Source: an optimization exercise on an open RTL-to-GDS flow (aim: small area). Production flows keep margins and buffers that such runs may drop.
The RTL was checked by simulation tests, not by an equivalence proof against the original design.
The series may have gaps, and a smaller design here may also do less where the tests do not look.
Treat power and IR drop as tool artefacts here; the default activity estimate runs too high for this design.

==> flow/design.v <==
module mac_unit_Parallel_128
#(
    parameter DATA_WIDTH    = 8,
    parameter VEC_LENGTH    = 16,
	parameter ACC_WIDTH     = DATA_WIDTH + 16,
	parameter RESULT_WIDTH  = 2*DATA_WIDTH
) (
	input  logic                             clk,
	input  logic                             reset,
	input  logic                             mul_en,
	input  logic                             acc_en,
	input  logic                             load_accum,
	input  logic [VEC_LENGTH*DATA_WIDTH-1:0] act_in_flat, 
	input  logic [VEC_LENGTH*DATA_WIDTH-1:0] w_in_flat, 
	input  logic signed [ACC_WIDTH-1:0]      accum_prev,
	output logic signed [RESULT_WIDTH-1:0]   result
);
	genvar j;
	logic signed [DATA_WIDTH-1:0]     act_in  [VEC_LENGTH-1:0];
	logic signed [DATA_WIDTH-1:0]     w_in    [VEC_LENGTH-1:0];
	generate
		for (j=0; j<VEC_LENGTH; j=j+1) begin
			assign act_in[j] = act_in_flat[DATA_WIDTH*j +: DATA_WIDTH];
			assign w_in[j]   = w_in_flat[DATA_WIDTH*j +: DATA_WIDTH];
		end
	endgenerate
	logic signed [RESULT_WIDTH-1:0]  mul_out [VEC_LENGTH-1:0];
	logic signed [RESULT_WIDTH+0:0]  psum_1 [VEC_LENGTH/2-1:0];
	logic signed [RESULT_WIDTH+1:0]  psum_2 [VEC_LENGTH/4-1:0];
	logic signed [RESULT_WIDTH+2:0]  psum_3 [VEC_LENGTH/8-1:0];
	logic signed [RESULT_WIDTH+3:0]  psum_total, psum_total_reg;
	generate
		for (j=0; j<VEC_LENGTH; j=j+1) begin
			assign mul_out[j] = act_in[j] * w_in[j];
		end
		for (j=0; j<VEC_LENGTH/2; j=j+1) begin
			always @(posedge clk) begin
				if (reset) begin
					psum_1[j] <= 0;
				end else if	(mul_en) begin
			    	psum_1[j] <= mul_out[2*j] + mul_out[2*j+1];
				end
			end
		end
		for (j=0; j<VEC_LENGTH/4; j=j+1) begin
			assign psum_2[j] = psum_1[2*j] + psum_1[2*j+1];
		end
		for (j=0; j<VEC_LENGTH/8; j=j+1) begin
			assign psum_3[j] = psum_2[2*j] + psum_2[2*j+1];
		end
		for (j=0; j<VEC_LENGTH/16; j=j+1) begin
			assign psum_total = psum_3[2*j] + psum_3[2*j+1];
		end
	endgenerate
	logic signed [ACC_WIDTH-1:0]  accum_in, accum_out;
	always_comb begin
		if (load_accum) begin
			accum_in = accum_prev;
		end else begin
			accum_in = accum_out;
		end
	end
	always @(posedge clk) begin
		if (reset) begin
			accum_out <= 0;
			psum_total_reg <= 0;
		end else if	(acc_en) begin
			psum_total_reg <= psum_total;
			accum_out <= psum_total_reg + accum_in;
		end
	end
	assign result = accum_out[ACC_WIDTH-1:ACC_WIDTH-16];
endmodule
module mac_unit_Parallel_128_clk
#(
    parameter DATA_WIDTH    = 8,
    parameter VEC_LENGTH    = 16,
	parameter ACC_WIDTH     = DATA_WIDTH + 16,
	parameter RESULT_WIDTH  = 2*DATA_WIDTH
) (
	input  logic                             clk,
	input  logic                             reset,
	input  logic                             mul_en,
	input  logic                             acc_en,
	input  logic                             load_accum,
	input  logic [VEC_LENGTH*DATA_WIDTH-1:0] act, 
	input  logic [VEC_LENGTH*DATA_WIDTH-1:0] w_in, 
	input  logic signed [ACC_WIDTH-1:0]      accum_prev,
	output logic signed [RESULT_WIDTH-1:0]   result
);
	genvar j;
	logic [VEC_LENGTH*DATA_WIDTH-1:0]  act_in;
	generate
		for (j=0; j<VEC_LENGTH; j=j+1) begin
			always @(posedge clk) begin
				if (reset) begin
					act_in[DATA_WIDTH*j +: DATA_WIDTH] <= 0;
				end else if (mul_en) begin
					act_in[DATA_WIDTH*j +: DATA_WIDTH] <= act[DATA_WIDTH*j +: DATA_WIDTH];
				end
			end
		end
	endgenerate
	mac_unit_Parallel_128 #(DATA_WIDTH, VEC_LENGTH, ACC_WIDTH, RESULT_WIDTH) mac (
		.clk(clk), .reset(reset), .mul_en(mul_en), .acc_en(acc_en), .load_accum(load_accum),
		.act_in_flat(act_in), .w_in_flat(w_in), .accum_prev(accum_prev), .result(result)
	);
endmodule
==> flow/run.sh <==
#!/bin/bash
# synth_recipe.tcl (not shown) runs the flow's synth.tcl, then flattens the netlist and writes it again
# the make line also repeats each setting of config.mk as NAME=value (left out here)
make -C /OpenROAD-flow-scripts/flow DESIGN_CONFIG=/design/flow/config.mk WORK_HOME=/design/flow/orfs CLKGATE_MAP_FILE= SYNTH_SCRIPT=/design/flow/synth_recipe.tcl finish
==> flow/config.mk <==
export PLATFORM = sky130hd
export DESIGN_NAME = mac_unit_Parallel_128_clk
export DESIGN_NICKNAME = mac_unit_Parallel_128_clk
export VERILOG_FILES = /design/flow/design.v
export SDC_FILE = /design/flow/constraint.sdc
export NUM_CORES = 4
export LEC_CHECK = 0
export CAP_MARGIN = 20
export CORE_MARGIN = 2
export CORE_UTILIZATION = 40
export SLEW_MARGIN = 20
==> flow/constraint.sdc <==
create_clock -name core_clock -period 8.0 [get_ports {clk}]
set_input_delay 1.6000 -clock core_clock [delete_from_list [all_inputs] [get_ports {clk}]]
set_output_delay 1.6000 -clock core_clock [all_outputs]
set_load 0.01 [all_outputs]
### Met1 routing, run 1

Scale: 1.5 px per um. Cells faint in the background.
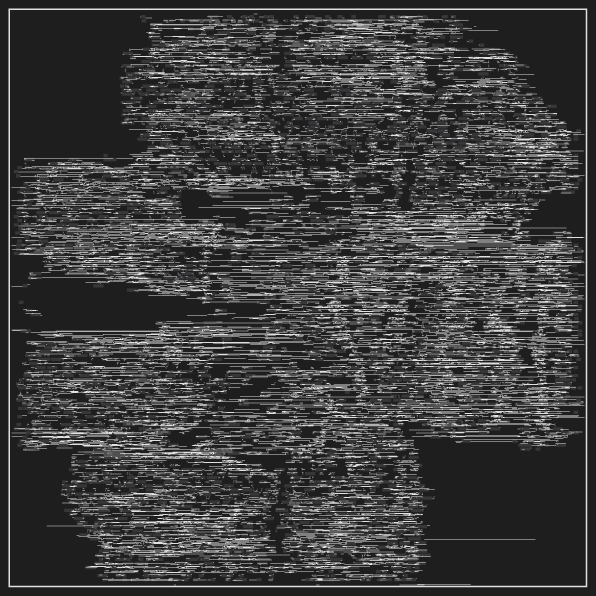
The layer carries 63.6 mm of wire. The layer holds 44% of the routed length.
routed via count: 39,400
final wirelength: 145 mm
met1 Use GR: 27.6%

### Signal wires on met2, run 1

Scale: 1.5 px per um. Cells faint in the background.
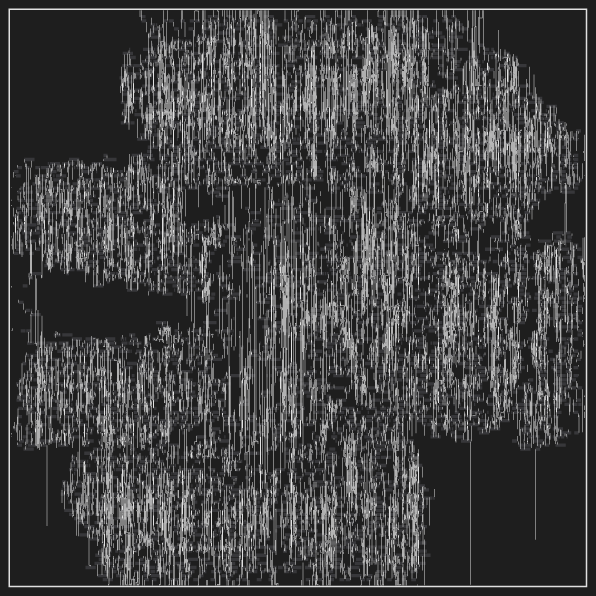
7,022 nets have wire on it. The longest straight run is 113 um. The layer holds 50% of the routed length. The layer carries 72.0 mm of wire.

### M3 wires, run 1

Scale: 1 px per um.
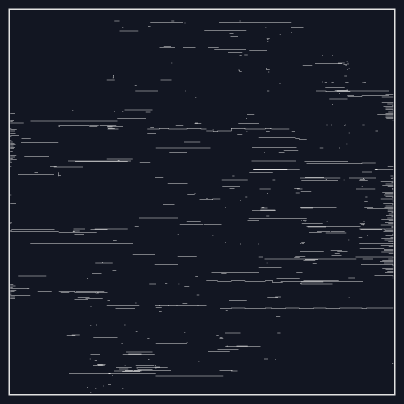
The longest straight run is 102 um. The layer carries 5,730 um of wire. The layer holds 4.0% of the routed length. The wires run mostly horizontal. 355 nets have wire on it.
met3 usage: 2.16%

==> impl_metrics.py, run 1 <==
metrics = {
    "die": {
        "initial_core_util_pct": 40.2,
        "core-area_sq_um": 143000,
        "num_rows": 139,
        "die_h_um": 384,
    },
    "final_layout": {
        "largest_reg_flops": 136,
        "diodes": 2,
        "area_growth_pct": 11.5,
        "fill_cells": 13800,
        "multi_input_area_share_pct": 70.8,
        "top_register": "mac.psum_1",
        "largest_class": "multi-input combinational cells",
        "nNonClkBuffers": 326,
        "inverters": 1461,
        "drive_above_1_share_pct": 2.42,
        "reg.largest.list": "mac.psum_1 x136, act_in x128, mac.accum_out x24",
        "layout_common_cells": "inv_1, fa_1, and2_1, ha_1, nor2_1",
        "seqCellArea_sq_um": 6170,
        "num-nets-final": 8241,
        "final_design_area_no_fill_sq_um": 64400,
    },
    "sta": {
        "finalHoldViolCount": 0,
        "slew_headroom_pct": 42.1,
        "skew_ns": 0.0358,
        "rsz0062_at_grt": "false",
        "slew_viol_final": 0,
        "max_freq_mhz": 142,
        "setup_ws_ns": 0.970,
        "setup_violations": 0,
    },
    "grt": {
        "grt_first_pass_wirelength_mm": 237,
        "grt_util_met2_pct": 35.2,
        "grt_start_max_net_pins": 84,
        "grt-busiest-layer": "met2",
    },
    "clock_tree": {
        "cts_tree": "built",
        "cts.repair.resized": 0,
        "cts_made_buffers": 45,
        "cts_setup_buffers": 0,
        "cts_max_path_buffers": 3,
    },
    "drt": {
        "top_layer_used": "met4",
        "drt_iter0_drc": 1982,
        "m1WireLength_mm": 63.6,
        "drt-vias-per-instance": 4.81,
    },
    "run": {
        "cap_violations": 0,
    },
    "hold_path": {
        "hold_path_class": "flip-flop to flip-flop",
        "worstHoldEndpoint": "mac.psum_1[1][15]$_SDFFE_PP0P_",
    },
    "status": {
        "outcome": "complete, no violations",
    },
    "yosys": {
        "yosysWarnings": 8,
        "synth_fa_ha_area_share_pct": 53.5,
        "synth_xor_area_share_pct": 3.44,
        "synthMostInstantiatedCell": "inv_1",
        "synth_cells": 5991,
        "synthArstFlopShare_pct": 0,
        "synth_mux_area_share_pct": 4.52,
    },
    "place": {
        "placed_cell_area_sq_um": 62800,
        "dp_hpwl_mm": 125,
        "dp_slack_ns": 0.301,
        "portBuffers": 300,
    },
    "setup_path": {
        "crit_path_end": "mac.psum_1[0][16]$_SDFFE_PP0P_",
        "required_ns": 8.53,
        "crit_cells": 18,
        "reg2reg_from": "act_in[15]$_SDFFE_PP0P_",
        "crit_type": "input port to flip-flop",
        "end_kind": "flip-flop",
        "slowest_delay_ns": 0.65,
        "worstSetupStartpointType": "input port",
    },
}
## Run 2: large edit since run 1, in outline
flow/design.v: 108 -> 5182 lines; modules unchanged: 0
  mac_fa: new, 4 lines
  mac_ha: new, 4 lines
  mac_unit_Parallel_128_clk: edited, 35 -> 5174 lines
  removed: mac_unit_Parallel_128
==> module mac_fa as of run 2 <==
module mac_fa (input logic a, input logic b, input logic c, output logic s, output logic co);
	assign s  = a ^ b ^ c;
	assign co = (a & b) | (a & c) | (b & c);
endmodule
==> module mac_ha as of run 2 <==
module mac_ha (input logic a, input logic b, output logic s, output logic co);
	assign s  = a ^ b;
	assign co = a & b;
endmodule
--- a/flow/config.mk
+++ b/flow/config.mk
@@ -10,2 +10,4 @@
 export CORE_UTILIZATION = 40
 export SLEW_MARGIN = 20
+export SYNTH_HIERARCHICAL = 1
+export SYNTH_MINIMUM_KEEP_SIZE = 0
### Met4 routing, run 2

Scale: 2 px per um. Cells faint in the background.
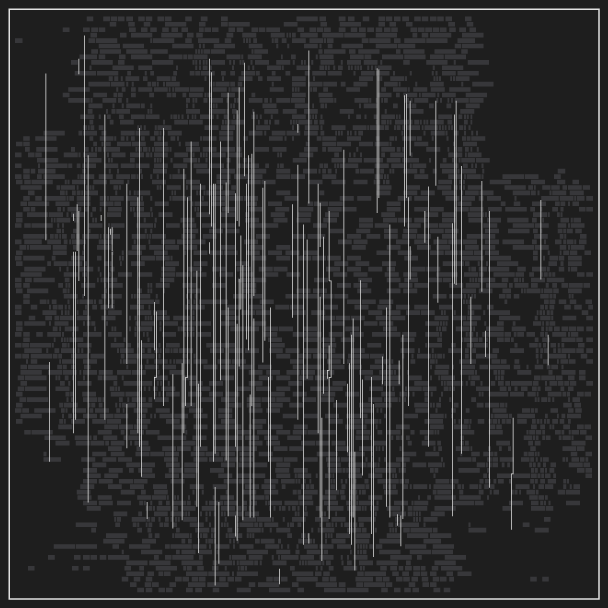
The wires run mostly vertical. The longest straight run is 173 um. The layer carries 8,590 um of wire. 102 nets have wire on it. The layer holds 6.4% of the routed length.
routed via count: 23,100
final wirelength: 135 mm

### IR drop map, run 2

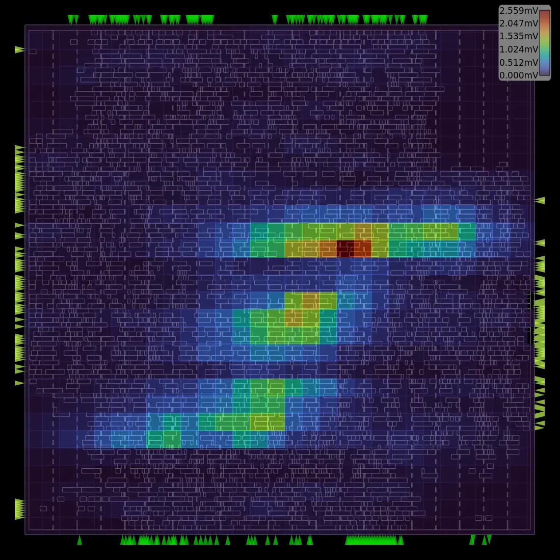

### Met1 routing, run 2

Scale: 2 px per um. Cells faint in the background.
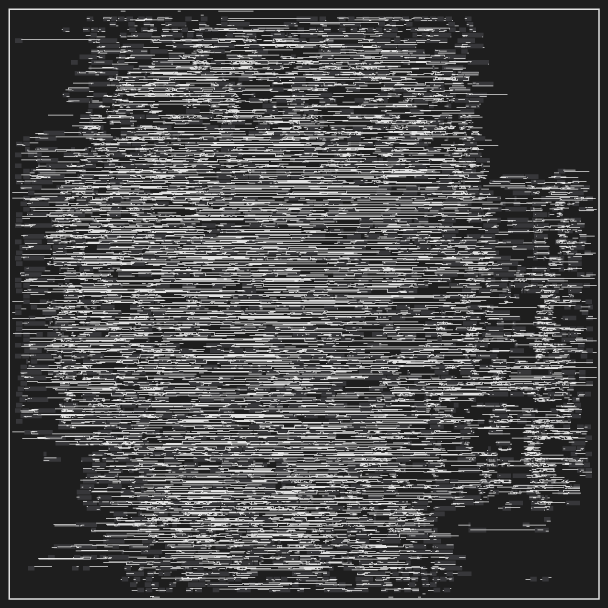
The longest straight run is 122 um. The wires run mostly horizontal. The layer holds 38% of the routed length. The layer carries 51.5 mm of wire.

==> impl_metrics.py, run 2 <==
metrics = {
    "sta": {
        "tightest_slew_ns": 0.869,
        "rsz0062_at_grt": "false",
        "skew_ns": 0.0393,
        "finalCriticalPeriod_ns": 7.81,
        "setup_violations": 0,
        "finalHoldViolCount": 0,
        "holdWs_ns": 0.414,
        "period_share_pct": 97.6,
        "setup_ws_ns": 0.188,
        "slew_viol_final": 0,
        "tns_ns": 0,
        "max_freq_mhz": 128,
        "slew_headroom_pct": 42.1,
    },
    "yosys": {
        "synth_edf_count": 158,
        "synth_cells": 2829,
        "ys_seq_area_share_pct": 16.8,
        "yosys-top-cells-count": "fa_1, nand2_1, clkbuf_1",
        "synth_ff_type": "edfxtp_1",
        "synthArstFlopShare_pct": 0,
        "synth-seq-cells": 204,
        "synth_area_sq_um": 33700,
        "synth_top_area_share_pct": 59.9,
        "synth_mux_area_share_pct": 1.16,
        "synth_compound_area_share_pct": 2.33,
        "synth_top_family_by_area": "adder cells",
        "yosys-top-cells-area": "fa_1, edfxtp_1, nand2_1",
        "yosys.area_share.simple_pct": 14.5,
        "synthMostInstantiatedCell": "fa_1",
        "synth_xor_area_share_pct": 0.781,
        "synth_cell_types": 48,
        "synth_fa_ha_area_share_pct": 61.3,
        "yosysTopAreaCell": "fa_1",
        "avgSynthCellArea_sq_um": 11.9,
        "yosysWarnings": 7,
    },
    "setup_path": {
        "slowest_delay_ns": 0.67,
        "crit_path_frequent_cell": "fa_1",
        "arrival_ns": 8.16,
        "required_ns": 8.35,
        "end_kind": "flip-flop",
        "crit_cells": 14,
        "reg2regPathDepth": 13,
        "reg2reg_from": "a_r[83]$_DFFE_PP_",
        "cp_max_fo": 6,
        "timing.rr.end": "q1[12]$_DFFE_PP_",
        "cpLargestDelayFamily": "adder cells",
        "worstSetupStartpointType": "input port",
        "cp-startpoint": "w_in[82]",
        "cp_num_buf_inv": 1,
        "crit_type": "input port to flip-flop",
        "worstPathCellList": "clkdlybuf4s50_1, nand2_1, fa_1, fa_1, fa_1, fa_1, fa_1, fa_1, fa_1, fa_1, fa_1, fa_1, fa_1, fa_1",
        "rrSetupSlack_ns": 1.28,
        "crit_path_end": "q1[12]$_DFFE_PP_",
        "cp_slowest_cell": "clkdlybuf4s50_1",
    },
    "final_layout": {
        "fin_cells": 4197,
        "num-nets-final": 4427,
        "layout_commonest_cell": "fa_1",
        "seqCellArea_sq_um": 5670,
        "top_register": "a_r",
        "layout_common_cells": "fa_1, nand2_1, clkdlybuf4s50_1, and2_1, buf_4",
        "final_design_area_no_fill_sq_um": 39300,
        "inverters": 8,
        "largest_class": "multi-input combinational cells",
        "multiInputGateArea_sq_um": 27000,
        "fill_cells": 7539,
        "final_core_util_pct": 47.1,
        "seq_share_pct": 14.4,
        "largest_reg_flops": 128,
        "drive_above_1_share_pct": 8.05,
        "area_growth_pct": 16.7,
        "multi_input_area_share_pct": 68.7,
        "clkCellAreaFrac_pct": 2.05,
        "diodes": 0,
        "nMultiInputCombCells": 2370,
        "reg.largest.list": "a_r x128, acc_r x24, t_r x20",
        "seq_cell_count": 204,
        "final-nonclk-buf-share_pct": 11.3,
        "nNonClkBuffers": 486,
        "num-clock-buffers": 39,
    },
    "clock_tree": {
        "cts.repair.resized": 0,
        "path_clk_slew_ns": 0.06,
        "cts_setup_buffers": 0,
        "root_buffer": "clkbuf_16",
        "cts_made_buffers": 27,
        "clock_latency_ns": 0.61,
        "cts_max_path_buffers": 3,
        "holdBufCountCts": 0,
        "cts-htree-levels": 1,
        "cts.sinks": 204,
        "cts_tree": "built",
    },
    "hold_path": {
        "hp-start": "q0[4]$_DFFE_PP_",
        "hold_depth": 1,
        "worstHoldEndpoint": "t_r[4]$_SDFFE_PP0P_",
        "hold_path_class": "flip-flop to flip-flop",
    },
    "die": {
        "nWellTaps": 1080,
        "die_h_um": 294,
        "num_rows": 106,
        "io_pins": 301,
        "die_area_sq_um": 86500,
        "core-area_sq_um": 83400,
        "dieWidth_um": 294,
        "initial_core_util_pct": 40.4,
    },
    "drt": {
        "ant_nets": 0,
        "drt_iter0_drc": 2096,
        "top_layer_used": "met5",
        "drt-vias-per-instance": 5.51,
        "dr_wl_met3_mm": 10.4,
        "drc": 0,
        "m1WireLength_mm": 51.5,
        "wl_per_cell_um": 32.1,
        "drt-pass1-iter-count": 6,
        "wl_met2_mm": 64.2,
    },
    "grt": {
        "grt_first_pass_wirelength_mm": 192,
        "grt_overflow": 0,
        "antenna_found_initial": 3,
        "grt_util_met2_pct": 52.4,
        "grt_start_max_net_pins": 72,
        "grt-busiest-layer": "met2",
        "gr-usage-all-layers_pct": 32.1,
        "use_met3_pct": 5.05,
        "grt_pass1_vias": 26200,
        "met1_usage_pct": 41.5,
    },
    "place": {
        "portBuffers": 300,
        "placed_cell_area_sq_um": 38500,
        "place_inst": 4148,
        "dp_slack_ns": -0.376,
        "gp_congestion": 1.04,
        "dp_hpwl_mm": 121,
    },
    "run": {
        "cap_violations": 0,
    },
    "status": {
        "outcome": "complete, no violations",
    },
}
==> run 3: changes to the inputs <==
==> flow/flow/run.sh (new file) <==
#!/bin/bash
# Standard ORFS layout (standard.sh, standard synthesis unchanged), with one
# change: the port buffers that global placement inserts on every input and output
# are the smallest buffer cell instead of the default delay buffer.
set -euo pipefail
export BUFFER_PORTS_ARGS="-buffer_cell sky130_fd_sc_hd__buf_1"
bash standard.sh > standard.log 2>&1
==> flow/standard.sh (new file) <==
#!/bin/bash
# synth_recipe.tcl (not shown) runs the flow's synth.tcl, then flattens the netlist and writes it again
# the make line also repeats each setting of config.mk as NAME=value (left out here)
make -C /OpenROAD-flow-scripts/flow DESIGN_CONFIG=/design/flow/config.mk WORK_HOME=/design/flow/orfs CLKGATE_MAP_FILE= SYNTH_SCRIPT=/design/flow/synth_recipe.tcl "${@:-finish}"
removed: flow/run.sh
### Met4 routing, run 3

Scale: 2 px per um. Cells faint in the background.
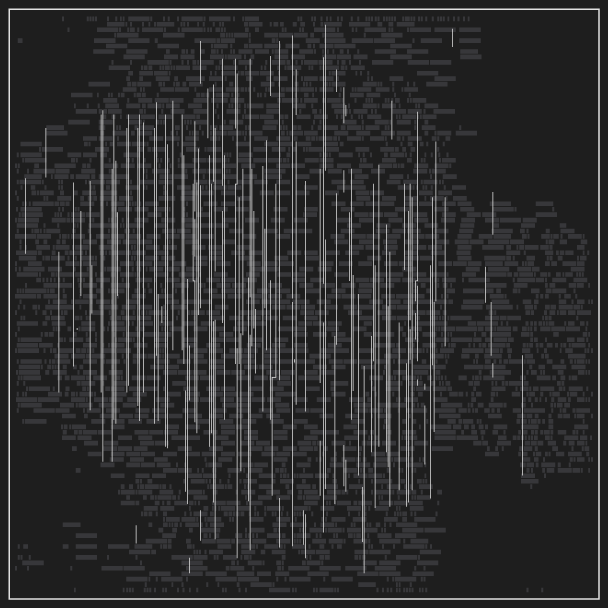
The longest straight run is 175 um. 118 nets have wire on it. The wires run mostly vertical. The layer holds 7.8% of the routed length. The layer carries 10,000 um of wire.
final wirelength: 129 mm
routed via count: 22,800

### Met1 routing, run 3

Scale: 2 px per um. Cells faint in the background.
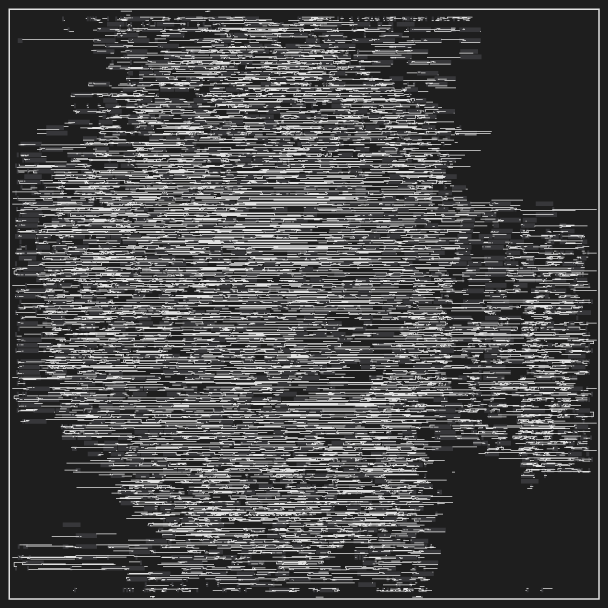
The layer carries 49.1 mm of wire. The layer holds 38% of the routed length. The longest straight run is 97.5 um. The wires run mostly horizontal.
met1 Use GR: 39.7%

==> impl_metrics.py, run 3 <==
metrics = {
    "grt": {
        "grt_pass1_vias": 24800,
        "grt_util_met2_pct": 48.7,
        "grt_start_max_net_pins": 66,
        "grt-busiest-layer": "met2",
        "use_met3_pct": 5.20,
        "gr-usage-all-layers_pct": 30.7,
        "grt_first_pass_wirelength_mm": 183,
        "antenna_found_initial": 2,
        "grt_overflow": 0,
    },
    "sta": {
        "period_share_pct": 92.1,
        "setup_ws_ns": 0.632,
        "tns_ns": 0,
        "holdWs_ns": 0.411,
        "tightest_slew_ns": 0.940,
        "finalCriticalPeriod_ns": 7.37,
        "slew_viol_final": 0,
        "finalHoldViolCount": 0,
        "slew_headroom_pct": 37.3,
        "setup_violations": 0,
        "rsz0062_at_grt": "false",
        "max_freq_mhz": 136,
        "skew_ns": 0.0296,
    },
    "final_layout": {
        "layout_common_cells": "fa_1, nand2_1, buf_1, and2_1, edfxtp_1",
        "seq_share_pct": 15.3,
        "diodes": 2,
        "nMultiInputCombCells": 2370,
        "fill_cells": 7761,
        "largest_reg_flops": 128,
        "layout_commonest_cell": "fa_1",
        "inverters": 8,
        "area_growth_pct": 10.0,
        "nNonClkBuffers": 407,
        "seq_cell_count": 204,
        "multiInputGateArea_sq_um": 27000,
        "fin_cells": 4123,
        "drive_above_1_share_pct": 6.02,
        "clkCellAreaFrac_pct": 2.85,
        "top_register": "a_r",
        "reg.largest.list": "a_r x128, acc_r x24, t_r x20",
        "largest_class": "multi-input combinational cells",
        "num-clock-buffers": 32,
        "num-nets-final": 4349,
        "multi_input_area_share_pct": 72.8,
        "final_core_util_pct": 44.4,
        "seqCellArea_sq_um": 5670,
        "final_design_area_no_fill_sq_um": 37000,
        "final-nonclk-buf-share_pct": 5.26,
    },
    "drt": {
        "drt-vias-per-instance": 5.52,
        "wl_met2_mm": 59.7,
        "ant_nets": 0,
        "drt-pass1-iter-count": 5,
        "wl_per_cell_um": 31.4,
        "drt_iter0_drc": 2170,
        "dr_wl_met3_mm": 10.5,
        "top_layer_used": "met5",
        "drc": 0,
        "m1WireLength_mm": 49.1,
    },
    "clock_tree": {
        "root_buffer": "clkbuf_16",
        "cts_made_buffers": 28,
        "path_clk_slew_ns": 0.07,
        "holdBufCountCts": 0,
        "clock_latency_ns": 0.64,
        "cts.repair.resized": 0,
        "cts_setup_buffers": 0,
        "cts-htree-levels": 1,
        "cts_max_path_buffers": 3,
        "cts.sinks": 204,
        "cts_tree": "built",
    },
    "die": {
        "dieWidth_um": 294,
        "initial_core_util_pct": 40.4,
        "core-area_sq_um": 83400,
        "nWellTaps": 1080,
        "die_area_sq_um": 86500,
        "die_h_um": 294,
        "io_pins": 301,
        "num_rows": 106,
    },
    "setup_path": {
        "cp_max_fo": 8,
        "cp_slowest_cell": "fa_1",
        "cp_num_buf_inv": 1,
        "end_kind": "flip-flop",
        "cpLargestDelayFamily": "adder cells",
        "crit_path_end": "q1[12]$_DFFE_PP_",
        "slowest_delay_ns": 0.51,
        "reg2regPathDepth": 13,
        "crit_path_frequent_cell": "fa_1",
        "worstSetupStartpointType": "input port",
        "required_ns": 8.39,
        "worstPathCellList": "buf_1, nand2_1, fa_1, fa_1, fa_1, fa_1, fa_1, fa_1, fa_1, fa_1, fa_1, fa_1, fa_1, fa_1",
        "rrSetupSlack_ns": 1.22,
        "crit_type": "input port to flip-flop",
        "crit_cells": 14,
        "arrival_ns": 7.75,
        "reg2reg_from": "a_r[75]$_DFFE_PP_",
        "cp-startpoint": "w_in[25]",
        "timing.rr.end": "q1[12]$_DFFE_PP_",
    },
    "yosys": {
        "synthArstFlopShare_pct": 0,
        "synth-seq-cells": 204,
        "synth_compound_area_share_pct": 2.33,
        "synth_cell_types": 48,
        "synth_edf_count": 158,
        "ys_seq_area_share_pct": 16.8,
        "synth_fa_ha_area_share_pct": 61.3,
        "yosys-top-cells-count": "fa_1, nand2_1, clkbuf_1",
        "avgSynthCellArea_sq_um": 11.9,
        "synthMostInstantiatedCell": "fa_1",
        "yosysWarnings": 7,
        "yosys-top-cells-area": "fa_1, edfxtp_1, nand2_1",
        "synth_top_family_by_area": "adder cells",
        "synth_cells": 2829,
        "yosys.area_share.simple_pct": 14.5,
        "synth_area_sq_um": 33700,
        "synth_top_area_share_pct": 59.9,
        "synth_ff_type": "edfxtp_1",
        "synth_xor_area_share_pct": 0.781,
        "synth_mux_area_share_pct": 1.16,
        "yosysTopAreaCell": "fa_1",
    },
    "place": {
        "dp_hpwl_mm": 115,
        "place_inst": 4069,
        "dp_slack_ns": 0.0408,
        "portBuffers": 300,
        "placed_cell_area_sq_um": 36000,
        "gp_congestion": 1.06,
    },
    "hold_path": {
        "hp-start": "q0[2]$_DFFE_PP_",
        "worstHoldEndpoint": "t_r[2]$_SDFFE_PP0P_",
        "hold_path_class": "flip-flop to flip-flop",
        "hold_depth": 1,
    },
    "status": {
        "outcome": "complete, no violations",
    },
    "run": {
        "cap_violations": 0,
    },
}
### Signal wires on met2, run 3

Scale: 2 px per um. Cells faint in the background.
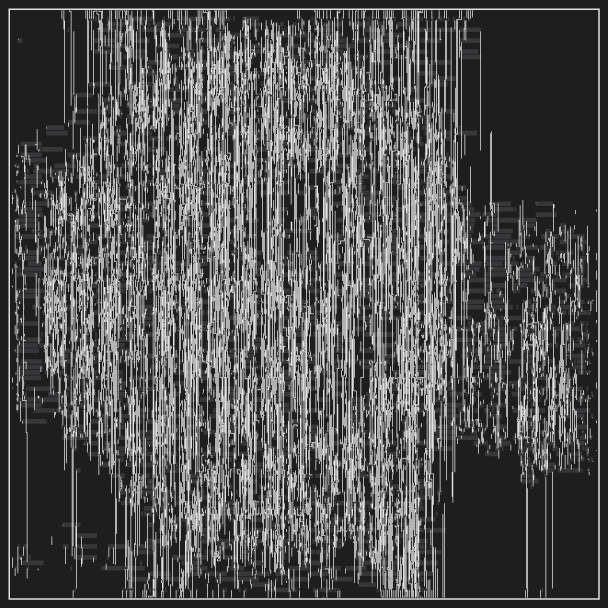
The wires run mostly vertical. The layer holds 46% of the routed length.

### IR drop map, run 3

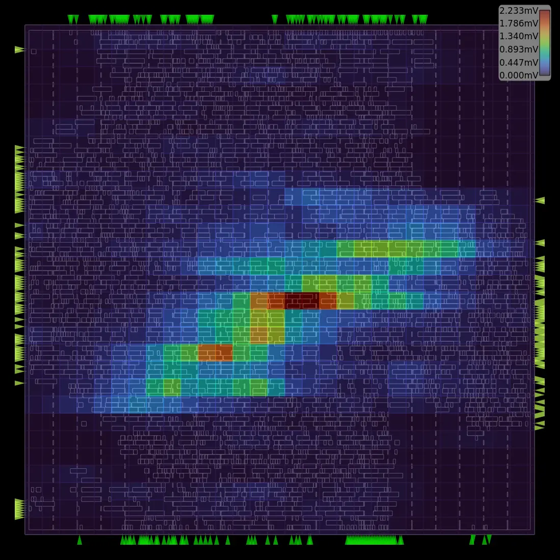

==> run 4: changes to the inputs <==
--- a/flow/config.mk
+++ b/flow/config.mk
@@ -8,6 +8,8 @@
 export CAP_MARGIN = 20
 export CORE_MARGIN = 2
 export CORE_UTILIZATION = 40
+export CTS_BUF_LIST = sky130_fd_sc_hd__clkbuf_4 sky130_fd_sc_hd__clkbuf_8
+export GPL_TIMING_DRIVEN = 0
 export SLEW_MARGIN = 20
 export SYNTH_HIERARCHICAL = 1
 export SYNTH_MINIMUM_KEEP_SIZE = 0
### IR drop map, run 4

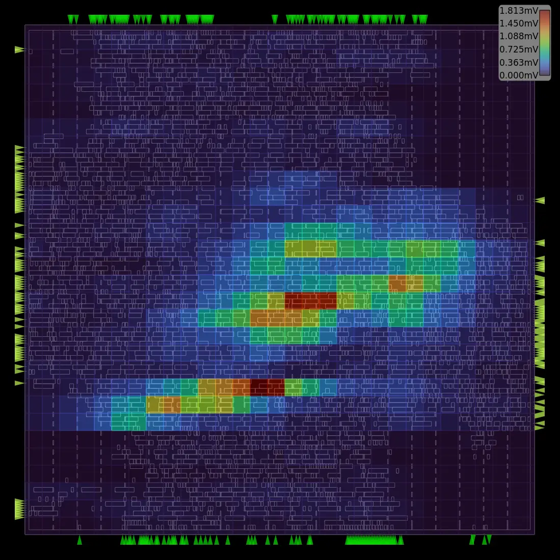

### M3 wires, run 4

Scale: 1.5 px per um.
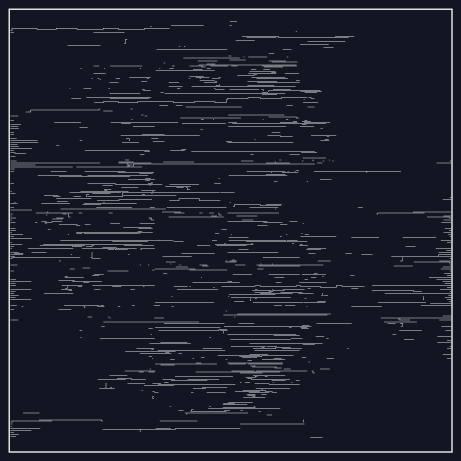
The wires run mostly horizontal. The longest straight run is 121 um. 594 nets have wire on it. The layer carries 9,400 um of wire.

### Signal wires on met2, run 4

Scale: 2 px per um. Cells faint in the background.
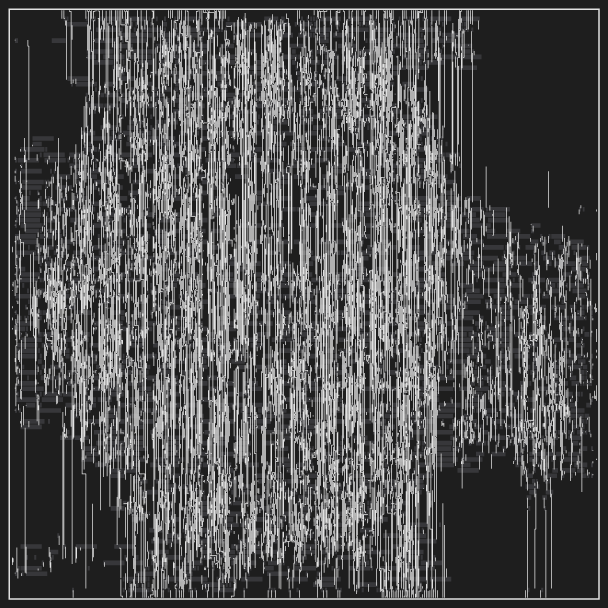
3,911 nets have wire on it. The layer holds 46% of the routed length. The layer carries 59.7 mm of wire.
routed via count: 23,100
met2 usage: 48.0%
final wirelength: 130 mm

==> impl_metrics.py, run 4 <==
metrics = {
    "final_layout": {
        "clkCellAreaFrac_pct": 2.28,
        "multiInputGateArea_sq_um": 27000,
        "nMultiInputCombCells": 2370,
        "num-clock-buffers": 52,
        "fill_cells": 7949,
        "drive_above_1_share_pct": 3.64,
        "final_core_util_pct": 44.0,
        "inverters": 8,
        "seq_cell_count": 204,
        "largest_class": "multi-input combinational cells",
        "nNonClkBuffers": 448,
        "area_growth_pct": 9.00,
        "num-nets-final": 4402,
        "top_register": "a_r",
        "largest_reg_flops": 128,
        "fin_cells": 4184,
        "final_design_area_no_fill_sq_um": 36700,
        "seqCellArea_sq_um": 5670,
        "final-nonclk-buf-share_pct": 4.97,
        "seq_share_pct": 15.4,
        "multi_input_area_share_pct": 73.5,
        "layout_common_cells": "fa_1, nand2_1, clkbuf_1, and2_1, buf_1",
        "diodes": 2,
        "layout_commonest_cell": "fa_1",
    },
    "grt": {
        "grt_first_pass_wirelength_mm": 184,
        "met1_usage_pct": 40.6,
        "grt_pass1_vias": 25200,
        "use_met3_pct": 4.80,
        "grt-busiest-layer": "met2",
        "gr-usage-all-layers_pct": 30.9,
        "antenna_found_initial": 3,
        "grt_overflow": 0,
        "grt_start_max_net_pins": 36,
    },
    "setup_path": {
        "required_ns": 8.41,
        "cp-startpoint": "w_in[77]",
        "crit_path_frequent_cell": "fa_1",
        "reg2regPathDepth": 14,
        "timing.rr.end": "q1[11]$_DFFE_PP_",
        "crit_path_end": "q1[11]$_DFFE_PP_",
        "worstPathCellList": "clkbuf_1, nand2_1, fa_1, fa_1, fa_1, fa_1, fa_1, fa_1, fa_1, fa_1, fa_1, fa_1, ha_1, ha_1",
        "cp_num_buf_inv": 1,
        "rrSetupSlack_ns": 0.98,
        "crit_type": "input port to flip-flop",
        "cp_slowest_cell": "fa_1",
        "worstSetupStartpointType": "input port",
        "end_kind": "flip-flop",
        "cp_max_fo": 8,
        "reg2reg_from": "a_r[77]$_DFFE_PP_",
        "cpLargestDelayFamily": "adder cells",
        "crit_cells": 14,
    },
    "drt": {
        "drt_iter0_drc": 2182,
        "drt-vias-per-instance": 5.52,
        "ant_nets": 0,
        "top_layer_used": "met5",
        "wl_per_cell_um": 31.0,
        "dr_wl_met3_mm": 9.40,
        "drc": 0,
        "drt-pass1-iter-count": 7,
        "wl_met2_mm": 59.7,
        "m1WireLength_mm": 50.2,
    },
    "yosys": {
        "synth_cell_types": 48,
        "yosys-top-cells-area": "fa_1, edfxtp_1, nand2_1",
        "avgSynthCellArea_sq_um": 11.9,
        "synth_area_sq_um": 33700,
        "ys_seq_area_share_pct": 16.8,
        "synthArstFlopShare_pct": 0,
        "synth_edf_count": 158,
        "yosysWarnings": 7,
        "synth_mux_area_share_pct": 1.16,
        "synth_ff_type": "edfxtp_1",
        "synth_xor_area_share_pct": 0.781,
        "synthMostInstantiatedCell": "fa_1",
        "yosysTopAreaCell": "fa_1",
        "synth_top_family_by_area": "adder cells",
        "synth-seq-cells": 204,
        "yosys.area_share.simple_pct": 14.5,
        "yosys-top-cells-count": "fa_1, nand2_1, clkbuf_1",
        "synth_compound_area_share_pct": 2.33,
        "synth_top_area_share_pct": 59.9,
        "synth_cells": 2829,
    },
    "sta": {
        "finalCriticalPeriod_ns": 7.53,
        "setup_violations": 0,
        "setup_ws_ns": 0.465,
        "skew_ns": 0.0417,
        "holdWs_ns": 0.411,
        "slew_viol_final": 0,
        "tns_ns": 0,
        "tightest_slew_ns": 0.809,
        "slew_headroom_pct": 46.1,
        "rsz0062_at_grt": "false",
        "period_share_pct": 94.2,
        "max_freq_mhz": 133,
        "finalHoldViolCount": 0,
    },
    "clock_tree": {
        "path_clk_slew_ns": 0.06,
        "cts.sinks": 204,
        "cts_max_path_buffers": 3,
        "cts_tree": "built",
        "root_buffer": "clkbuf_8",
        "cts.repair.resized": 0,
        "cts_made_buffers": 40,
        "cts-htree-levels": 2,
        "clock_latency_ns": 0.67,
        "holdBufCountCts": 0,
        "cts_setup_buffers": 0,
    },
    "place": {
        "dp_slack_ns": -0.148,
        "dp_hpwl_mm": 113,
        "placed_cell_area_sq_um": 35900,
        "place_inst": 4110,
        "portBuffers": 186,
    },
    "hold_path": {
        "hold_depth": 1,
        "hold_path_class": "flip-flop to flip-flop",
        "worstHoldEndpoint": "t_r[0]$_SDFFE_PP0P_",
    },
    "die": {
        "die_h_um": 294,
        "dieWidth_um": 294,
        "core-area_sq_um": 83400,
        "die_area_sq_um": 86500,
        "initial_core_util_pct": 40.4,
        "nWellTaps": 1080,
        "num_rows": 106,
        "io_pins": 301,
    },
    "status": {
        "outcome": "complete, no violations",
    },
    "run": {
        "cap_violations": 0,
    },
}
==> run 5: changes to the inputs <==
--- a/flow/design.v
+++ b/flow/design.v
@@ -2,6 +2,12 @@
 	assign s  = a ^ b ^ c;
 	assign co = (a & b) | (a & c) | (b & c);
 endmodule
+module mac_bsel (input logic one, input logic two, input logic neg, input logic a0, input logic a1, output logic p);
+	assign p = ((one & a0) | (two & a1)) ^ neg;
+endmodule
+module mac_bseln (input logic one, input logic two, input logic neg, input logic a0, input logic a1, output logic p);
+	assign p = ~(((one & a0) | (two & a1)) ^ neg);
+endmodule
 module mac_ha (input logic a, input logic b, output logic s, output logic co);
 	assign s  = a ^ b;
 	assign co = a & b;
==> flow/flow/run.sh (replaced) <==
#!/bin/bash
# Standard ORFS layout (standard.sh, standard synthesis unchanged), with these
# changes to how the layout is made:
#  - the port buffers that global placement puts on every input and output are the
#    smallest buffer cell instead of the default delay buffer;
#  - the buffers ABC put in during synthesis are removed at floorplan (the resizer
#    puts back what timing and slew need);
#  - clock tree synthesis adds no dummy loads.
set -euo pipefail
export BUFFER_PORTS_ARGS="-buffer_cell sky130_fd_sc_hd__buf_1"
export REMOVE_ABC_BUFFERS=1
export CTS_ARGS="-sink_clustering_enable -repair_clock_nets -dont_use_dummy_load -buf_list {sky130_fd_sc_hd__clkbuf_4 sky130_fd_sc_hd__clkbuf_8}"
bash standard.sh > standard.log 2>&1
### Met1 routing, run 5

Scale: 2 px per um. Cells faint in the background.
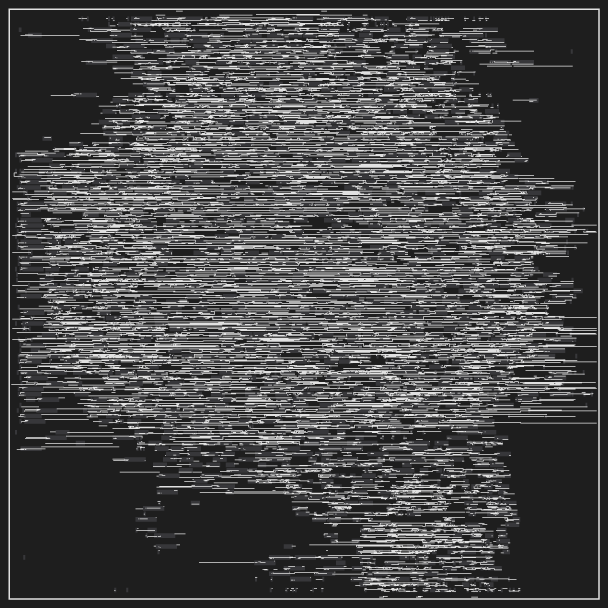
The layer carries 47.8 mm of wire. The wires run mostly horizontal. The layer holds 38% of the routed length.
met1 Use GR: 39.7%
routed via count: 22,600
final wirelength: 124 mm

### Signal wires on met2, run 5

Scale: 2 px per um. Cells faint in the background.
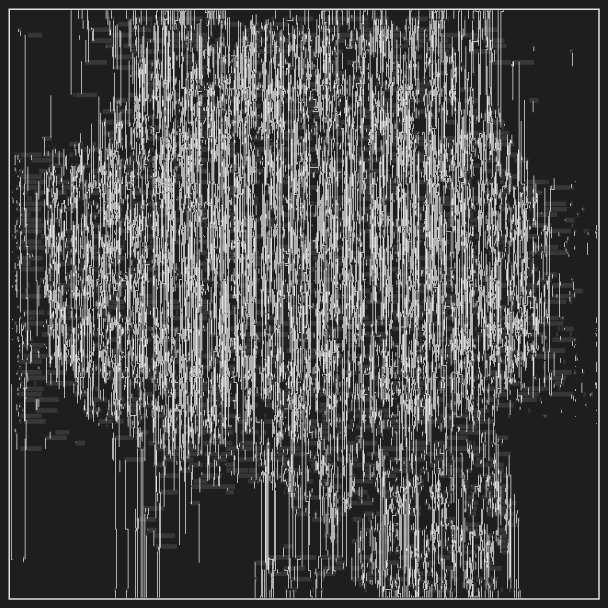
The longest straight run is 99.6 um. The wires run mostly vertical. The layer holds 45% of the routed length.

### IR drop map, run 5

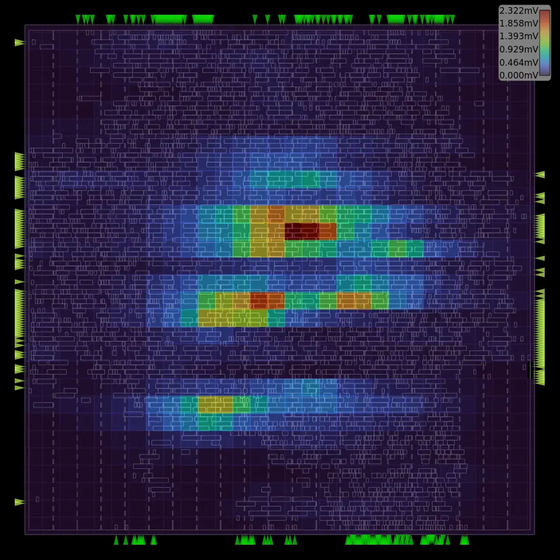

==> impl_metrics.py, run 5 <==
metrics = {
    "status": {
        "outcome": "complete, no violations",
    },
    "final_layout": {
        "clkCellAreaFrac_pct": 1.57,
        "fill_cells": 7882,
        "diodes": 10,
        "multiInputGateArea_sq_um": 27000,
        "nNonClkBuffers": 306,
        "seq_cell_count": 204,
        "drive_above_1_share_pct": 2.66,
        "final_design_area_no_fill_sq_um": 35900,
        "num-nets-final": 4261,
        "fin_cells": 4019,
        "largest_reg_flops": 128,
        "seq_share_pct": 15.8,
        "nMultiInputCombCells": 2370,
        "layout_commonest_cell": "fa_1",
        "largest_class": "multi-input combinational cells",
        "multi_input_area_share_pct": 75.2,
        "top_register": "a_r",
        "inverters": 8,
        "layout_common_cells": "fa_1, nand2_1, buf_1, and2_1, edfxtp_1",
        "area_growth_pct": 6.55,
        "seqCellArea_sq_um": 5670,
        "final_core_util_pct": 43.0,
        "reg.largest.list": "a_r x128, acc_r x24, t_r x20",
        "final-nonclk-buf-share_pct": 3.49,
        "num-clock-buffers": 41,
    },
    "hold_path": {
        "hp-start": "q0[4]$_DFFE_PP_",
        "hold_depth": 1,
        "worstHoldEndpoint": "t_r[4]$_SDFFE_PP0P_",
        "hold_path_class": "flip-flop to flip-flop",
    },
    "clock_tree": {
        "cts-htree-levels": 2,
        "cts_setup_buffers": 0,
        "cts_max_path_buffers": 3,
        "cts_tree": "built",
        "root_buffer": "clkbuf_8",
        "path_clk_slew_ns": 0.05,
        "cts.repair.resized": 0,
        "cts_made_buffers": 41,
        "holdBufCountCts": 0,
        "clock_latency_ns": 0.65,
        "cts.sinks": 204,
    },
    "drt": {
        "wl_met2_mm": 56.1,
        "top_layer_used": "met5",
        "ant_nets": 0,
        "drt-pass1-iter-count": 6,
        "m1WireLength_mm": 47.8,
        "dr_wl_met3_mm": 14.2,
        "drc": 0,
        "drt_iter0_drc": 2329,
        "drt-vias-per-instance": 5.63,
        "wl_per_cell_um": 31.0,
    },
    "sta": {
        "period_share_pct": 95.2,
        "finalHoldViolCount": 0,
        "tns_ns": 0,
        "skew_ns": 0.0749,
        "slew_viol_final": 0,
        "tightest_slew_ns": 1.02,
        "slew_headroom_pct": 31.8,
        "setup_ws_ns": 0.383,
        "max_freq_mhz": 131,
        "finalCriticalPeriod_ns": 7.62,
        "holdWs_ns": 0.420,
        "setup_violations": 0,
        "rsz0062_at_grt": "false",
    },
    "yosys": {
        "yosys-top-cells-area": "fa_1, edfxtp_1, nand2_1",
        "yosysWarnings": 7,
        "synth_top_area_share_pct": 59.9,
        "synth_cell_types": 48,
        "synth_ff_type": "edfxtp_1",
        "synth_fa_ha_area_share_pct": 61.3,
        "synthMostInstantiatedCell": "fa_1",
        "synth_top_family_by_area": "adder cells",
        "synth_xor_area_share_pct": 0.781,
        "yosysTopAreaCell": "fa_1",
        "ys_seq_area_share_pct": 16.8,
        "synth_edf_count": 158,
        "yosys.area_share.simple_pct": 14.5,
        "synth_cells": 2829,
        "synthArstFlopShare_pct": 0,
        "synth-seq-cells": 204,
        "yosys-top-cells-count": "fa_1, nand2_1, clkbuf_1",
        "avgSynthCellArea_sq_um": 11.9,
        "synth_compound_area_share_pct": 2.33,
        "synth_mux_area_share_pct": 1.16,
        "synth_area_sq_um": 33700,
    },
    "grt": {
        "use_met3_pct": 9.36,
        "grt_start_max_net_pins": 46,
        "grt_first_pass_wirelength_mm": 178,
        "grt_pass1_vias": 24600,
        "grt-busiest-layer": "met2",
        "gr-usage-all-layers_pct": 29.7,
        "antenna_found_initial": 12,
        "grt_overflow": 0,
        "grt_util_met2_pct": 44.8,
    },
    "run": {
        "cap_violations": 0,
    },
    "setup_path": {
        "cp_slowest_cell": "fa_1",
        "worstSetupStartpointType": "input port",
        "crit_cells": 14,
        "worstPathCellList": "buf_1, nand2_1, fa_1, fa_1, fa_1, fa_1, fa_1, fa_1, fa_1, fa_1, fa_1, fa_1, fa_1, fa_1",
        "end_kind": "flip-flop",
        "reg2reg_from": "a_r[0]$_DFFE_PP_",
        "rrSetupSlack_ns": 1.22,
        "arrival_ns": 7.92,
        "crit_path_end": "q1[12]$_DFFE_PP_",
        "cp-startpoint": "w_in[3]",
        "slowest_delay_ns": 0.55,
        "cp_num_buf_inv": 1,
        "reg2regPathDepth": 13,
        "cp_max_fo": 8,
        "crit_path_frequent_cell": "fa_1",
        "cpLargestDelayFamily": "adder cells",
        "crit_type": "input port to flip-flop",
        "required_ns": 8.31,
        "timing.rr.end": "q1[12]$_DFFE_PP_",
    },
    "place": {
        "dp_slack_ns": -0.156,
        "place_inst": 3968,
        "placed_cell_area_sq_um": 35300,
        "gp_congestion": 1.02,
        "portBuffers": 300,
        "dp_hpwl_mm": 109,
    },
    "die": {
        "io_pins": 301,
        "core-area_sq_um": 83400,
        "initial_core_util_pct": 40.4,
        "dieWidth_um": 294,
        "num_rows": 106,
        "nWellTaps": 1080,
        "die_area_sq_um": 86500,
        "die_h_um": 294,
    },
}
==> run 6: too many edits to list; what changed since run 5 <==
flow/design.v: 5188 -> 5206 lines; modules unchanged: 2
  mac_unit_Parallel_128_clk: edited, 5174 -> 5198 lines
  removed: mac_bsel, mac_bseln
==> flow/run.sh (new file) <==
#!/bin/bash
# synth_recipe.tcl (not shown) runs the flow's synth.tcl, then flattens the netlist and writes it again
# the make line also repeats each setting of config.mk as NAME=value (left out here)
make -C /OpenROAD-flow-scripts/flow DESIGN_CONFIG=/design/flow/config.mk WORK_HOME=/design/flow/orfs CLKGATE_MAP_FILE= SYNTH_SCRIPT=/design/flow/synth_recipe.tcl finish
--- a/flow/config.mk
+++ b/flow/config.mk
@@ -9,6 +9,4 @@
 export CORE_MARGIN = 2
 export CORE_UTILIZATION = 40
-export CTS_BUF_LIST = sky130_fd_sc_hd__clkbuf_4 sky130_fd_sc_hd__clkbuf_8
-export GPL_TIMING_DRIVEN = 0
 export SLEW_MARGIN = 20
 export SYNTH_HIERARCHICAL = 1
removed: flow/flow/run.sh
removed: flow/standard.sh
### IR drop map, run 6

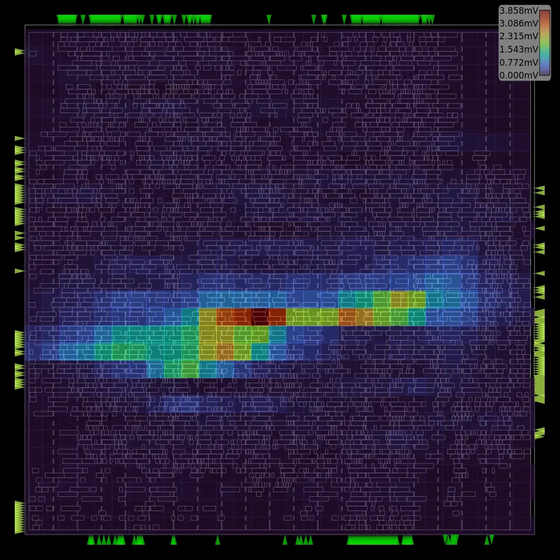

### Signal wires on met2, run 6

Scale: 2 px per um. Cells faint in the background.
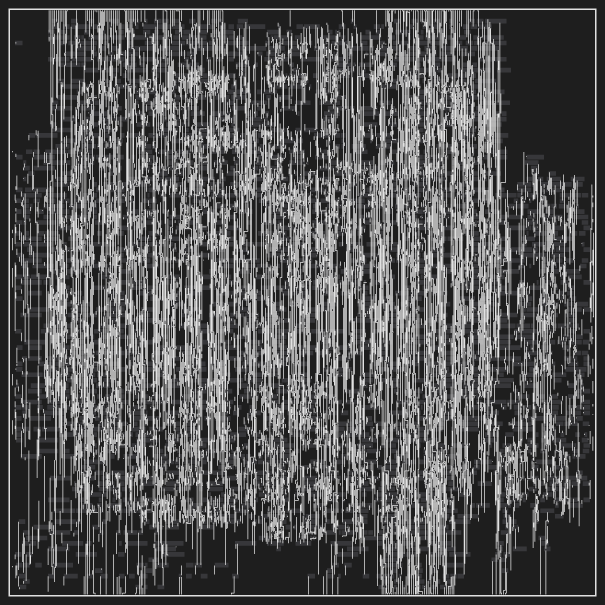
The layer carries 65.0 mm of wire. The layer holds 48% of the routed length. The longest straight run is 97.9 um. 4,240 nets have wire on it. The wires run mostly vertical.
met2 usage: 52.6%
final wirelength: 135 mm
routed via count: 24,000

==> impl_metrics.py, run 6 <==
metrics = {
    "status": {
        "outcome": "finished with violations",
        "so.violations": "negative setup slack",
    },
    "final_layout": {
        "layout_commonest_cell": "fa_1",
        "clkCellAreaFrac_pct": 1.32,
        "top_register": "a_r",
        "fin_cells": 4386,
        "inverters": 8,
        "largest_reg_flops": 128,
        "num-clock-buffers": 19,
        "drive_above_1_share_pct": 30.1,
        "seq_share_pct": 12.7,
        "final_core_util_pct": 51.4,
    },
    "grt": {
        "met1_usage_pct": 40.8,
        "grt_start_max_net_pins": 91,
        "grt-busiest-layer": "met2",
    },
    "clock_tree": {
        "clock_latency_ns": 0.52,
        "cts_made_buffers": 17,
        "cts.repair.resized": 651,
        "cts_max_path_buffers": 2,
    },
    "setup_path": {
        "end_kind": "flip-flop",
        "crit_cells": 23,
        "cp_slowest_cell": "fa_2",
        "slowest_delay_ns": 0.63,
        "cpLargestDelayFamily": "adder cells",
        "rrSetupSlack_ns": -1.62,
        "crit_path_frequent_cell": "fa_2",
        "cp_max_fo": 7,
        "timing.rr.end": "q0[19]$_DFFE_PP_",
    },
    "yosys": {
        "synth_fa_ha_area_share_pct": 62.0,
        "avgSynthCellArea_sq_um": 12.0,
        "ys_seq_area_share_pct": 16.1,
        "yosys.area_share.simple_pct": 14.6,
        "synth_mux_area_share_pct": 1.13,
        "synth_area_sq_um": 33300,
        "synth_top_area_share_pct": 61.1,
        "synth_xor_area_share_pct": 0.526,
    },
    "drt": {
        "wl_per_cell_um": 30.8,
        "drt-vias-per-instance": 5.47,
        "ant_nets": 0,
        "drt-pass1-iter-count": 5,
        "drc": 0,
        "top_layer_used": "met4",
        "m1WireLength_mm": 50.0,
    },
    "place": {
        "portBuffers": 300,
    },
    "die": {
        "nWellTaps": 1070,
        "die_area_sq_um": 85600,
        "core-area_sq_um": 82200,
        "io_pins": 301,
        "dieWidth_um": 293,
    },
    "run": {
        "cap_violations": 0,
    },
    "sta": {
        "slew_viol_final": 0,
        "finalHoldViolCount": 0,
        "tns_ns": -10.27,
        "finalCriticalPeriod_ns": 10.21,
        "setup_violations": 8,
        "setup_ws_ns": -2.21,
    },
    "hold_path": {
        "hold_path_class": "flip-flop to flip-flop",
    },
}
### M3 wires, run 6

Scale: 1.5 px per um.
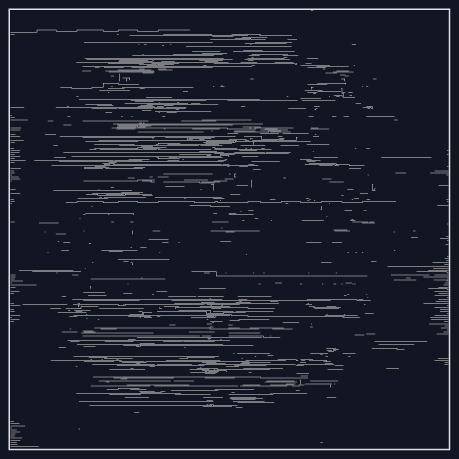
The wires run mostly horizontal. 605 nets have wire on it. The layer holds 9.0% of the routed length.
met3 usage: 7.65%

==> run 7: too many edits to list; what changed since run 6 <==
flow/design.v: 5206 -> 3393 lines; modules unchanged: 2
  mac_unit_Parallel_128_clk: edited, 5198 -> 3385 lines
==> flow/flow/run.sh (new file) <==
#!/bin/bash
# Standard ORFS layout (standard.sh, standard synthesis unchanged), with these
# changes to how the layout is made:
#  - the port buffers that global placement puts on every input and output are the
#    smallest buffer cell instead of the default delay buffer;
#  - the buffers ABC put in during synthesis are removed at floorplan (the resizer
#    puts back what timing and slew need);
#  - clock tree synthesis adds no dummy loads.
set -euo pipefail
export BUFFER_PORTS_ARGS="-buffer_cell sky130_fd_sc_hd__buf_1"
export REMOVE_ABC_BUFFERS=1
export CTS_ARGS="-sink_clustering_enable -repair_clock_nets -dont_use_dummy_load -buf_list {sky130_fd_sc_hd__clkbuf_4 sky130_fd_sc_hd__clkbuf_8}"
bash standard.sh > standard.log 2>&1
==> flow/standard.sh (new file) <==
#!/bin/bash
# synth_recipe.tcl (not shown) runs the flow's synth.tcl, then flattens the netlist and writes it again
# the make line also repeats each setting of config.mk as NAME=value (left out here)
make -C /OpenROAD-flow-scripts/flow DESIGN_CONFIG=/design/flow/config.mk WORK_HOME=/design/flow/orfs CLKGATE_MAP_FILE= SYNTH_SCRIPT=/design/flow/synth_recipe.tcl "${@:-finish}"
--- a/flow/config.mk
+++ b/flow/config.mk
@@ -6,7 +6,10 @@
 export NUM_CORES = 4
 export LEC_CHECK = 0
+export ABC_AREA = 1
 export CAP_MARGIN = 20
 export CORE_MARGIN = 2
-export CORE_UTILIZATION = 40
+export CORE_UTILIZATION = 60
+export CTS_BUF_LIST = sky130_fd_sc_hd__clkbuf_4 sky130_fd_sc_hd__clkbuf_8
+export GPL_TIMING_DRIVEN = 0
 export SLEW_MARGIN = 20
 export SYNTH_HIERARCHICAL = 1
removed: flow/run.sh
==> impl_metrics.py, run 7 <==
metrics = {
    "setup_path": {
        "slowest_delay_ns": 0.58,
        "rrSetupSlack_ns": 1.70,
        "cpLargestDelayFamily": "adder cells",
        "cp_max_fo": 15,
        "cp_slowest_cell": "fa_1",
        "required_ns": 8.33,
        "crit_cells": 15,
        "worstSetupStartpointType": "input port",
        "cp_num_buf_inv": 1,
        "arrival_ns": 8.20,
        "crit_path_end": "q1[12]$_DFFE_PP_",
        "end_kind": "flip-flop",
        "reg2reg_from": "a_r[97]$_DFFE_PP_",
        "crit_path_frequent_cell": "fa_1",
        "timing.rr.end": "q1[12]$_DFFE_PP_",
        "cp-startpoint": "w_in[101]",
        "worstPathCellList": "clkdlybuf4s15_2, nor2_1, a21oi_1, o22ai_1, xor2_1, fa_1, fa_1, fa_1, fa_1, fa_1, fa_1, fa_1, fa_1, fa_1, fa_1",
        "reg2regPathDepth": 13,
        "crit_type": "input port to flip-flop",
    },
    "status": {
        "outcome": "complete, no violations",
    },
    "sta": {
        "tns_ns": 0,
        "setup_violations": 0,
        "slew_viol_final": 0,
        "finalHoldViolCount": 0,
        "finalCriticalPeriod_ns": 7.87,
        "skew_ns": 0.0662,
        "max_freq_mhz": 127,
        "tightest_slew_ns": 0.918,
        "rsz0062_at_grt": "false",
        "slew_headroom_pct": 38.8,
        "setup_ws_ns": 0.126,
        "holdWs_ns": 0.452,
        "period_share_pct": 98.4,
    },
    "grt": {
        "gr-usage-all-layers_pct": 40.0,
        "met1_usage_pct": 52.2,
        "grt_pass1_vias": 26600,
        "grt-busiest-layer": "met2",
        "grt_overflow": 0,
        "antenna_found_initial": 0,
        "grt_first_pass_wirelength_mm": 163,
        "use_met3_pct": 7.69,
        "grt_start_max_net_pins": 51,
    },
    "place": {
        "portBuffers": 300,
        "dp_hpwl_mm": 94.4,
        "dp_slack_ns": -0.671,
        "placed_cell_area_sq_um": 33800,
        "place_inst": 4301,
        "gp_congestion": 1.07,
    },
    "yosys": {
        "synth_area_sq_um": 32200,
        "synth_top_family_by_area": "adder cells",
        "synth_compound_area_share_pct": 14.9,
        "synth_mux_area_share_pct": 0.0349,
        "yosysWarnings": 7,
        "synth_cell_types": 33,
        "synth-seq-cells": 206,
        "synthArstFlopShare_pct": 0,
        "synth_edf_count": 160,
        "yosys.area_share.simple_pct": 10.1,
        "yosysTopAreaCell": "fa_1",
        "synth_ff_type": "edfxtp_1",
        "yosys-top-cells-area": "fa_1, edfxtp_1, xor2_1",
        "synth_xor_area_share_pct": 11.3,
        "ys_seq_area_share_pct": 17.8,
        "synthMostInstantiatedCell": "fa_1",
        "yosys-top-cells-count": "fa_1, nand2_1, xor2_1",
        "synth_cells": 3418,
        "avgSynthCellArea_sq_um": 9.43,
        "synth_top_area_share_pct": 38.1,
        "synth_fa_ha_area_share_pct": 40.1,
    },
    "drt": {
        "ant_nets": 0,
        "drt_iter0_drc": 3069,
        "m1WireLength_mm": 41.4,
        "top_layer_used": "met4",
        "dr_wl_met3_mm": 10.8,
        "wl_per_cell_um": 25.4,
        "drt-pass1-iter-count": 6,
        "drc": 0,
        "drt-vias-per-instance": 6.21,
        "wl_met2_mm": 50.7,
    },
    "final_layout": {
        "fin_cells": 4341,
        "seqCellArea_sq_um": 5730,
        "num-nets-final": 4603,
        "drive_above_1_share_pct": 3.04,
        "layout_commonest_cell": "fa_1",
        "diodes": 1,
        "num-clock-buffers": 39,
        "clkCellAreaFrac_pct": 1.56,
        "largest_reg_flops": 128,
        "area_growth_pct": 6.93,
        "largest_class": "multi-input combinational cells",
        "layout_common_cells": "fa_1, nand2_1, xor2_1, o22ai_1, inv_1",
        "nNonClkBuffers": 306,
        "seq_cell_count": 206,
        "nMultiInputCombCells": 2758,
        "reg.largest.list": "a_r x128, acc_r x24, t_r x20",
        "inverters": 343,
        "final_design_area_no_fill_sq_um": 34500,
        "fill_cells": 4379,
        "seq_share_pct": 16.6,
        "final_core_util_pct": 65.2,
        "final-nonclk-buf-share_pct": 3.91,
        "top_register": "a_r",
        "multiInputGateArea_sq_um": 24700,
        "multi_input_area_share_pct": 71.7,
    },
    "clock_tree": {
        "cts_tree": "built",
        "root_buffer": "clkbuf_8",
        "clock_latency_ns": 0.63,
        "cts_made_buffers": 39,
        "cts_setup_buffers": 0,
        "holdBufCountCts": 0,
        "cts_max_path_buffers": 3,
        "cts-htree-levels": 2,
        "cts.repair.resized": 2,
        "cts.sinks": 206,
        "path_clk_slew_ns": 0.06,
    },
    "hold_path": {
        "hold_path_class": "flip-flop to flip-flop",
        "worstHoldEndpoint": "acc_r[0]$_SDFFE_PP0P_",
        "hold_depth": 2,
        "hp-start": "acc_r[0]$_SDFFE_PP0P_",
    },
    "die": {
        "die_area_sq_um": 55600,
        "num_rows": 84,
        "initial_core_util_pct": 61.0,
        "io_pins": 301,
        "core-area_sq_um": 52900,
        "nWellTaps": 688,
        "die_h_um": 236,
        "dieWidth_um": 236,
    },
    "run": {
        "cap_violations": 0,
    },
}
### Met4 routing, run 7

Scale: 2 px per um. Cells faint in the background.
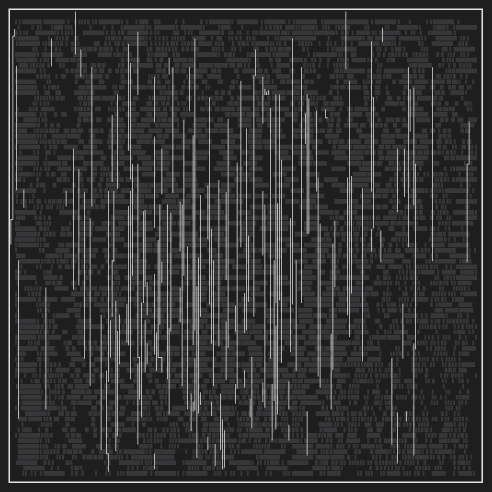
The layer holds 6.8% of the routed length. 130 nets have wire on it. The layer carries 7,530 um of wire. The longest straight run is 146 um. The wires run mostly vertical.

### Signal wires on met2, run 7

Scale: 2 px per um. Cells faint in the background.
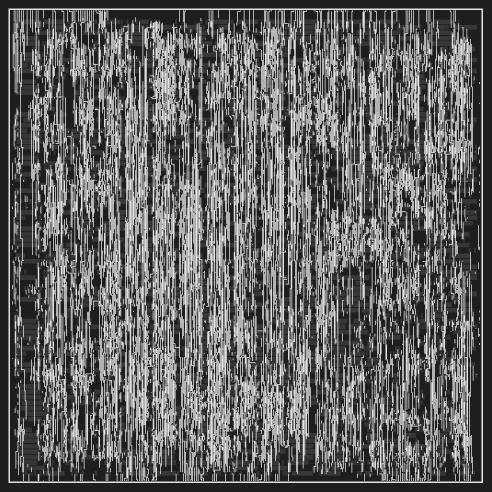
The layer carries 50.7 mm of wire. The layer holds 46% of the routed length.
final wirelength: 110 mm
met2 usage: 63.6%
routed via count: 27,000

### M3 wires, run 7

Scale: 2 px per um.
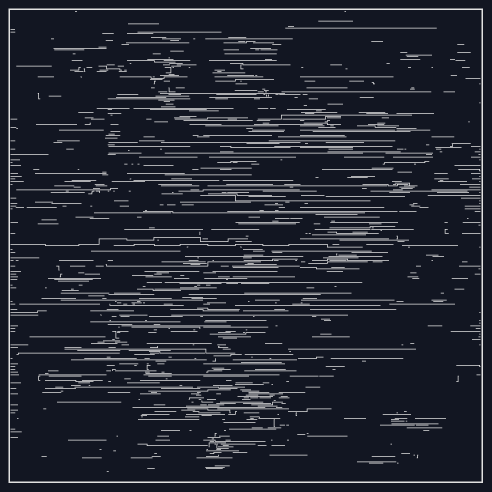
The layer holds 9.8% of the routed length. The layer carries 10,800 um of wire. The wires run mostly horizontal. The longest straight run is 98.9 um.


==> gallery <==
Met4 routing.
Plate I
Scale: 2 px per um. Cells faint in the background.
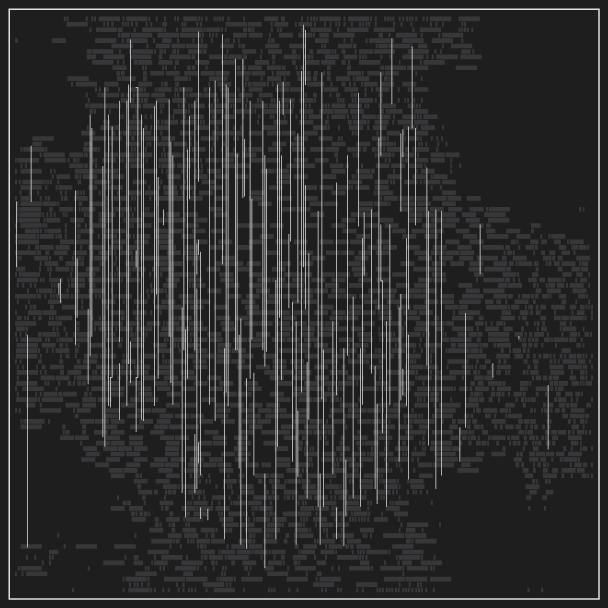
Plate II
Scale: 1.5 px per um. Cells faint in the background.
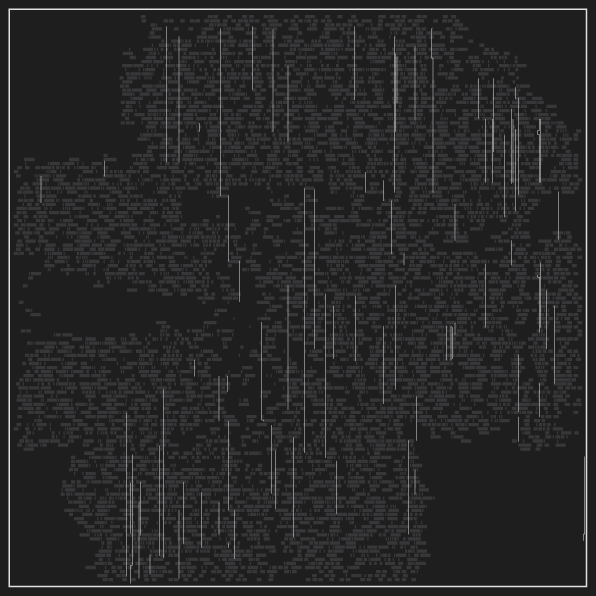
Plate III
Scale: 2 px per um. Cells faint in the background.
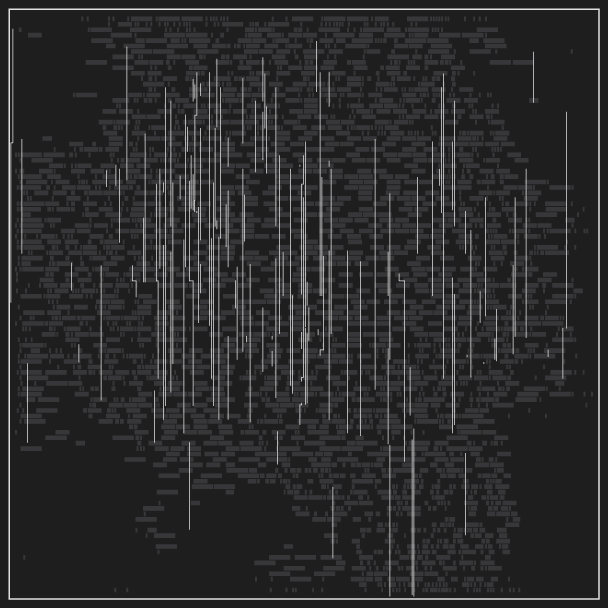
Plate IV
Scale: 2 px per um. Cells faint in the background.
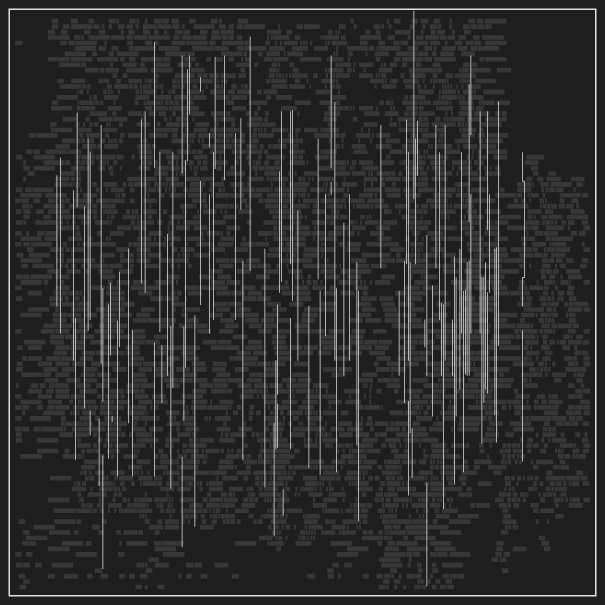
Plate I comes from run 4.
Plate III comes from run 5.
Plate II comes from run 1.
Plate IV comes from run 6.
The one with the largest die is Plate II.

Key to Plate II:
The longest straight run is 176 um. The layer carries 3,870 um of wire.

==> re-timing with driven ports <==
The flow's constraints put no driver on any port. The routed layouts listed below were extracted and timed again, unchanged, in two steps.
Step 1 assumes that a clkbuf_16 drives the clock port and a buf_2 every other input.
Step 2 moves the port delays by t, midway between the first and last clock arrival at a register: inputs arrive t later, outputs are due t later. That takes back most of the time a late clock gives input paths.
Three values: no drivers, after step 1, after step 2; two values: the first two.
run	shift t [ns]	slack for setup (ns)	hold slack, ns
run 1	0.705	0.970 / 0.957 / 0.252	0.461 / 0.461 / 0.461
run 2	0.662	0.188 / 0.205 / -0.457	0.414 / 0.414 / 0.414
run 3	0.691	0.632 / 0.664 / -0.027	0.411 / 0.411 / 0.411
run 4	0.720	0.465 / 0.445 / -0.275	0.411 / 0.411 / 0.411
run 5	0.677	0.383 / 0.409 / -0.268	0.420 / 0.420 / 0.420
run 6	0.578	-2.213 / -2.179 / -2.757	0.423 / 0.423 / 0.423
run 7	0.658	0.126 / 0.107 / -0.551	0.452 / 0.452 / 0.452
With both steps, setup timing fails in 5 of these runs, where it was met with ideal ports. The setup slack of run 4, which loses most, moves by -0.020 ns with the drivers and by -0.740 ns with both steps.
